Context: an optimization exercise on an open-source flow, tuned for small area. The choices shown serve that exercise and are no tape-out recipe. RTL that was checked went through simulation tests only; none was proved equivalent to the original. Some runs may be left out. An edit can pass the tests and still lose a function that they never use. No functional check of the RTL was part of run 8.

### Ports around the boundary, run 1

Pins as bars across the die edge, other pins in grey.
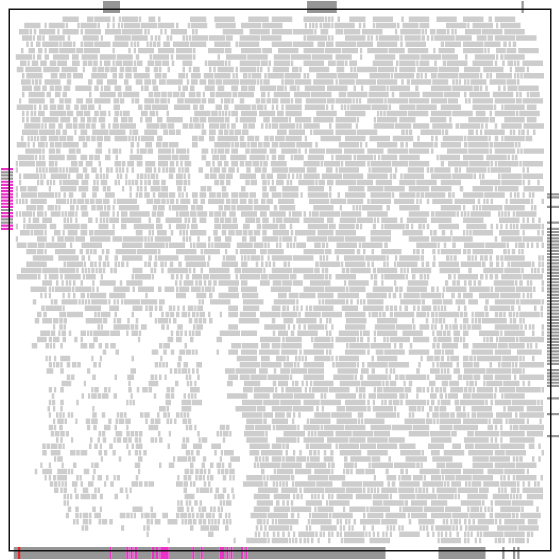
### I/O nets highlighted, run 1

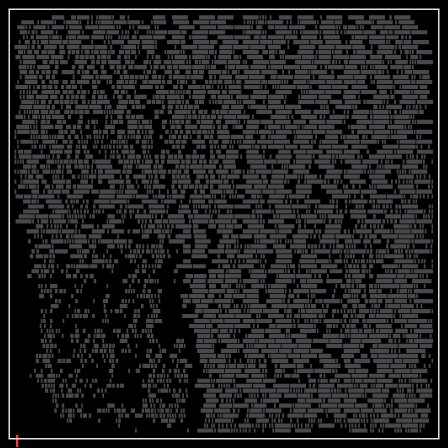
### Final layout, run 1

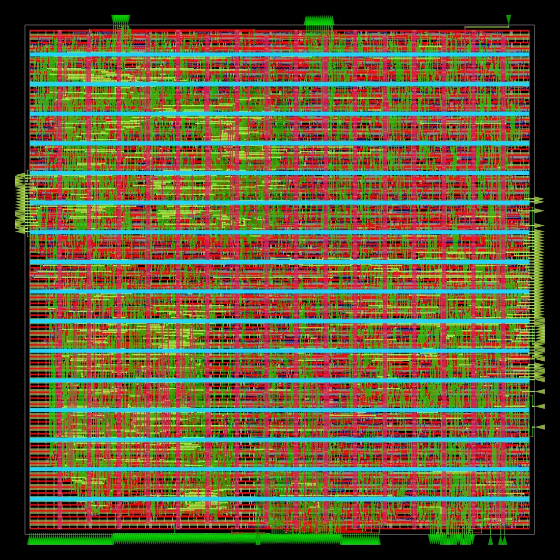
==> flow/design.v, too long to show whole: its modules and the start of the top module <==
// module SINE_LUT_V4: 674 lines
// module NCO_V4: 53 lines
// module MIXER_V4: 659 lines
// module CIC_V4: 55 lines
// module PIG_V4: 90 lines
// module RCA_V4: 12 lines
// module OLINT_V4: 14 lines
// module PHASEMETER_V4: 91 lines
module PHASEMETER_V4#
(
    parameter AXIS_TDATA_WIDTH = 32,
    parameter integer GUESS = 340161410
)
(
    input clk,
    input rst,
    input en,
    input [AXIS_TDATA_WIDTH-1:0]        S_AXIS_SOURCE_tdata,
    input                               S_AXIS_SOURCE_tvalid,
    input [AXIS_TDATA_WIDTH-1:0]        S_AXIS_PARAM_tdata,  
    input                               S_AXIS_PARAM_tvalid,
    input [AXIS_TDATA_WIDTH-1:0]        S_AXIS_GUESS_tdata,  
    input                               S_AXIS_GUESS_tvalid,
    output wire [AXIS_TDATA_WIDTH-1:0]  M_AXIS_REF_tdata,
    output wire                         M_AXIS_REF_tvalid,
    output wire [AXIS_TDATA_WIDTH-1:0]  M_AXIS_QUAD_tdata,
    output wire                         M_AXIS_QUAD_tvalid,
    output wire [AXIS_TDATA_WIDTH-1:0]  M_AXIS_MIX_tdata,
    output wire                         M_AXIS_MIX_tvalid,
    output wire [AXIS_TDATA_WIDTH-1:0]  M_AXIS_LPF_tdata,  
    output wire                         M_AXIS_LPF_tvalid,
    output wire [AXIS_TDATA_WIDTH-1:0]  M_AXIS_PI_tdata,  
    output wire                         M_AXIS_PI_tvalid,
    output wire [AXIS_TDATA_WIDTH-1:0]  M_AXIS_PE_tdata,  
    output wire                         M_AXIS_PE_tvalid);
  // ...
==> flow/flow/run.sh <==
#!/bin/bash
# Standard layout (standard.sh, the standard flow's own ORFS run) with these settings given
# to ORFS through its environment:
# - port buffers are the smallest buffer, sky130_fd_sc_hd__buf_1 (every input
#   and output port still gets one);
# - the constant outputs share the tie cells synthesis made (one tie-high,
#   one tie-low) instead of one tie cell per port;
# - clock tree synthesis clusters up to 25 sinks per leaf buffer within 60 um
#   and inserts no dummy loads.
set -euo pipefail
export BUFFER_PORTS_ARGS="-buffer_cell sky130_fd_sc_hd__buf_1"
export SKIP_REPAIR_TIE_FANOUT=1
export CTS_ARGS="-sink_clustering_enable -repair_clock_nets -dont_use_dummy_load -sink_clustering_size 25 -sink_clustering_max_diameter 60"
bash standard.sh > flow_make.log 2>&1
==> flow/standard.sh <==
#!/bin/bash
# synth_recipe.tcl (not shown) runs the flow's synth.tcl, then flattens the netlist and writes it again
# the make line also repeats each setting of config.mk as NAME=value (left out here)
make -C /OpenROAD-flow-scripts/flow DESIGN_CONFIG=/design/flow/config.mk WORK_HOME=/design/flow/orfs CLKGATE_MAP_FILE= SYNTH_SCRIPT=/design/flow/synth_recipe.tcl "${@:-finish}"
==> flow/config.mk <==
export PLATFORM = sky130hd
export DESIGN_NAME = PHASEMETER_V4
export DESIGN_NICKNAME = PHASEMETER_V4
export VERILOG_FILES = /design/flow/design.v
export SDC_FILE = /design/flow/constraint.sdc
export NUM_CORES = 4
export LEC_CHECK = 0
export ABC_AREA = 1
export CAP_MARGIN = 20
export CORE_MARGIN = 2
export CORE_UTILIZATION = 65
export PLACE_DENSITY = 0.75
export SLEW_MARGIN = 20
export SYNTH_MEMORY_MAX_BITS = 32768
==> flow/constraint.sdc <==
create_clock -name core_clock -period 10.0 [get_ports {clk}]
set_input_delay 2.0000 -clock core_clock [delete_from_list [all_inputs] [get_ports {clk}]]
set_output_delay 2.0000 -clock core_clock [all_outputs]
set_load 0.01 [all_outputs]
==> reports/metrics.cfg, run 1 <==
[clocking]
clockBufferDepth=3
post_cts_buffers=0
cts_inserted_buffers=36
clk_latency_ns=0.58
htree_levels=2
clk_pin_slew_ns=0.09
cts.sinks=534
cts_tree=yes
cts-root-buf=clkbuf_16

[final_layout]
drive_gt1_frac=0.05355
fin_nets=4150
area_delta_synth_final_pct=4.956
postLayoutCoreUtil=0.6885
diodes=0

[drt]
drc=0
detail-route-antenna-nets=0
dr.pass1.iters=6
vias=24600
wl_per_cell_um=19.65
drt_iter0_markers=2352
via_per_inst=5.807

[run_status]
status=finished clean

[die]
die-area_um2=54680
ios=300
initial_core_util=0.6560
rows=84
core_um2=52340

[sta]
finalHoldViolCount=0
worstMarginPinSlew_ns=0.9243
fin_crit_ns=9.517
tns_ns=0
timing.fmax_ghz=0.1051
setup_viol=0
final_max_slew_viol_count=0
finalClockSkew_ns=0.07458
fin_crit_sh=0.9517
grt_setup_unrepaired=false
slew_headroom=0.3679
hold_ws_ns=0.2999

[synthesis]
synthMostInstantiatedCell=nand2_1
avgSynthCellArea_um2=9.748
yosysSeqAreaShare=0.3862
yosys-top-cells-count=nand2_1 (582), inv_1 (520), dfrtp_1 (445)
synth_cell_types=60
synth_top_area_share=0.3243
synth_edf_count=23
netlist_area_um2=34330
syn_inst=3522
synth_seq_cells=534
async_flop_share=0.8670
ys.flop_type=dfrtp_1
synthTopCellsByArea=dfrtp_1 (32%), fa_1 (18%), ha_1 (7.2%)
synth_largest_area_cell=dfrtp_1
ys_warn_count=6

[placement]
placed_area_um2=35130
port_buffers=160
dp_hpwl_um=61990
place_congestion=0.9715

[critical_path]
cp_slowest_stage_delay_ns=0.61
crit_slowest_cell=xnor2_1
required_ns=10.48
cp.arrival_ns=10.00
critPathLaunchType=flop
cp_common_cell=fa_1
cp_max_fo=13
critPathKind=flop to flop
reg2regPathDepth=33
critPathCaptureType=flop
ff2ff_setup_slack_ns=0.48

[min_path]
holdPathStages=0
min_path_type=flop to flop

[global_routing]
globalRoute.totalOverflow=0
grt_pass1_wl_um=135300
grt_max_degree=168
antenna_found_initial=1
gr-usage-all-layers=0.3150
first_global_vias=25420

[run]
drv_cap=0

-- 'Ports around the boundary' (at the start) --
legend:
  M_AXIS_REF_tdata:
    colour: magenta
    pins: 32
    direction: output
    edge: 18 bottom, 14 left
  S_AXIS_PARAM_tvalid:
    colour: red
    pins: 1
    direction: input
    edge: bottom
all pins by edge: 200 bottom, 57 right, 23 top, 20 left

-- 'I/O nets highlighted' (at the start) --
legend:
  S_AXIS_PARAM_tvalid:
    colour: red
    direction: input
    edge: bottom
    end_cells: 0
    buffers: 0

-- 'Final layout' (at the start) --
Design Area, Final: 36040 um2
Die Height: 233.8 um
Post-Route WL: 83260 um
die width: 233.8 um

==> run 1: critical path: cells and delay by family, from the launching register on <==
family / cells / cell delay [ns]
adders and majority gates: 17 / 7.02
xor gates and xnor gates: 2 / 0.79
DFF: 1 / 0.58
and+or+nand+nor: 8 / 0.44
buffers and inverters: 6 / 0.63
==> run 1: through the flow <==
stage	worst slack, ns	cells
3_3_place_gp	0.6021	4200
2_1_floorplan	0.6537	3522
6_report	0.4826	4236
4_1_cts	0.4643	4236
5_1_grt	0.02934	4236
3_5_place_dp	0.4646	4200
==> run 1: repair_timing <==
action / 4_1_cts / 5_1_grt
hold buffers: 0 / 0
endpoints found under the setup margin: 0 / 1
resized for setup: 0 / 1
==> run 1: final cells by class <==
type / count / area, um2
Multi-Input combinational cell: 2202 / 17820
Fill cell: 3969 / 16300
Sequential cell: 534 / 13260
Clock buffer: 36 / 900.9
Tap cell: 688 / 860.8
Inverter: 546 / 2053
Timing Repair Buffer: 230 / 1139
==> run 1: logic make-up after synthesis <==
logic type | Yosys count | share of synthesized area
muxes | 29 | 0.009037
DFF | 534 | 0.3862
adders and majority gates | 498 | 0.2473
xor gates and xnor gates | 239 | 0.06184
other | 2 | 0.0002187
and+or+nand+nor | 825 | 0.09464
AOI/OAI and AO/OA | 609 | 0.1049
buffers and inverters | 786 | 0.09584
==> run 1: layer usage <==
layer,wire [um],part of all wire,vias up,global-route usage
met5,0,0,-,0
met4,3586,0.043,0,0.1297
met3,6168,0.074,238,0.04390
met2,39230,0.47,1052,0.5043
met1,34280,0.41,12190,0.4376
li1,-,-,11120,-
==> run 1: cells in the final DEF (no fill, tap or decap), types with 9 or more instances in the layout <==
cell type,n
edfxtp_1,23
xnor2_1,43
dfstp_2,18
dfrtp_1,445
fa_1,301
clkbuf_16,36
a21oi_1,107
ha_1,197
xor2_1,189
o21ai_0,220
dfxtp_1,48
nand3_1,32
a31oi_1,12
clkinv_1,13
mux2i_1,13
a211oi_1,9
buf_1,160
nand2_1,582
nor3_1,11
o22ai_1,178
inv_1,519
mux2_2,16
buf_4,69
nor2_1,174
inv_2,13
o211ai_1,17
==> run 2: changes to the inputs <==
--- a/flow/config.mk
+++ b/flow/config.mk
@@ -8,7 +8,7 @@
 export ABC_AREA = 1
 export CAP_MARGIN = 20
 export CORE_MARGIN = 2
-export CORE_UTILIZATION = 65
-export PLACE_DENSITY = 0.75
+export CORE_UTILIZATION = 72
+export PLACE_DENSITY = 0.82
 export SLEW_MARGIN = 20
 export SYNTH_MEMORY_MAX_BITS = 32768
### Ports around the boundary, run 2

Pins as bars across the die edge, other pins in grey.
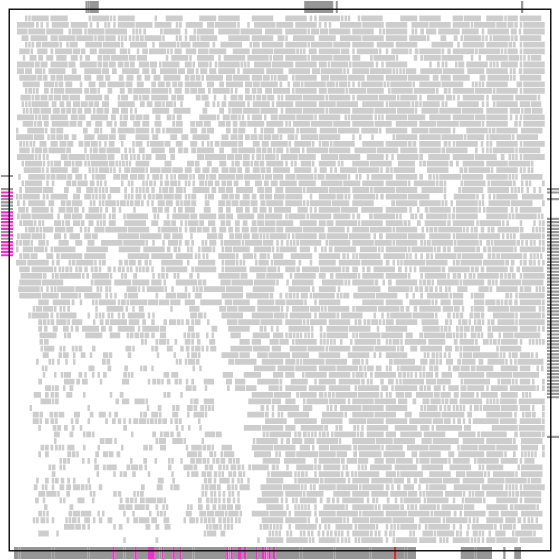
legend:
  S_AXIS_PARAM_tvalid:
    colour: red
    pins: 1
    direction: input
    edge: bottom
  M_AXIS_REF_tdata:
    colour: magenta
    pins: 32
    direction: output
    edge: 18 bottom, 14 left

### Final layout, run 2

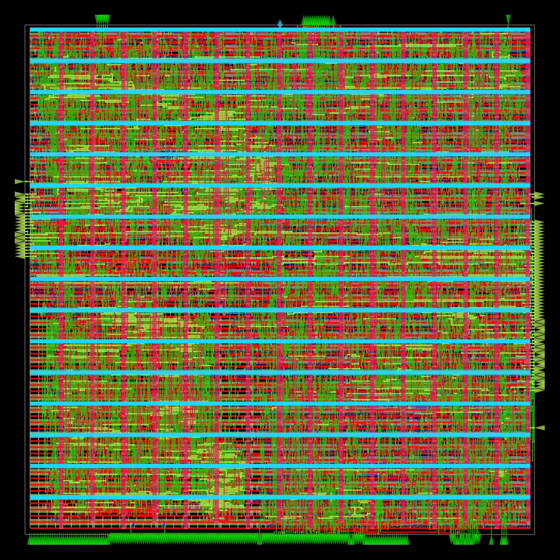
die area: 49450 um2
Post-Route WL: 88230 um
final cell count without fillers: 4156

==> run 2 against run 1 <==
Still clean on timing, DRC and antenna. Synthesized cell count is the same. Area after synthesis did not move. Global-route usage up 5.3 points. Critical path depth did not move. Sequential cell count unchanged. Clock skew up 0.017 ns.
==> reports/metrics.cfg, run 2 <==
[critical_path]
crit_slowest_cell=dfrtp_1
cp_max_fo=13  ; unchanged
critPathKind=flop to flop
required_ns=10.49  ; about the same
cp.arrival_ns=10.03  ; +0.03 ns
critPathCaptureType=flop
critPathLaunchType=flop
cp_slowest_stage_delay_ns=0.58  ; -0.03 ns
cp_common_cell=fa_1
ff2ff_setup_slack_ns=0.46  ; -0.02 ns
reg2regPathDepth=33  ; unchanged

[synthesis]
synth_largest_area_cell=dfrtp_1
synthTopCellsByArea=dfrtp_1 (32%), fa_1 (18%), ha_1 (7.2%)
synth_edf_count=23  ; unchanged
netlist_area_um2=34330  ; unchanged
synthMostInstantiatedCell=nand2_1
synth_seq_cells=534  ; unchanged
yosys-top-cells-count=nand2_1 (582), inv_1 (520), dfrtp_1 (445)
ys.flop_type=dfrtp_1
yosysSeqAreaShare=0.3862  ; unchanged
ys_warn_count=6  ; unchanged
synth_top_area_share=0.3243  ; unchanged
syn_inst=3522  ; unchanged
async_flop_share=0.8670  ; unchanged
avgSynthCellArea_um2=9.748  ; unchanged
synth_cell_types=60  ; unchanged

[sta]
grt_setup_unrepaired=false
final_max_slew_viol_count=0  ; unchanged
fin_crit_ns=9.541  ; +0.02309 ns
slew_headroom=0.3162  ; -0.05168
worstMarginPinSlew_ns=1.022  ; +0.09765 ns
tns_ns=0  ; unchanged
finalHoldViolCount=0  ; unchanged
fin_crit_sh=0.9541  ; +0.002309
setup_viol=0  ; unchanged
finalClockSkew_ns=0.09110  ; +0.01652 ns
timing.fmax_ghz=0.1048  ; -0.24%

[clocking]
cts-root-buf=clkbuf_16
clk_latency_ns=0.58  ; about the same
htree_levels=2  ; unchanged
post_cts_buffers=0  ; unchanged
cts_inserted_buffers=35  ; -2.8%
clk_pin_slew_ns=0.07  ; -0.02 ns
clockBufferDepth=3  ; unchanged
cts_tree=yes
cts.sinks=534  ; unchanged

[drt]
drt_iter0_markers=2776  ; +18%
via_per_inst=6.099  ; +5.0%
wl_per_cell_um=21.23  ; +8.0%
dr.pass1.iters=7  ; +1
vias=25350  ; +3.0%
detail-route-antenna-nets=0  ; unchanged
drc=0  ; unchanged

[placement]
dp_hpwl_um=64180  ; +3.5%
place_congestion=1.009  ; +3.8%
port_buffers=160  ; unchanged

[die]
die_h_um=222.4  ; -4.9%
ios=300  ; unchanged
initial_core_util=0.7237  ; +0.06767
die_w_um=222.4  ; -4.9%
rows=80  ; -4.8%
core_um2=47450  ; -9.4%

[global_routing]
gr-usage-all-layers=0.3679  ; +0.05288
grt_max_degree=204  ; +21%
first_global_vias=26660  ; +4.9%
antenna_found_initial=1  ; unchanged
grt_pass1_wl_um=142700  ; +5.4%
globalRoute.totalOverflow=0  ; unchanged

[min_path]
holdPathStages=0  ; unchanged
min_path_type=flop to flop

[final_layout]
final_cell_mix=nand2_1 (582), inv_1 (519), dfrtp_1 (445), fa_1 (301), o21ai_0 (220)
fillers=3121  ; -21%
final_common_cell=nand2_1
drive_gt1_frac=0.05141  ; -0.002139
area_delta_synth_final_pct=4.541
fin_nets=4142  ; -0.19%

[run]
drv_cap=0  ; unchanged

[run_status]
status=finished clean

### A small window of the routed layout, run 2

Scale bar: 5 um. Window x 157 to 177, y 157 to 177 um. Cells in grey, sequential cells in the stronger grey; small squares are vias.
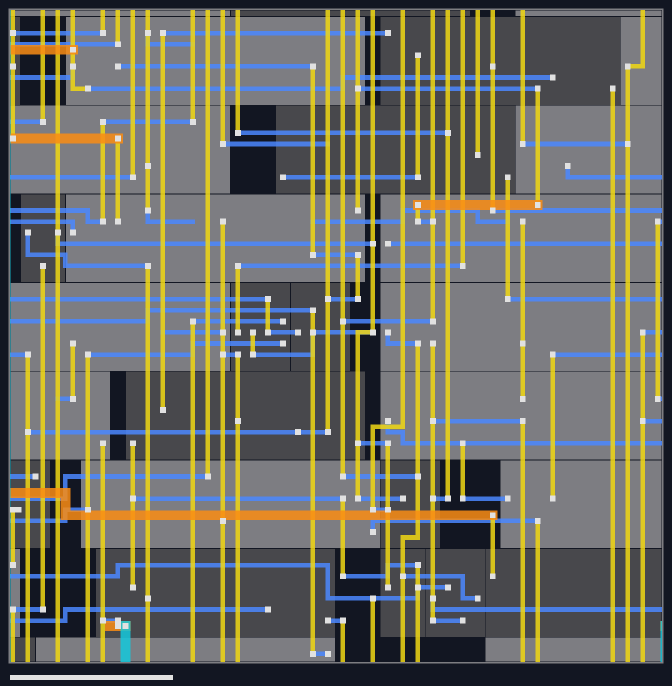
legend:
  M3:
    colour: orange
  M2:
    colour: yellow
  M4:
    colour: cyan
  M1:
    colour: blue
cells with their middle in the window: 21
most frequent: dfrtp_1 (9), o21ai_0 (4), fa_1 (4)
sequential cells in the window: 9

### Cells coloured by class, run 2

Scale bar: 50 um. Fill, decap, tap and diode cells in grey.
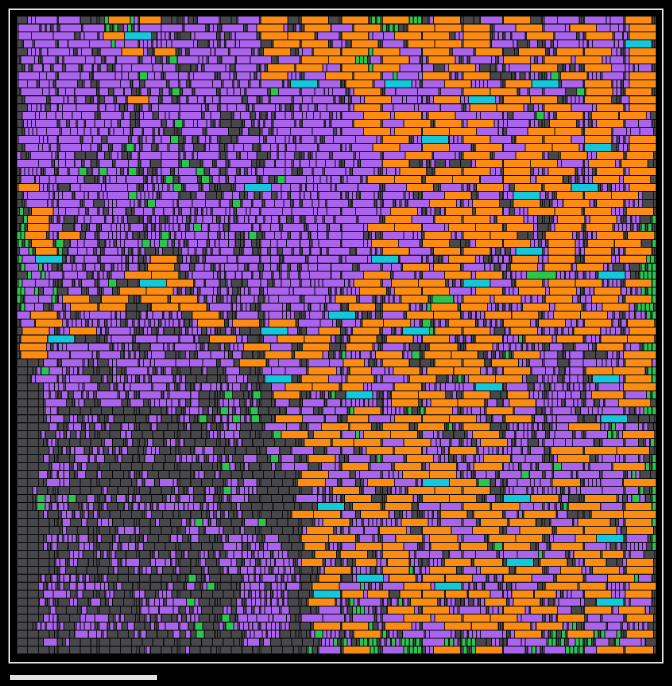
legend:
  clock-net drivers:
    colour: cyan
    cells: 35
    share_of_their_area: 2.5%
  sequential cells:
    colour: orange
    cells: 534
    share_of_their_area: 38%
  remaining buffers and delay cells:
    colour: green
    cells: 223
    share_of_their_area: 3.2%
  remaining logic cells:
    colour: purple
    cells: 2748
    share_of_their_area: 57%

run 2: logic make-up after synthesis:
family | Yosys count | synth area share
flip-flops | 534 | 0.3862
other | 2 | 0.0002187
XOR/XNOR | 239 | 0.06184
AO/OA/AOI/OAI | 609 | 0.1049
AND/OR/NAND/NOR | 825 | 0.09464
adder cells (fa/ha/maj) | 498 | 0.2473
buffers and inverters | 786 | 0.09584
multiplexers | 29 | 0.009037
run 2: timing repair:
action,4_1_cts,5_1_grt
gates resized for setup,0,1
hold buffers,0,0
endpoints found under the setup margin,0,1
endpoints found under the hold margin,0,0
run 2: area by class of cell:
| class | instances | area, um2 | area share |
|---|---|---|---|
| antenna | 1 | 2.502 | 0.00006972 |
| sequential | 534 | 13260 | 0.3694 |
| tap | 615 | 769.5 | 0.02144 |
| clock buffer | 35 | 875.8 | 0.02440 |
| multi-input combinational | 2202 | 17820 | 0.4965 |
| timing repair buffer | 223 | 1110 | 0.03092 |
| inverter | 546 | 2053 | 0.05720 |
run 2: per-stage QoR:
step / std cells / worst slack, ns / instance area [um2] / util / hold slack, ns
2_1_floorplan: 3522 / 0.6537 / 34340 / - / 0.3311
3_3_place_gp: 4119 / 0.6732 / 34980 / 0.7372 / 0.3317
3_5_place_dp: 4119 / 0.4597 / 34980 / 0.7372 / 0.3347
4_1_cts: 4154 / 0.4085 / 35850 / 0.7556 / 0.2888
5_1_grt: 4155 / 0.04682 / 35890 / 0.7565 / 0.2875
6_report: 4156 / 0.4595 / 35890 / 0.7565 / 0.2805
run 2: per-layer routing:
layer	GRT usage	vias to the layer above	part of all wire
met5	0	-	0
met4	0.1522	0	0.045
met3	0.05223	284	0.072
met2	0.6152	1252	0.49
met1	0.4902	12700	0.39
li1	-	11110	-
run 2: critical path: cells and delay by family, from the launching register on:
| kind | cells | cell delay, ns |
|---|---|---|
| DFF | 1 | 0.58 |
| adders and majority gates | 17 | 7.10 |
| and+or+nand+nor | 8 | 0.42 |
| xor gates and xnor gates | 2 | 0.74 |
| buffers and inverters | 6 | 0.64 |
==> run 3: changes to the inputs <==
==> flow/flow/run.sh (replaced) <==
#!/bin/bash
# Standard layout (standard.sh, the standard flow's own ORFS run) with two settings given
# to ORFS through its environment:
# - port buffers are the smallest buffer, sky130_fd_sc_hd__buf_1 (every input
#   and output port still gets one);
# - clock tree synthesis clusters up to 25 sinks per leaf buffer within 60 um
#   and inserts no dummy loads.
set -euo pipefail
export BUFFER_PORTS_ARGS="-buffer_cell sky130_fd_sc_hd__buf_1"
export CTS_ARGS="-sink_clustering_enable -repair_clock_nets -dont_use_dummy_load -sink_clustering_size 25 -sink_clustering_max_diameter 60"
bash standard.sh > flow_make.log 2>&1
--- a/flow/config.mk
+++ b/flow/config.mk
@@ -8,7 +8,7 @@
 export ABC_AREA = 1
 export CAP_MARGIN = 20
 export CORE_MARGIN = 2
-export CORE_UTILIZATION = 72
-export PLACE_DENSITY = 0.82
+export CORE_UTILIZATION = 65
+export PLACE_DENSITY = 0.75
 export SLEW_MARGIN = 20
 export SYNTH_MEMORY_MAX_BITS = 32768
### Final layout, run 3

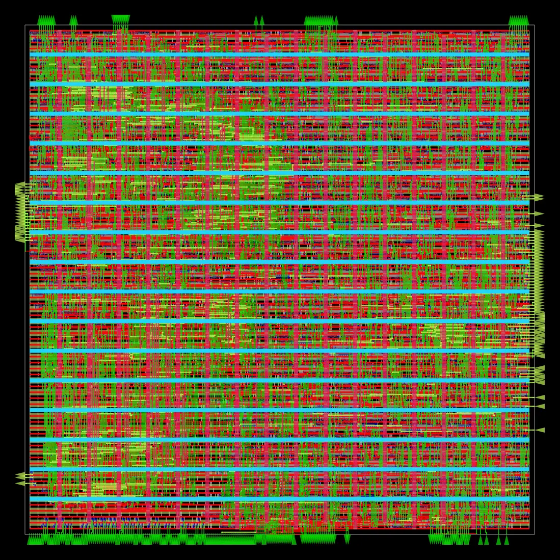
final cell count without fillers: 4311
Design Area, Final: 36280 um2
row cnt: 84
Post-Route WL: 83410 um
# IOs: 300

### A small window of the routed layout, run 3

Scale bar: 5 um. Window x 165 to 185, y 165 to 185 um. Cells in grey, sequential cells in the stronger grey; small squares are vias.
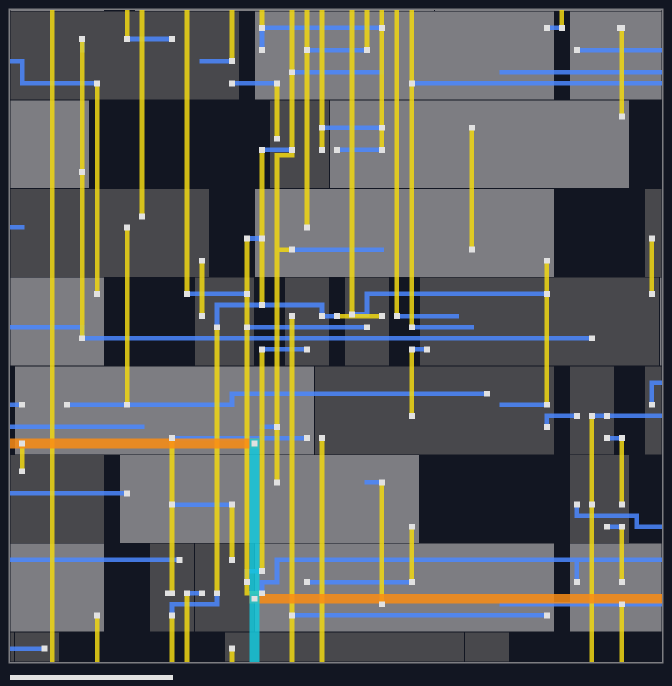
legend:
  M3:
    colour: orange
  M4:
    colour: cyan
  M2:
    colour: yellow
  M1:
    colour: blue
most frequent: dfrtp_1 (6), o21ai_0 (4), fa_1 (4)
sequential cells in the window: 6
cells with their middle in the window: 18

==> run 3 against run 2 <==
Maximum frequency rose by 0.51%. Largest cell class unchanged. Critical path type unchanged. Global-route usage shrank 5.6 points. Area after synthesis unchanged.
==> reports/metrics.cfg, run 3 <==
[synthesis]
synth_seq_cells=534  ; unchanged
synth_edf_count=23  ; unchanged
synthTopCellsByArea=dfrtp_1 (32%), fa_1 (18%), ha_1 (7.2%)
ys.flop_type=dfrtp_1
yosysSeqAreaShare=0.3862  ; unchanged
avgSynthCellArea_um2=9.748  ; unchanged
synth_top_area_share=0.3243  ; unchanged
synth_cell_types=60  ; unchanged
yosys-top-cells-count=nand2_1 (582), inv_1 (520), dfrtp_1 (445)
synthMostInstantiatedCell=nand2_1
syn_inst=3522  ; unchanged
async_flop_share=0.8670  ; unchanged
synth_largest_area_cell=dfrtp_1
netlist_area_um2=34330  ; unchanged
ys_warn_count=6  ; unchanged

[die]
die_h_um=233.8  ; +5.2%
initial_core_util=0.6560  ; -0.06767
die_w_um=233.8  ; +5.2%
die-area_um2=54680  ; +11%

[final_layout]
final_common_cell=nand2_1
seqCellArea_um2=13260  ; unchanged
fillers=4014  ; +29%
final_cell_mix=nand2_1 (582), inv_1 (519), dfrtp_1 (445), fa_1 (301), o21ai_0 (220)
drive_gt1_frac=0.05135  ; -0.00005959
fin_nets=4224  ; +2.0%
area_delta_synth_final_pct=5.677
multiInputGateArea_um2=18100  ; +1.6%

[critical_path]
cpLargestDelayFamily=adder cells
crit_slowest_cell=dfrtp_1
reg2regPathDepth=33  ; unchanged
ff2ff_setup_slack_ns=0.51  ; +0.05 ns
cp_common_cell=fa_1
cp_max_fo=13  ; unchanged
critPathLaunchType=flop
cp_slowest_stage_delay_ns=0.57  ; about the same
critPathCaptureType=flop
path_depth=33  ; unchanged
required_ns=10.48  ; about the same
cp_num_buf_inv=6  ; unchanged
cp.arrival_ns=9.97  ; -0.06 ns
critPathKind=flop to flop

[run_status]
status=finished clean

[sta]
final_max_slew_viol_count=0  ; unchanged
worstMarginPinSlew_ns=1.089  ; +0.06662 ns
finalClockSkew_ns=0.05157  ; -0.03953 ns
fin_crit_sh=0.9492  ; -0.004869
setup_viol=0  ; unchanged
tns_ns=0  ; unchanged
grt_setup_unrepaired=false
fin_crit_ns=9.492  ; -0.04869 ns
timing.fmax_ghz=0.1054  ; +0.51%
finalHoldViolCount=0  ; unchanged
slew_headroom=0.2743  ; -0.04190

[drt]
detail-route-antenna-nets=0  ; unchanged
via_per_inst=5.730  ; -6.0%
drt_iter0_markers=2541  ; -8.5%
drc=0  ; unchanged
wl_per_cell_um=19.35  ; -8.9%
vias=24700  ; -2.5%
dr.pass1.iters=12  ; +5

[global_routing]
grt_max_degree=190  ; -6.9%
antenna_found_initial=0  ; -1
first_global_vias=25110  ; -5.8%
gr-usage-all-layers=0.3120  ; -0.05587
globalRoute.totalOverflow=0  ; unchanged
grt_pass1_wl_um=134000  ; -6.1%

[clocking]
post_cts_buffers=0  ; unchanged
cts.sinks=534  ; unchanged
ctsHoldBuffers=0  ; unchanged
clockBufferDepth=3  ; unchanged
cts-root-buf=clkbuf_16
cts_tree=yes
htree_levels=2  ; unchanged
clk_latency_ns=0.57  ; about the same
cts_inserted_buffers=35  ; unchanged
post_cts_resized=0  ; unchanged
clk_pin_slew_ns=0.09  ; +0.02 ns

[placement]
place_congestion=0.9790  ; -2.9%
dp_hpwl_um=61770  ; -3.7%

[run]
drv_cap=0  ; unchanged

[min_path]
holdPathStages=0  ; unchanged
min_path_type=flop to flop

### Ports around the boundary, run 3

Pins as bars across the die edge, other pins in grey.
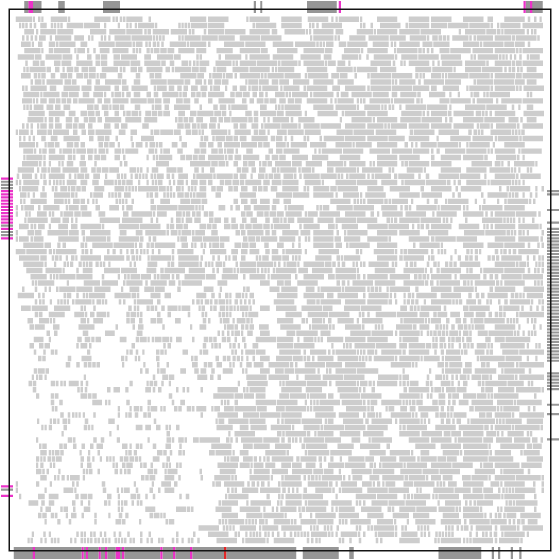
legend:
  M_AXIS_REF_tdata:
    colour: magenta
    pins: 32
    direction: output
    edge: 16 left, 11 bottom, 5 top
  S_AXIS_PARAM_tvalid:
    colour: red
    pins: 1
    direction: input
    edge: bottom
I/O Buffers: 160

### Cells coloured by class, run 3

Scale bar: 50 um. Fill, decap, tap and diode cells in grey.
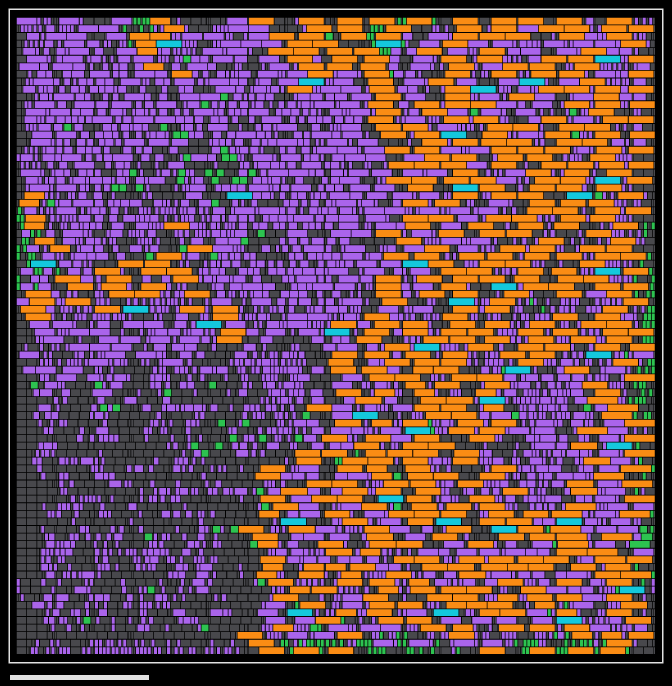
fraction of area in registers: 0.3655
core area: 52340 um2
final core occ: 0.6932

-- run 3: cell types whose count changed in the layout (fill, tap and decap cells not counted) --
| cell | before | now |
|---|---|---|
| buf_16 | 1 | 0 |
| buf_4 | 60 | 66 |
| conb_1 | 2 | 79 |
| xnor2_1 | 43 | 44 |
| xnor2_2 | 7 | 6 |
-- run 3: logic make-up (layout without fill, tap and decap cells) --
| kind of cell | count (synthesis) | in the layout | synth area share |
|---|---|---|---|
| simple gates | 825 | 825 | 0.09464 |
| buf+inv | 786 | 809 | 0.09584 |
| compound gates | 609 | 609 | 0.1049 |
| flops | 534 | 534 | 0.3862 |
| fa+ha+maj | 498 | 498 | 0.2473 |
| xor+xnor | 239 | 239 | 0.06184 |
| mux | 29 | 29 | 0.009037 |
| other cells | 2 | 80 | 0.0002187 |
-- run 3: final cells by class --
cell class	count	share of cell area
repair buffers	228	0.03107
inverters	546	0.05659
diodes	1	0.00006897
flip-flops and latches	534	0.3655
clock buffers	35	0.02414
well taps	688	0.02372
multi-input cells	2279	0.4989
-- run 3: metrics by stage --
step,cell area [um2],setup WS [ns],std cells,hold slack (ns)
3_3_place_gp,35400,0.5949,4275,0.3315
2_1_floorplan,34630,0.6537,3599,0.3311
5_1_grt,36280,0.01803,4310,0.3222
6_report,36280,0.5081,4311,0.3235
3_5_place_dp,35400,0.5424,4275,0.3347
4_1_cts,36280,0.5368,4310,0.3260
-- run 3: per-layer routing --
layer  global-route usage  part of all wire  up-vias
met3              0.03478             0.062      190
met5                    0                 0        -
met2               0.5028              0.48      979
met4               0.1121             0.035        0
met1               0.4435              0.42    12340
li1                     -                 -    11190
==> run 4: changes to the inputs <==
==> flow/flow/run.sh (replaced) <==
#!/bin/bash
# Standard layout (standard.sh, the standard flow's own ORFS run) with these settings given
# to ORFS through its environment:
# - port buffers are the smallest buffer, sky130_fd_sc_hd__buf_1 (every input
#   and output port still gets one);
# - the constant outputs share the tie cells synthesis made (one tie-high,
#   one tie-low) instead of one tie cell per port;
# - clock tree synthesis clusters up to 30 sinks per leaf buffer within 60 um
#   and inserts no dummy loads.
set -euo pipefail
export BUFFER_PORTS_ARGS="-buffer_cell sky130_fd_sc_hd__buf_1"
export SKIP_REPAIR_TIE_FANOUT=1
export CTS_ARGS="-sink_clustering_enable -repair_clock_nets -dont_use_dummy_load -sink_clustering_size 30 -sink_clustering_max_diameter 60"
bash standard.sh > flow_make.log 2>&1
### A small window of the routed layout, run 4

Scale bar: 5 um. Window x 165 to 185, y 165 to 185 um. Cells in grey, sequential cells in the stronger grey; small squares are vias.
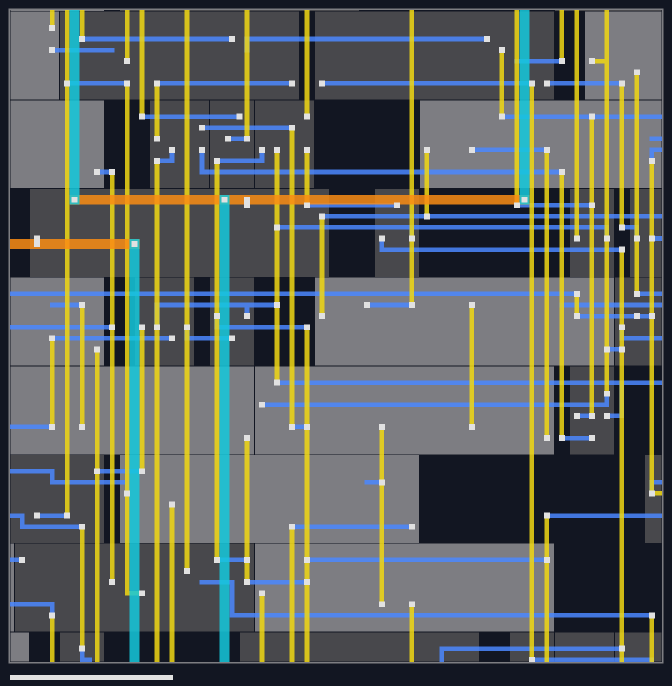
legend:
  M3:
    colour: orange
  M4:
    colour: cyan
  M1:
    colour: blue
  M2:
    colour: yellow
most frequent: dfrtp_1 (6), nand2_1 (5), o21ai_0 (4)
sequential cells in the window: 6
cells with their middle in the window: 20

### I/O nets highlighted, run 4

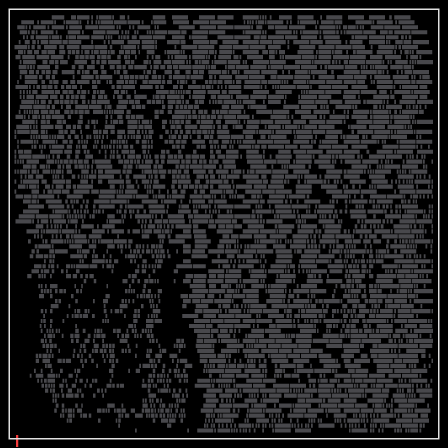
legend:
  S_AXIS_PARAM_tvalid:
    colour: red
    direction: input
    edge: bottom
    end_cells: 0
    buffers: 0

==> run 4 against run 3 <==
Still clean. Worst setup slack worse by 0.011 ns. Wire length is 0.44% lower. Clock skew is 0.053 ns higher. Sequential share of layout area is 0.25 points higher. Clock-buffer cell count grew 1. Area after synthesis stayed put.
==> reports/metrics.cfg, run 4 <==
[run_status]
status=finished clean

[synthesis]
synth_adder_area_share=0.2473  ; unchanged
synth_compound_area_frac=0.1049  ; unchanged
async_flop_share=0.8670  ; unchanged
syn_inst=3522  ; unchanged
synth_seq_cells=534  ; unchanged
yosysSeqAreaShare=0.3862  ; unchanged
ys_warn_count=6  ; unchanged
ys.flop_type=dfrtp_1
avgSynthCellArea_um2=9.748  ; unchanged
synth_largest_area_cell=dfrtp_1
synth-xor-area-share=0.06184  ; unchanged
netlist_area_um2=34330  ; unchanged
synthMostInstantiatedCell=nand2_1
synthTopCellsByArea=dfrtp_1 (32%), fa_1 (18%), ha_1 (7.2%)
synth_cell_types=60  ; unchanged
synth_top_family_by_area=adder cells
synth_simple_gate_area_frac=0.09464  ; unchanged
yosys-top-cells-count=nand2_1 (582), inv_1 (520), dfrtp_1 (445)
synth.area.mux_share=0.009038  ; unchanged
synth_edf_count=23  ; unchanged
synth_top_area_share=0.3243  ; unchanged

[drt]
wl_per_cell_um=19.60  ; +1.3%
drt_iter0_markers=2278  ; -10%
vias=24590  ; -0.45%
drc=0  ; unchanged
via_per_inst=5.805  ; +1.3%
dr.pass1.iters=6  ; -6
detail-route-antenna-nets=0  ; unchanged

[clocking]
clk_pin_slew_ns=0.09  ; about the same
cts_inserted_buffers=36  ; +2.9%
clockBufferDepth=3  ; unchanged
cts.sinks=534  ; unchanged
cts_tree=yes
clk_latency_ns=0.59  ; +0.02 ns
post_cts_buffers=0  ; unchanged
htree_levels=2  ; unchanged
ctsHoldBuffers=0  ; unchanged
cts-root-buf=clkbuf_16

[global_routing]
antenna_found_initial=1  ; +1
grt_max_degree=168  ; -12%
grt_pass1_wl_um=135300  ; +0.98%
first_global_vias=25410  ; +1.2%
globalRoute.totalOverflow=0  ; unchanged
gr-usage-all-layers=0.3150  ; +0.002972

[critical_path]
cpLargestDelayFamily=adder cells
cp.arrival_ns=9.98  ; about the same
cp_slowest_stage_delay_ns=0.59  ; +0.02 ns
crit_slowest_cell=xnor2_1
ff2ff_setup_slack_ns=0.50  ; about the same
cp_common_cell=fa_1
cp_num_buf_inv=6  ; unchanged
path_depth=33  ; unchanged
required_ns=10.48  ; about the same
critPathCaptureType=flop
critPathLaunchType=flop
critPathKind=flop to flop
cp_max_fo=13  ; unchanged
reg2regPathDepth=33  ; unchanged

[sta]
timing.fmax_ghz=0.1052  ; -0.12%
tns_ns=0  ; unchanged
grt_setup_unrepaired=false
fin_crit_ns=9.503  ; +0.01126 ns
finalHoldViolCount=0  ; unchanged
fin_crit_sh=0.9503  ; +0.001127
setup_viol=0  ; unchanged
final_max_slew_viol_count=0  ; unchanged
finalClockSkew_ns=0.1043  ; +0.05274 ns
slew_headroom=0.3661  ; +0.09181
worstMarginPinSlew_ns=0.9269  ; -0.1617 ns

[die]
die_h_um=233.8  ; unchanged
die_w_um=233.8  ; unchanged
initial_core_util=0.6560  ; unchanged
rows=84  ; unchanged
core_um2=52340  ; unchanged
ios=300  ; unchanged

[placement]
place_congestion=0.9715  ; -0.77%
port_buffers=160  ; unchanged
placed_area_um2=35130  ; -0.77%
dp_hpwl_um=61990  ; +0.35%

[final_layout]
area_delta_synth_final_pct=4.956
final_common_cell=nand2_1
final_cell_mix=nand2_1 (582), inv_1 (519), dfrtp_1 (445), fa_1 (301), o21ai_0 (220)
drive_gt1_frac=0.05355  ; +0.002198
diodes=0  ; -1
fin_nets=4150  ; -1.8%
fillers=3968  ; -1.1%

[min_path]
holdPathStages=0  ; unchanged
min_path_type=flop to flop

[run]
drv_cap=0  ; unchanged

### Final layout, run 4

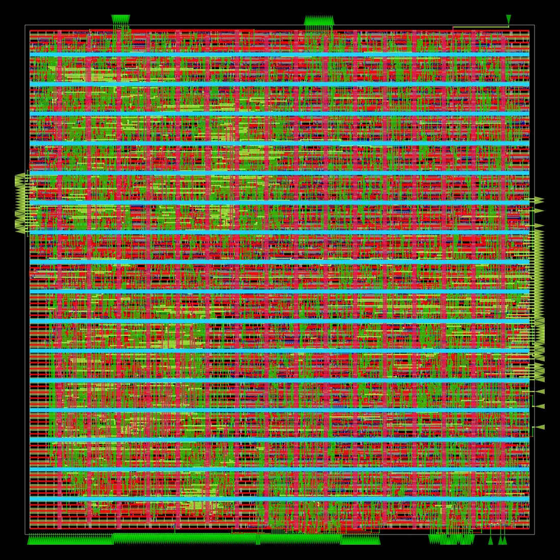
Post-Route WL: 83040 um
die area: 54680 um2
final cell count without fillers: 4236
final core occ: 0.6885

### Cells coloured by class, run 4

Scale bar: 50 um. Fill, decap, tap and diode cells in grey.
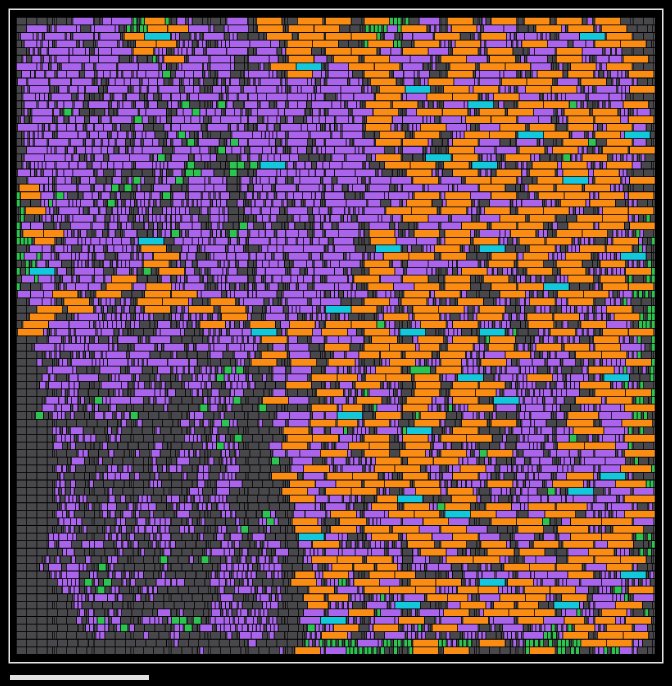
legend:
  clock-net drivers:
    colour: cyan
    cells: 36
    share_of_their_area: 2.6%
  sequential cells:
    colour: orange
    cells: 534
    share_of_their_area: 38%
  remaining buffers and delay cells:
    colour: green
    cells: 230
    share_of_their_area: 3.2%
  remaining logic cells:
    colour: purple
    cells: 2748
    share_of_their_area: 57%
fraction of area in registers: 0.3680
Design Area, Final: 36040 um2

-- run 4: logic make-up (layout without fill, tap and decap cells) --
group,Yosys count,after routing
xor+xnor,239,239
fa+ha+maj,498,498
compound gates,609,609
simple gates,825,825
other cells,2,2
mux,29,29
buf+inv,786,812
flops,534,534
-- run 4: routing by layer --
metal / up-vias / part of all wire / GRT usage
met4: 0 / 0.043 / 0.1286
li1: 11130 / - / -
met1: 12240 / 0.42 / 0.4382
met2: 986 / 0.47 / 0.5051
met3: 235 / 0.068 / 0.04268
met5: - / 0 / 0
-- run 4: per-stage QoR --
step                      hold slack (ns)  utilization  setup slack, ns  cells
after floorplan                    0.3311            -           0.6537   3522
after global placement             0.3323       0.6711           0.6021   4200
after detailed placement           0.3347       0.6711           0.4646   4200
after CTS                          0.3172       0.6883           0.4624   4236
after global routing               0.3284       0.6885          0.02934   4236
final                              0.3217       0.6885           0.4969   4236
-- run 4: layout make-up --
cell class,count,area (um2),share of cell area
Multi-Input combinational cell,2202,17820,0.4946
Sequential cell,534,13260,0.3680
Inverter,546,2053,0.05698
Timing Repair Buffer,230,1139,0.03160
Clock buffer,36,900.9,0.02500
Tap cell,688,860.8,0.02389
-- run 4: timing repair --
| item | 4_1_cts | 5_1_grt |
|---|---|---|
| resized for setup | 0 | 1 |
| setup endpoints to repair | 0 | 1 |
| hold endpoints to repair | 0 | 0 |
==> run 5: changes to the inputs <==
==> flow/flow/run.sh (replaced) <==
#!/bin/bash
# Standard layout (standard.sh, the standard flow's own ORFS run) with these settings given
# to ORFS through its environment:
# - port buffers are the smallest buffer, sky130_fd_sc_hd__buf_1 (every input
#   and output port still gets one);
# - the constant outputs share the tie cells synthesis made (one tie-high,
#   one tie-low) instead of one tie cell per port;
# - clock tree synthesis clusters up to 30 sinks per leaf buffer within 80 um
#   and inserts no dummy loads.
set -euo pipefail
export BUFFER_PORTS_ARGS="-buffer_cell sky130_fd_sc_hd__buf_1"
export SKIP_REPAIR_TIE_FANOUT=1
export CTS_ARGS="-sink_clustering_enable -repair_clock_nets -dont_use_dummy_load -sink_clustering_size 30 -sink_clustering_max_diameter 80"
bash standard.sh > flow_make.log 2>&1
--- a/flow/config.mk
+++ b/flow/config.mk
@@ -8,7 +8,7 @@
 export ABC_AREA = 1
 export CAP_MARGIN = 20
 export CORE_MARGIN = 2
-export CORE_UTILIZATION = 65
-export PLACE_DENSITY = 0.75
+export CORE_UTILIZATION = 72
+export PLACE_DENSITY = 0.82
 export SLEW_MARGIN = 20
 export SYNTH_MEMORY_MAX_BITS = 32768
### Ports around the boundary, run 5

Pins as bars across the die edge, other pins in grey.
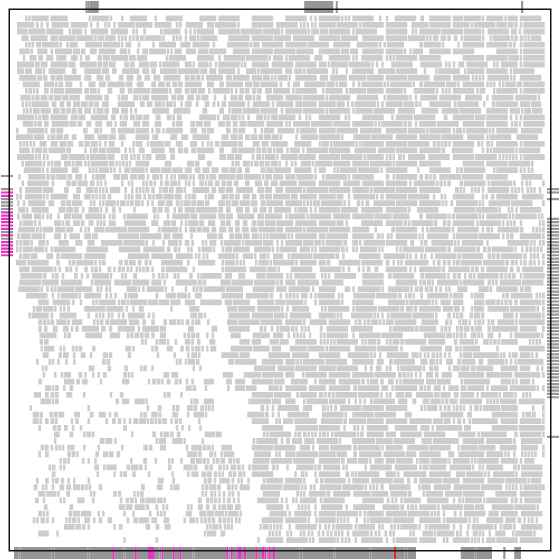
legend:
  S_AXIS_PARAM_tvalid:
    colour: red
    pins: 1
    direction: input
    edge: bottom
  M_AXIS_REF_tdata:
    colour: magenta
    pins: 32
    direction: output
    edge: 18 bottom, 14 left
all pins by edge: 198 bottom, 59 right, 22 left, 21 top
Die Height: 222.4 um
die width: 222.4 um

### A small window of the routed layout, run 5

Scale bar: 5 um. Window x 157 to 177, y 157 to 177 um. Cells in grey, sequential cells in the stronger grey; small squares are vias.
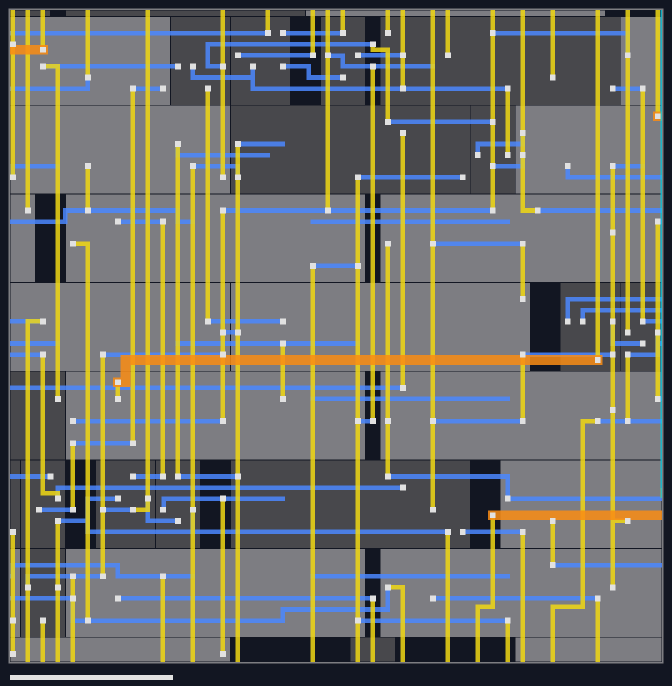
legend:
  M2:
    colour: yellow
  M3:
    colour: orange
  M4:
    colour: cyan
  M1:
    colour: blue
cells with their middle in the window: 24
sequential cells in the window: 11
most frequent: dfrtp_1 (11), nand2_1 (5), o21ai_0 (4)

==> run 5 against run 4 <==
Sequential share of layout area increased by 0.36 points. Sequential cell count unchanged. Critical path depth unchanged. Wire length increased by 5.6%. Die area decreased by 9.6%. Synthesized cell count unchanged. Cell area decreased by 0.96%. Critical endpoint unchanged.
==> reports/metrics.cfg, run 5 <==
[run_status]
status=finished clean

[drt]
wl_per_cell_um=21.15  ; +7.9%
vias=25210  ; +2.5%
via_per_inst=6.080  ; +4.7%
drc=0  ; unchanged
drt_iter0_markers=2697  ; +18%
dr.pass1.iters=8  ; +2
detail-route-antenna-nets=0  ; unchanged

[sta]
final_max_slew_viol_count=0  ; unchanged
timing.fmax_ghz=0.1043  ; -0.84%
tns_ns=0  ; unchanged
grt_setup_unrepaired=false
finalClockSkew_ns=0.09548  ; -0.008821 ns
finalHoldViolCount=0  ; unchanged
slew_headroom=0.3320  ; -0.03414
worstMarginPinSlew_ns=1.001  ; +0.07408 ns
setup_viol=0  ; unchanged
fin_crit_ns=9.584  ; +0.08070 ns
worst_slack_ns=0.4162  ; -0.08070 ns
fin_crit_sh=0.9584  ; +0.008070

[synthesis]
synth_seq_cells=534  ; unchanged
yosys-top-cells-count=nand2_1 (582), inv_1 (520), dfrtp_1 (445)
ys.flop_type=dfrtp_1
avgSynthCellArea_um2=9.748  ; unchanged
synth_edf_count=23  ; unchanged
synth_top_area_share=0.3243  ; unchanged
synth_largest_area_cell=dfrtp_1
synth_cell_types=60  ; unchanged
yosysSeqAreaShare=0.3862  ; unchanged
syn_inst=3522  ; unchanged
synthMostInstantiatedCell=nand2_1
synthTopCellsByArea=dfrtp_1 (32%), fa_1 (18%), ha_1 (7.2%)
ys_warn_count=6  ; unchanged
async_flop_share=0.8670  ; unchanged
netlist_area_um2=34330  ; unchanged

[global_routing]
globalRoute.totalOverflow=0  ; unchanged
grt_pass1_wl_um=141100  ; +4.3%
grt_max_degree=204  ; +21%
gr-usage-all-layers=0.3621  ; +0.04717
antenna_found_initial=1  ; unchanged
first_global_vias=26300  ; +3.5%

[critical_path]
cp_common_cell=fa_1
critPathLaunchType=flop
cp_max_fo=13  ; unchanged
ff2ff_setup_slack_ns=0.42  ; -0.08 ns
required_ns=10.50  ; +0.02 ns
cp_slowest_stage_delay_ns=0.60  ; about the same
cp.arrival_ns=10.08  ; +0.10 ns
critPathKind=flop to flop
crit_slowest_cell=dfrtp_1
reg2regPathDepth=33  ; unchanged
critPathCaptureType=flop

[final_layout]
area_delta_synth_final_pct=3.950
multiInputGateArea_um2=17820  ; unchanged
drive_gt1_frac=0.04926  ; -0.004287
final_cell_mix=nand2_1 (582), inv_1 (519), dfrtp_1 (445), fa_1 (301), o21ai_0 (220)
diodes=0  ; unchanged
seqCellArea_um2=13260  ; unchanged
final_common_cell=nand2_1
fillers=3160  ; -20%
fin_nets=4134  ; -0.39%

[die]
initial_core_util=0.7237  ; +0.06767
die-area_um2=49450  ; -9.6%
ios=300  ; unchanged

[placement]
dp_slack_ns=0.4597  ; -0.004829 ns
place_congestion=1.009  ; +3.8%
port_buffers=160  ; unchanged
dp_hpwl_um=64180  ; +3.5%

[clocking]
post_cts_resized=0  ; unchanged
cts.sinks=534  ; unchanged
post_cts_buffers=0  ; unchanged
clk_pin_slew_ns=0.10  ; about the same
clockBufferDepth=3  ; unchanged
cts_inserted_buffers=27  ; -25%
clk_latency_ns=0.63  ; +0.04 ns
cts_tree=yes
htree_levels=1  ; -1
cts-root-buf=clkbuf_16
ctsHoldBuffers=0  ; unchanged

[min_path]
min_path_type=flop to flop
holdPathStages=0  ; unchanged

[run]
drv_cap=0  ; unchanged

### Final layout, run 5

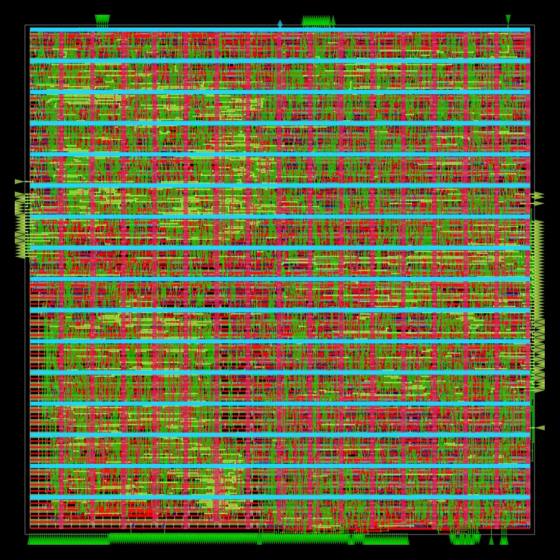
final core occ: 0.7522
row cnt: 80
Post-Route WL: 87700 um

### Cells coloured by class, run 5

Scale bar: 50 um. Fill, decap, tap and diode cells in grey.
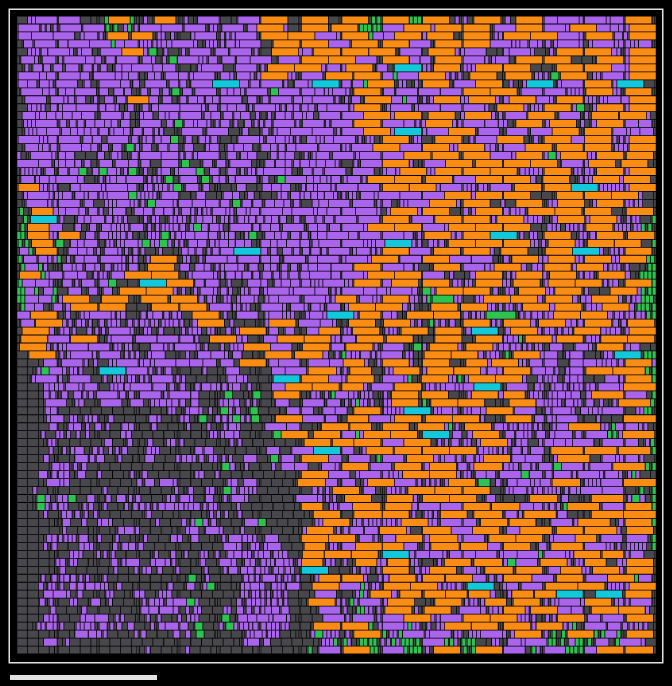
legend:
  remaining logic cells:
    colour: purple
    cells: 2748
    share_of_their_area: 57%
  remaining buffers and delay cells:
    colour: green
    cells: 223
    share_of_their_area: 3.2%
  clock-net drivers:
    colour: cyan
    cells: 27
    share_of_their_area: 1.9%
  sequential cells:
    colour: orange
    cells: 534
    share_of_their_area: 38%
core area: 47450 um2
Design Area, Final: 35690 um2
fraction of area in registers: 0.3715

## run 5: cell counts after synthesis
No cell type changed its count.
## run 5: critical path: cells and delay by family, from the launching register on
| kind | cells | cell delay, ns |
|---|---|---|
| adders and majority gates | 17 | 7.10 |
| xor gates and xnor gates | 2 | 0.75 |
| buffers and inverters | 6 | 0.63 |
| DFF | 1 | 0.60 |
| and+or+nand+nor | 8 | 0.43 |
## run 5: per-stage QoR
| stage | instances | utilization | cell area (um2) | hold slack, ns |
|---|---|---|---|---|
| finish | 4147 | 0.7522 | 35690 | 0.2575 |
| global placement | 4119 | 0.7372 | 34980 | 0.3317 |
| detailed placement | 4119 | 0.7372 | 34980 | 0.3347 |
| global route | 4147 | 0.7522 | 35690 | 0.2513 |
| floorplan | 3522 | - | 34340 | 0.3311 |
| CTS | 4146 | 0.7514 | 35650 | 0.2592 |
## run 5: logic make-up (layout without fill, tap and decap cells)
logic type	Yosys count	after routing	share of synthesized area
DFF	534	534	0.3862
buffers and inverters	786	796	0.09584
other	2	2	0.0002187
muxes	29	29	0.009037
adders and majority gates	498	498	0.2473
xor gates and xnor gates	239	239	0.06184
and+or+nand+nor	825	825	0.09464
AOI/OAI and AO/OA	609	609	0.1049
## run 5: layout make-up
cell class / count / area share
Multi-Input combinational cell: 2202 / 0.4994
Sequential cell: 534 / 0.3715
Inverter: 546 / 0.05753
Timing Repair Buffer: 223 / 0.03110
Tap cell: 615 / 0.02156
Clock buffer: 27 / 0.01893
## run 5: metal layers
metal / GRT usage / vias to the layer above / wire length (um)
met5: 0 / - / 0
met4: 0.1373 / 0 / 3908
met3: 0.04655 / 287 / 6453
met2: 0.6102 / 1293 / 43310
met1: 0.4872 / 12560 / 34020
li1: - / 11080 / -
==> run 6: changes to the inputs <==
--- a/flow/config.mk
+++ b/flow/config.mk
@@ -8,7 +8,7 @@
 export ABC_AREA = 1
 export CAP_MARGIN = 20
 export CORE_MARGIN = 2
-export CORE_UTILIZATION = 72
-export PLACE_DENSITY = 0.82
+export CORE_UTILIZATION = 78
+export PLACE_DENSITY = 0.86
 export SLEW_MARGIN = 20
 export SYNTH_MEMORY_MAX_BITS = 32768
==> run 6 against run 5 <==
The run now fails in global routing. Area after synthesis unchanged. Synthesized cell count is the same.
==> reports/metrics.cfg, run 6 <==
[run_status]
status=aborted with a tool error
stop_stage=global routing
firstError=[ERROR GRT-0232] Routing congestion too high. Check the congestion heatmap in the GUI.

[synthesis]
synthMostInstantiatedCell=nand2_1
syn_inst=3522  ; unchanged
synth_top_area_share=0.3243  ; unchanged
yosys-top-cells-count=nand2_1 (582), inv_1 (520), dfrtp_1 (445)
ys.flop_type=dfrtp_1
avgSynthCellArea_um2=9.748  ; unchanged
synth_cell_types=60  ; unchanged
synthTopCellsByArea=dfrtp_1 (32%), fa_1 (18%), ha_1 (7.2%)
synth_largest_area_cell=dfrtp_1
synth_seq_cells=534  ; unchanged
yosysSeqAreaShare=0.3862  ; unchanged
synth_edf_count=23  ; unchanged
netlist_area_um2=34330  ; unchanged
ys_warn_count=6  ; unchanged
async_flop_share=0.8670  ; unchanged

[die]
die_h_um=213.8  ; -3.9%
initial_core_util=0.7936  ; +0.06990
rows=76  ; -5.0%
ios=300  ; unchanged
die_w_um=213.8  ; -3.9%

[clocking]
post_cts_resized=0  ; unchanged
cts_inserted_buffers=27  ; unchanged
cts-root-buf=clkbuf_16
post_cts_buffers=0  ; unchanged
cts.sinks=534  ; unchanged
htree_levels=1  ; unchanged
clockBufferDepth=3  ; unchanged
ctsHoldBuffers=0  ; unchanged

[placement]
placed_area_um2=34980  ; about the same
dp_hpwl_um=71740  ; +12%
place_congestion=1.023  ; +1.4%
port_buffers=160  ; unchanged
dp_slack_ns=0.2595  ; -0.2003 ns

[global_routing]
gr-usage-all-layers=0.7291
grt_max_degree=168
globalRoute.totalOverflow=38
antenna_found_initial=22

[sta]
worst_endpoint_kind=register data pin

[run 6: cell counts after synthesis]
No cell type changed its count.
[run 6: stage by stage]
stage,cells
after floorplan,3522
after global placement,4095
after detailed placement,4095
after CTS,4122
[run 6: per-layer routing]
layer	global-route usage	GRT overflow
met3	0.6248	11
met2	0.8715	10
met5	0.4397	0
met1	0.7386	4
met4	0.6372	13
[run 6: cells by family after synthesis]
family	synth area share
xor+xnor	0.06184
mux	0.009037
compound gates	0.1049
flops	0.3862
simple gates	0.09464
fa+ha+maj	0.2473
other cells	0.0002187
buf+inv	0.09584
==> run 7: changes to the inputs <==
==> flow/flow/run.sh (replaced) <==
#!/bin/bash
# Standard layout (standard.sh, the standard flow's own ORFS run) with these settings given
# to ORFS through its environment:
# - port buffers are the smallest buffer, sky130_fd_sc_hd__buf_1 (every input
#   and output port still gets one);
# - the constant outputs share the tie cells synthesis made (one tie-high,
#   one tie-low) instead of one tie cell per port;
# - clock tree synthesis clusters up to 28 sinks per leaf buffer within 70 um
#   and inserts no dummy loads.
set -euo pipefail
export BUFFER_PORTS_ARGS="-buffer_cell sky130_fd_sc_hd__buf_1"
export SKIP_REPAIR_TIE_FANOUT=1
export CTS_ARGS="-sink_clustering_enable -repair_clock_nets -dont_use_dummy_load -sink_clustering_size 28 -sink_clustering_max_diameter 70"
bash standard.sh > flow_make.log 2>&1
--- a/flow/config.mk
+++ b/flow/config.mk
@@ -8,7 +8,7 @@
 export ABC_AREA = 1
 export CAP_MARGIN = 20
 export CORE_MARGIN = 2
-export CORE_UTILIZATION = 78
-export PLACE_DENSITY = 0.86
+export CORE_UTILIZATION = 72
+export PLACE_DENSITY = 0.82
 export SLEW_MARGIN = 20
 export SYNTH_MEMORY_MAX_BITS = 32768
### Final layout, run 7

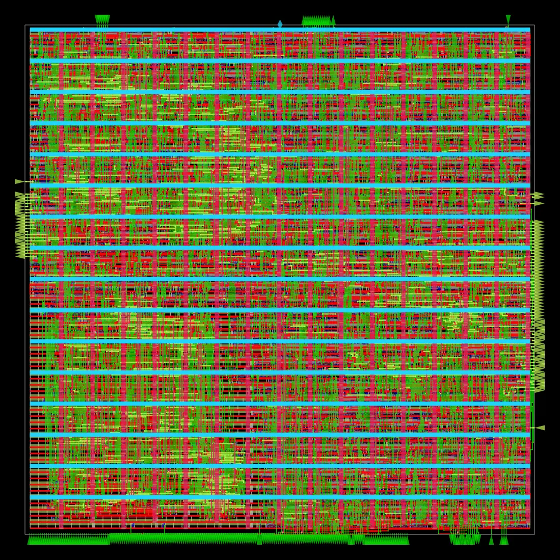
Post-Route WL: 87380 um
Design Area, Final: 35740 um2
die area: 49450 um2
final cell count without fillers: 4150

### Cells coloured by class, run 7

Scale bar: 50 um. Fill, decap, tap and diode cells in grey.
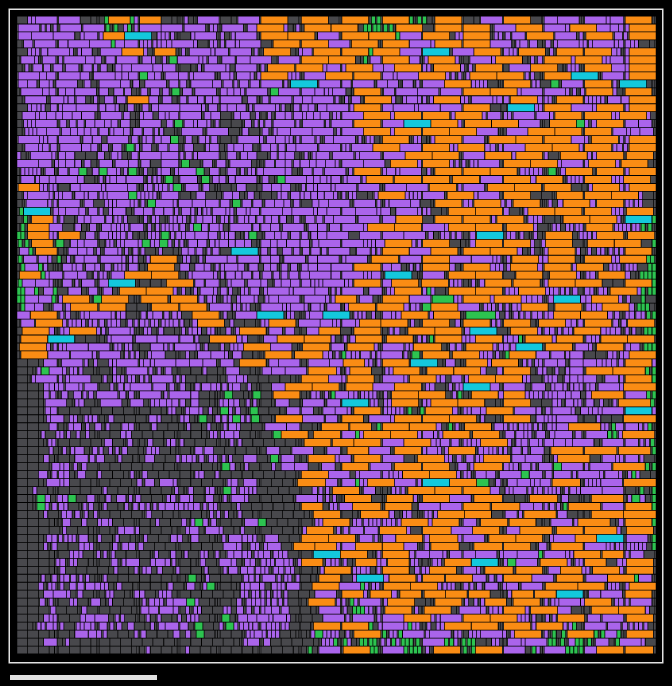
legend:
  remaining logic cells:
    colour: purple
    cells: 2748
    share_of_their_area: 57%
  remaining buffers and delay cells:
    colour: green
    cells: 223
    share_of_their_area: 3.2%
  sequential cells:
    colour: orange
    cells: 534
    share_of_their_area: 38%
  clock-net drivers:
    colour: cyan
    cells: 29
    share_of_their_area: 2.1%

==> run 7 against run 6 <==
The run now finishes clean. Area after synthesis unchanged. Synthesized cell count did not move.
==> reports/metrics.cfg, run 7 <==
[synthesis]
synth_edf_count=23  ; unchanged
ys_warn_count=6  ; unchanged
async_flop_share=0.8670  ; unchanged
syn_inst=3522  ; unchanged
synth_top_area_share=0.3243  ; unchanged
ys.flop_type=dfrtp_1
synth-xor-area-share=0.06184  ; unchanged
synth_compound_area_frac=0.1049  ; unchanged
synthMostInstantiatedCell=nand2_1
synth.area.mux_share=0.009038  ; unchanged
synth_adder_area_share=0.2473  ; unchanged
synth_top_family_by_area=adder cells
synth_simple_gate_area_frac=0.09464  ; unchanged
synth_cell_types=60  ; unchanged
synth_seq_cells=534  ; unchanged
yosys-top-cells-count=nand2_1 (582), inv_1 (520), dfrtp_1 (445)
synth_largest_area_cell=dfrtp_1
yosysSeqAreaShare=0.3862  ; unchanged
netlist_area_um2=34330  ; unchanged
synthTopCellsByArea=dfrtp_1 (32%), fa_1 (18%), ha_1 (7.2%)
avgSynthCellArea_um2=9.748  ; unchanged

[sta]
fin_crit_sh=0.9560
finalHoldViolCount=0
timing.fmax_ghz=0.1046
grt_setup_unrepaired=false
setup_viol=0
final_max_slew_viol_count=0
slew_headroom=0.3352
finalClockSkew_ns=0.09536
hold_ws_ns=0.2930
tns_ns=0
worstMarginPinSlew_ns=0.9961
fin_crit_ns=9.560

[die]
core_um2=47450
die_h_um=222.4  ; +4.0%
initial_core_util=0.7237  ; -0.06990
ios=300  ; unchanged
rows=80  ; +5.3%
die_w_um=222.4  ; +4.0%

[drt]
vias=25170
drt_iter0_markers=2800
dr.pass1.iters=7
drc=0
detail-route-antenna-nets=0
via_per_inst=6.064
wl_per_cell_um=21.06

[critical_path]
required_ns=10.51
critPathKind=flop to flop
ff2ff_setup_slack_ns=0.44
critPathCaptureType=flop
cp.arrival_ns=10.07
crit_slowest_cell=dfrtp_1
cp_slowest_stage_delay_ns=0.60
cp_common_cell=fa_1
cp_max_fo=13
critPathLaunchType=flop
reg2regPathDepth=33

[min_path]
min_path_type=flop to flop
holdPathStages=0

[placement]
place_congestion=1.009  ; -1.4%
dp_hpwl_um=64180  ; -11%
port_buffers=160  ; unchanged
placed_area_um2=34980  ; about the same
dpl.cell_count=4119  ; +0.59%

[final_layout]
final_common_cell=nand2_1
final_cell_mix=nand2_1 (582), inv_1 (519), dfrtp_1 (445), fa_1 (301), o21ai_0 (220)
fin_nets=4136
area_delta_synth_final_pct=4.103
drive_gt1_frac=0.04980

[clocking]
cts_inserted_buffers=29  ; +7.4%
cts-root-buf=clkbuf_16
cts_tree=yes
post_cts_buffers=0  ; unchanged
clk_latency_ns=0.63
post_cts_resized=0  ; unchanged
clk_pin_slew_ns=0.11
cts.sinks=534  ; unchanged
htree_levels=1  ; unchanged
ctsHoldBuffers=0  ; unchanged
clockBufferDepth=3  ; unchanged

[global_routing]
first_global_vias=26210
grt_max_degree=204
globalRoute.totalOverflow=0
gr-usage-all-layers=0.3584
antenna_found_initial=1
grt_pass1_wl_um=140100

[run_status]
status=finished clean

[run]
drv_cap=0

### I/O nets highlighted, run 7

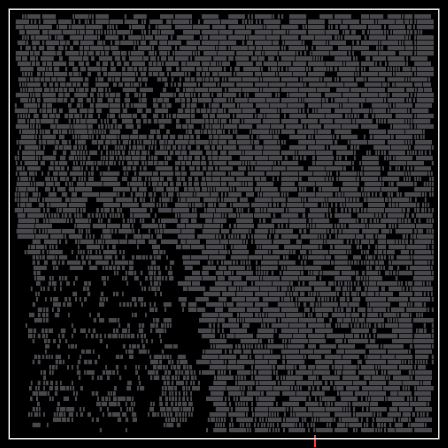
legend:
  S_AXIS_PARAM_tvalid:
    colour: red
    direction: input
    edge: bottom
    end_cells: 0
    buffers: 0

### Ports around the boundary, run 7

Pins as bars across the die edge, other pins in grey.
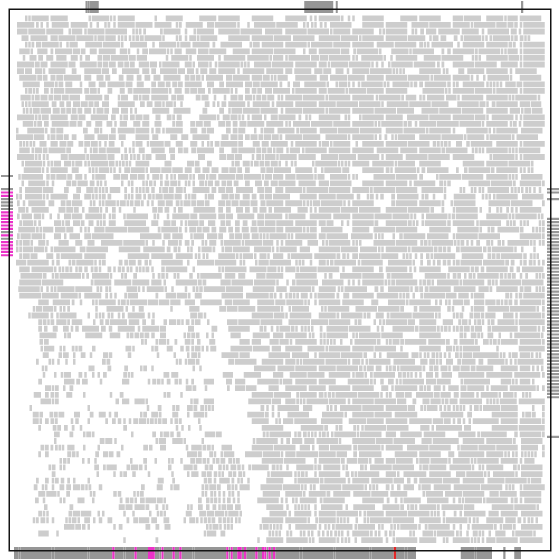
legend:
  S_AXIS_PARAM_tvalid:
    colour: red
    pins: 1
    direction: input
    edge: bottom
  M_AXIS_REF_tdata:
    colour: magenta
    pins: 32
    direction: output
    edge: 18 bottom, 14 left
all pins by edge: 198 bottom, 59 right, 22 left, 21 top

## run 7: cell counts after synthesis
Identical to the previous run, type by type.
## run 7: metrics by stage
step / setup WS (ns) / utilization
6_report: 0.4403 / 0.7533
5_1_grt: 0.008784 / 0.7533
4_1_cts: 0.4020 / 0.7525
3_5_place_dp: 0.4597 / 0.7372
3_3_place_gp: 0.6732 / 0.7372
2_1_floorplan: 0.6537 / -
## run 7: kinds of logic (layout without fill, tap and decap cells)
family,count (synthesis),in the layout
other,2,3
XOR/XNOR,239,239
multiplexers,29,29
flip-flops,534,534
AND/OR/NAND/NOR,825,825
buffers and inverters,786,798
AO/OA/AOI/OAI,609,609
adder cells (fa/ha/maj),498,498
## run 7: worst max-delay path: cells and delay by family (launching register included)
kind / cells / cell delay [ns]
XOR/XNOR: 2 / 0.75
adder cells (fa/ha/maj): 17 / 7.06
flip-flops: 1 / 0.60
buffers and inverters: 6 / 0.64
AND/OR/NAND/NOR: 8 / 0.44
## run 7: routing by layer
layer,GRT usage,up-vias,part of all wire
met3,0.04271,267,0.069
met2,0.6051,1233,0.49
li1,-,11100,-
met4,0.1314,0,0.043
met5,0,-,0
met1,0.4854,12570,0.39
## run 7: cell type report
class,instances,area [um2]
Multi-Input combinational cell,2202,17820
Sequential cell,534,13260
Fill cell,3133,11700
Inverter,546,2053
Timing Repair Buffer,223,1110
Tap cell,615,769.5
Clock buffer,29,725.7
Antenna cell,1,2.502
--- run 8: outline of the changes from run 7 ---
flow/design.v: 1655 -> 1368 lines; modules unchanged: 0
  SINE_LUT_V4: edited, 674 -> 1031 lines
  NCO_V4: edited, 53 -> 38 lines
  MIXER_V4: edited, 659 -> 27 lines
  CIC_V4: edited, 55 -> 87 lines
  PIG_V4: edited, 90 -> 39 lines
  OLINT_V4: edited, 14 -> 8 lines
  PHASEMETER_V4: edited, 91 -> 131 lines
  removed: RCA_V4
==> module OLINT_V4 as of run 8 <==
module OLINT_V4#(parameter INPUT_WIDTH = 32, parameter ACCUMULATOR_WIDTH = 32)(input signed [INPUT_WIDTH-1:0] FERROR, input clk, input ce, input rst, output signed [ACCUMULATOR_WIDTH-1:0] PERROR);
    reg signed [ACCUMULATOR_WIDTH-1:0] phaseAccum;  
    assign PERROR = phaseAccum;
    always @ (posedge clk or posedge rst) begin
        if(rst) phaseAccum <= 0;
        else if(ce) phaseAccum <= phaseAccum + FERROR;
    end
endmodule
==> module CIC_V4 as of run 8 <==
module CIC_V4 # (parameter N = 2, parameter R = 32, parameter INPUT_WIDTH = 14, parameter OUTPUT_WIDTH = 14)
(input clk, input rst, input signed [INPUT_WIDTH-1:0] inF, output signed [OUTPUT_WIDTH-1:0] outF, output d_clk);
reg signed [INPUT_WIDTH+N*$clog2(R):0] integratorRegs [2*N:0];
reg signed [INPUT_WIDTH+N*$clog2(R):0] subtractorRegs [2*N:0];
reg [$clog2(R)-1:0] count;
reg [OUTPUT_WIDTH-1:0] outputReg;
reg clk_d;
localparam TRUNCATION_UP = OUTPUT_WIDTH - (INPUT_WIDTH + N*$clog2(R));
localparam TRUNCATION_DOWN = (INPUT_WIDTH + N*$clog2(R)) - OUTPUT_WIDTH;
assign outF = outputReg;
assign d_clk = clk_d;
always @ (posedge clk or posedge rst) begin
    if(rst) begin
        clk_d <= 0;
        count <= 0;
    end
    else begin
        count <= count + 1;
        if(count == R-1) begin
            clk_d <= 1'b1;
            count <= 0;
        end
        else clk_d <= 1'b0;
    end
end
genvar k;
always @ (posedge clk or posedge rst) begin
    if(rst) begin
        integratorRegs[0] <= 0;
        integratorRegs[1] <= 0;
        integratorRegs[2] <= 0;
    end
    else begin
        integratorRegs[0] <= inF;
        integratorRegs[2] <= integratorRegs[1];
        integratorRegs[1] <= integratorRegs[2] + integratorRegs[0];
    end
end
generate
    for(k = 1; k < N; k = k + 1) begin : INTEGRATOR_STAGE
        always @ (posedge clk or posedge rst) begin
            if(rst) begin
                integratorRegs[2*k + 1] <= 0;
                integratorRegs[2*k + 2] <= 0;
            end
            else begin
                integratorRegs[2*k + 1] <= integratorRegs[2*k - 1] + integratorRegs[2*k + 2];
                integratorRegs[2*k + 2] <= integratorRegs[2*k + 1];
            end
        end
    end
endgenerate
always @ (posedge clk or posedge rst) begin
    if(rst) begin
        subtractorRegs[0] <= 0;
        subtractorRegs[1] <= 0;
        subtractorRegs[2] <= 0;
    end
    else if(clk_d) begin
        subtractorRegs[1] <= subtractorRegs[0];
        subtractorRegs[0] <= integratorRegs[2*N];
        subtractorRegs[2] <= subtractorRegs[0] - subtractorRegs[1];
    end
end
generate
    for(k = 1; k < N; k = k + 1) begin : SUBTRACTOR_STAGE
        always @ (posedge clk or posedge rst) begin
            if(rst) begin
                subtractorRegs[2*k + 1] <= 0;
                subtractorRegs[2*k + 2] <= 0;
            end
            else if(clk_d) begin
                subtractorRegs[2*k + 2] <= subtractorRegs[2*k] - subtractorRegs[2*k + 1];
                subtractorRegs[2*k + 1] <= subtractorRegs[2*k];
            end
        end
    end
endgenerate
always @ (posedge rst or posedge clk) begin
    if(rst) outputReg <= 0;
    else begin
        if(TRUNCATION_UP > 0) outputReg <= subtractorRegs[2*N] <<< TRUNCATION_UP;
        else if(TRUNCATION_DOWN > 0) outputReg <= subtractorRegs[2*N] >>> TRUNCATION_DOWN;
        else outputReg <= subtractorRegs[2*N];
    end
end
endmodule
==> module NCO_V4 as of run 8 <==
module NCO_V4#
(parameter ACCUM_WIDTH = 32,
parameter PHASE_BITS = 10,
parameter AMPLITUDE_BITS = 14
)
(input clk,
input rst,
input [ACCUM_WIDTH-1:0] FREQ_WORD,
output [AMPLITUDE_BITS-1:0] SINE_WAVE,
output [AMPLITUDE_BITS-1:0] COS_WAVE);
localparam integer LUT_LENGTH = 1 << PHASE_BITS;
localparam integer COS_OFFSET = LUT_LENGTH/4;
reg [ACCUM_WIDTH-1:0] ACCUMULATOR;
wire [PHASE_BITS-1:0] PHASE;
wire [PHASE_BITS-1:0] PHASE_COS;
reg signed [AMPLITUDE_BITS-1:0] SINE;
reg signed [AMPLITUDE_BITS-1:0] COS;
wire signed [AMPLITUDE_BITS-1:0] SINE_LOOKUP;
wire signed [AMPLITUDE_BITS-1:0] COS_LOOKUP;
assign SINE_WAVE = SINE;
assign COS_WAVE = COS;
assign PHASE = ACCUMULATOR[ACCUM_WIDTH-1:ACCUM_WIDTH-PHASE_BITS];
assign PHASE_COS = ACCUMULATOR[ACCUM_WIDTH-1:ACCUM_WIDTH-PHASE_BITS]+COS_OFFSET;
SINE_LUT_V4 sine_lut (.ADDR(PHASE), .DATA(SINE_LOOKUP));
SINE_LUT_V4 cos_lut (.ADDR(PHASE_COS), .DATA(COS_LOOKUP));
always @ (posedge clk or posedge rst) begin
    if(rst) begin
        ACCUMULATOR <= 0;
        SINE <= 0;
        COS <= 0;
    end
    else begin
        ACCUMULATOR <= ACCUMULATOR + FREQ_WORD;
        SINE <= SINE_LOOKUP;
        COS <= COS_LOOKUP;
    end
end
endmodule
==> module PIG_V4 as of run 8 <==
module PIG_V4 # (parameter INPUT_WIDTH = 14, parameter OUTPUT_WIDTH = 32)(input clk, input ce, input rst, input signed [7:0] KP, input signed [7:0] KI, input signed [7:0] KG, input KGSign, input signed [INPUT_WIDTH-1:0] PV, output signed [OUTPUT_WIDTH-1:0] action);
reg signed [OUTPUT_WIDTH-1:0] error;
reg signed [OUTPUT_WIDTH-1:0] integrator;
reg signed [OUTPUT_WIDTH-1:0] sum;
reg signed [OUTPUT_WIDTH-1:0] actionReg;  
reg signed [OUTPUT_WIDTH-1:0] negSum;
assign action = actionReg;
always @ (*) begin
    if(KI >= 0) begin
        if(KP >= 0) sum = (error <<< KP) + (integrator <<< KI);
        else sum = (error >>> (~KP+1)) + (integrator <<< KI);
    end
    else begin
        if(KP >= 0) sum = (error <<< KP) + (integrator >>> (~KI+1));
        else sum = (error >>> (~KP+1)) + (integrator >>> (~KI+1));
    end
end
always @ (posedge clk or posedge rst) begin
    if(rst) begin
        integrator <= 0;
        actionReg <= 0;
        negSum <= 0;
        error <= 0;
    end
    else if(ce) begin
        error <= ~PV+1;  
        integrator <= error + integrator;  
        if(KGSign == 0) begin
            if(KG >= 0) actionReg <= sum <<< KG;
            else actionReg <= sum >>> (~KG+1);
        end
        else if(KGSign == 1) begin
            negSum <= ~sum+1;
            if(KG >= 0) actionReg <= negSum <<< KG;
            else actionReg <= negSum >>> (~KG+1);
        end
    end
end
endmodule
==> module MIXER_V4 as of run 8 <==
module MIXER_V4#
(parameter OUTPUT_WIDTH = 14,
parameter INPUT_WIDTH = 14
)
(input clk,
input rst,
input signed [INPUT_WIDTH-1:0] INPUT_A,
input signed [INPUT_WIDTH-1:0] INPUT_B,
output signed [OUTPUT_WIDTH-1:0] MIXED_AB);
localparam TRUNCATION_UP = OUTPUT_WIDTH - 2*INPUT_WIDTH;  
localparam TRUNCATION_DOWN = 2*INPUT_WIDTH - OUTPUT_WIDTH;
reg signed [2*INPUT_WIDTH-1:0] MIXED_REG;
reg signed [OUTPUT_WIDTH-1:0] TRUNCATED_REG;
assign MIXED_AB = TRUNCATED_REG;
always @ (posedge clk or posedge rst) begin
        if(rst) begin
            MIXED_REG <= 0;
            TRUNCATED_REG <= 0;
        end
        else begin
            MIXED_REG <= INPUT_A * INPUT_B;
            if(TRUNCATION_UP > 0) TRUNCATED_REG <= MIXED_REG <<< TRUNCATION_UP;
            else if (TRUNCATION_DOWN > 0) TRUNCATED_REG <= MIXED_REG >>> TRUNCATION_DOWN;
            else TRUNCATED_REG <= MIXED_REG;
        end
    end
endmodule
==> flow/run.sh (new file) <==
#!/bin/bash
# synth_recipe.tcl (not shown) runs the flow's synth.tcl, then flattens the netlist and writes it again
# the make line also repeats each setting of config.mk as NAME=value (left out here)
make -C /OpenROAD-flow-scripts/flow DESIGN_CONFIG=/design/flow/config.mk WORK_HOME=/design/flow/orfs CLKGATE_MAP_FILE= SYNTH_SCRIPT=/design/flow/synth_recipe.tcl finish
--- a/flow/config.mk
+++ b/flow/config.mk
@@ -6,9 +6,7 @@
 export NUM_CORES = 4
 export LEC_CHECK = 0
-export ABC_AREA = 1
 export CAP_MARGIN = 20
 export CORE_MARGIN = 2
-export CORE_UTILIZATION = 72
-export PLACE_DENSITY = 0.82
+export CORE_UTILIZATION = 45
 export SLEW_MARGIN = 20
 export SYNTH_MEMORY_MAX_BITS = 32768
removed: flow/flow/run.sh
removed: flow/standard.sh
### A small window of the routed layout, run 8

Scale bar: 5 um. Window x 302 to 322, y 302 to 322 um. Cells in grey, sequential cells in the stronger grey; small squares are vias.
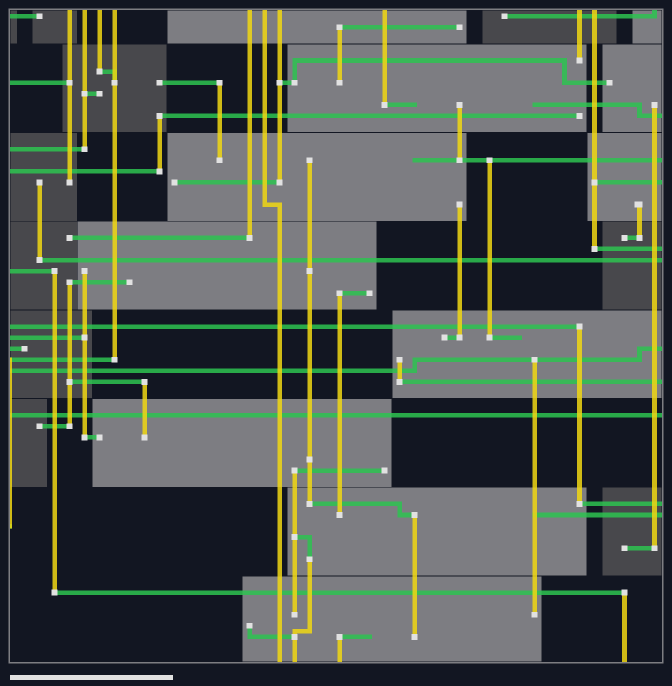

### Final layout, run 8

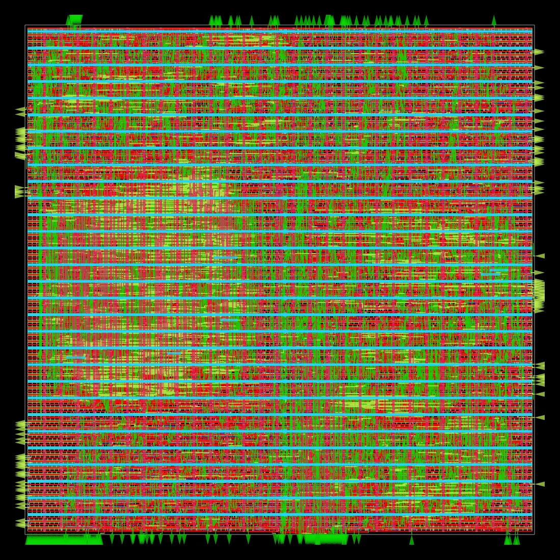
final core occ: 0.4935
Design Area, Final: 83450 um2
die width: 416.1 um
final cell count without fillers: 10860

==> run 8 against run 7 <==
Sequential share of layout area is 11 points lower. Maximum frequency is 10% higher. Synthesized cell count rose by 150%. Wire length increased to 3.2 times the previous value. Core utilization shrank 26 points. Global-route usage down 4.0 points.
==> reports/metrics.cfg, run 8 <==
[synthesis]
async_flop_share=0.9724  ; +0.1053
synthTopCellsByArea=dfrtp_1 (27%), fa_1 (10%), ha_1 (8.1%)
syn_inst=8648  ; +150%
yosys-top-cells-count=nand2_1 (1034), dfrtp_1 (832), o21ai_0 (675)
avgSynthCellArea_um2=8.835  ; -9.4%
netlist_area_um2=76400  ; +120%
synth_seq_cells=868  ; +63%
synth_largest_area_cell=dfrtp_1
synth_edf_count=24  ; +4.3%
ys.flop_type=dfrtp_1
synth_top_area_share=0.2725  ; -0.05184
ys_warn_count=9  ; +3
yosysSeqAreaShare=0.2861  ; -0.1002
synthMostInstantiatedCell=nand2_1
synth_cell_types=105  ; +75%

[sta]
worstMarginPinSlew_ns=1.355  ; +0.3591 ns
slew_headroom=0.09049  ; -0.2447
timing.fmax_ghz=0.1150  ; +10%
setup_viol=0  ; unchanged
fin_crit_sh=0.8693  ; -0.08664
finalClockSkew_ns=0.06128  ; -0.03408 ns
finalHoldViolCount=0  ; unchanged
fin_crit_ns=8.693  ; -0.8664 ns
grt_setup_unrepaired=false
worst_slack_ns=1.307  ; +0.8664 ns
hold_ws_ns=0.3301  ; +0.03712 ns
final_max_slew_viol_count=0  ; unchanged

[clocking]
htree_levels=3  ; +2
post_cts_buffers=0  ; unchanged
clk_pin_slew_ns=0.06  ; -0.05 ns
cts-root-buf=clkbuf_16
post_cts_resized=0  ; unchanged
clk_latency_ns=0.77  ; +0.14 ns
cts_inserted_buffers=99  ; +240%
cts.sinks=868  ; +63%
ctsHoldBuffers=0  ; unchanged
cts_tree=yes
clockBufferDepth=3  ; unchanged

[drt]
vias=66800  ; +170%
dr.pass1.iters=9  ; +2
detail-route-antenna-nets=0  ; unchanged
via_per_inst=6.153  ; +1.5%
drc=0  ; unchanged
wl_per_cell_um=25.82  ; +23%
wl_um=280300  ; +220%
drt_iter0_markers=7221  ; +160%

[final_layout]
drive_gt1_frac=0.08801  ; +0.03821
final_common_cell=nand2_1
final_cell_mix=nand2_1 (1033), dfrtp_1 (823), o21ai_0 (672), inv_1 (588), nor2_1 (568)
fin_nets=9547  ; +130%
seqCellArea_um2=21880  ; +65%
area_delta_synth_final_pct=9.220
fillers=15850  ; +410%
multiInputGateArea_um2=50090  ; +180%

[min_path]
holdPathStages=0  ; unchanged
min_path_type=flop to flop

[placement]
placed_area_um2=79950  ; +130%
dp_slack_ns=1.441  ; +0.9810 ns
place_congestion=1.042  ; +3.3%
port_buffers=160  ; unchanged
dp_hpwl_um=205100  ; +220%
dpl.cell_count=10670  ; +160%

[die]
initial_core_util=0.4518  ; -0.2718
die-area_um2=173100  ; +250%
ios=300  ; unchanged
core_um2=169100  ; +260%
rows=151  ; +89%

[global_routing]
globalRoute.totalOverflow=0  ; unchanged
grt_pass1_wl_um=419400  ; +200%
first_global_vias=64730  ; +150%
gr-usage-all-layers=0.3188  ; -0.03963
antenna_found_initial=10  ; +9
grt_max_degree=154  ; -25%

[critical_path]
required_ns=10.65  ; +0.14 ns
cp_max_fo=14  ; +1
reg2regPathDepth=28  ; -15%
crit_slowest_cell=a2111oi_4
critPathCaptureType=flop
ff2ff_setup_slack_ns=1.31  ; +0.87 ns
critPathKind=flop to flop
critPathLaunchType=flop
cp.arrival_ns=9.34  ; -0.73 ns
cp_slowest_stage_delay_ns=0.79  ; +0.19 ns

[run_status]
status=finished clean

[run]
drv_cap=0  ; unchanged

### Ports around the boundary, run 8

Pins as bars across the die edge, other pins in grey.
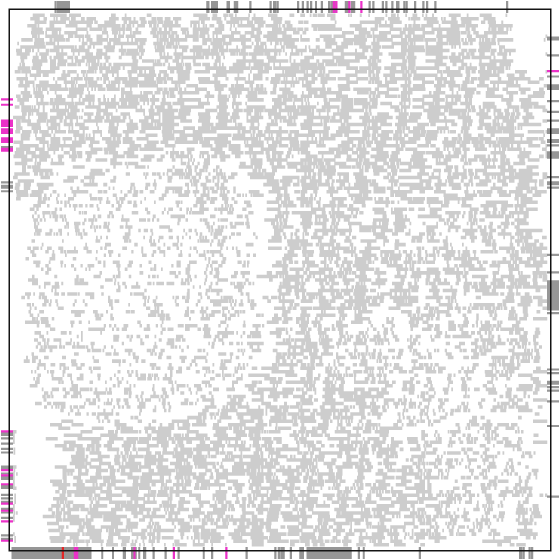
legend:
  S_AXIS_PARAM_tvalid:
    colour: red
    pins: 1
    direction: input
    edge: bottom
  M_AXIS_REF_tdata:
    colour: magenta
    pins: 32
    direction: output
    edge: 22 left, 5 bottom, 4 top, 1 right
all pins by edge: 139 bottom, 59 top, 54 right, 48 left
Die Height: 416.1 um

### I/O nets highlighted, run 8

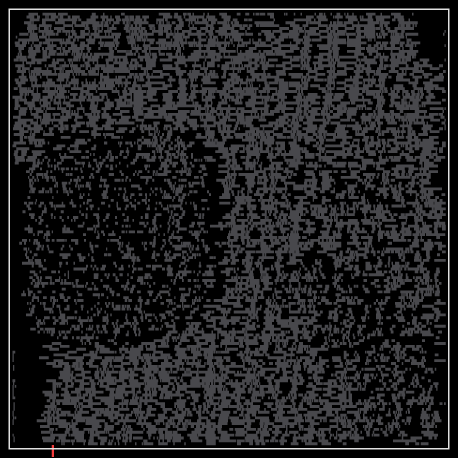
legend:
  S_AXIS_PARAM_tvalid:
    colour: red
    direction: input
    edge: bottom
    end_cells: 0
    buffers: 0

run 8: cell count changes in the layout (fill, tap and decap cells not counted), sizes merged, moves of 295 or more:
| cell | before | now |
|---|---|---|
| a21oi | 109 | 552 |
| dfrtp | 445 | 832 |
| ha | 197 | 492 |
| nand2 | 588 | 1034 |
| nor2 | 176 | 576 |
| o21ai | 229 | 693 |
run 8: worst max-delay path, delay by kind of cell, from the launching register on:
family	cells	cell delay, ns
flops	1	0.47
fa+ha+maj	4	1.38
buf+inv	1	0.11
xor+xnor	1	0.27
simple gates	7	1.84
mux	1	0.61
compound gates	14	3.95
run 8: layer usage:
metal	vias to the layer above	wire, um	track usage
li1	30160	-	-
met1	33010	118500	0.4328
met2	2997	121200	0.4788
met3	634	22790	0.06154
met4	12	17770	0.1760
met5	-	79	0
run 8: through the flow:
| stage | TNS [ns] | utilization |
|---|---|---|
| after floorplan | -2987.24 | - |
| after global placement | 0 | 0.4728 |
| after detailed placement | 0 | 0.4728 |
| after CTS | 0 | 0.4934 |
| after global routing | 0 | 0.4934 |
| final | 0 | 0.4935 |
run 8: cells by family after synthesis:
group                      after synthesis  share of synthesized area
AOI/OAI and AO/OA                     2296                     0.1923
xor gates and xnor gates               360                    0.04127
adders and majority gates              892                     0.1854
buffers and inverters                 1201                    0.06297
DFF                                    868                     0.2861
muxes                                  431                    0.07533
other                                    2                 0.00009829
and+or+nand+nor                       2598                     0.1566
run 8: area by class of cell:
cell class / instances / area share
clock buffer: 122 / 0.03216
multi-input combinational: 6655 / 0.6003
timing repair buffer: 328 / 0.03519
clock inverter: 61 / 0.009596
tap: 2218 / 0.03326
sequential: 868 / 0.2623
inverter: 601 / 0.02712
antenna: 5 / 0.0001499

[port drivers added, routing unchanged]
In the flow no input, the clock included, has a driving cell. The finished layouts below were timed again as built, in two steps.
Step 1 assumes that a clkbuf_16 drives the clock port and a buf_2 every other input.
Step 2 times the ports against the registers' clock, not the clock port: input delays grow and output delays shrink by t, the midpoint of the rising clock arrivals with the driver on.
Slacks: ideal / step 1 / step 2; pairs: ideal / step 1.
| run | t, ns | slack for setup (ns) | slew at the worst register clock pin (ns) | worst slew at a driven data input, ns | pins driven straight from the clock port |
|---|---|---|---|---|---|
| run 1 | 0.603 | 0.483 / 0.483 / 0.483 | 0.09 / 0.09 | 0.04 | 1 |
| run 2 | 0.598 | 0.459 / 0.459 / 0.459 | 0.09 / 0.09 | 0.06 | 1 |
| run 3 | 0.597 | 0.508 / 0.508 / 0.508 | 0.10 / 0.10 | 0.07 | 1 |
| run 4 | 0.603 | 0.497 / 0.497 / 0.497 | 0.10 / 0.10 | 0.04 | 1 |
| run 5 | 0.639 | 0.416 / 0.416 / 0.416 | 0.12 / 0.12 | 0.06 | 1 |
| run 7 | 0.652 | 0.440 / 0.440 / 0.440 | 0.11 / 0.11 | 0.06 | 1 |
| run 8 | 0.829 | 1.307 / 1.307 / 1.307 | 0.07 / 0.07 | 0.09 | 1 |
After both steps setup and hold are still met in every run listed.
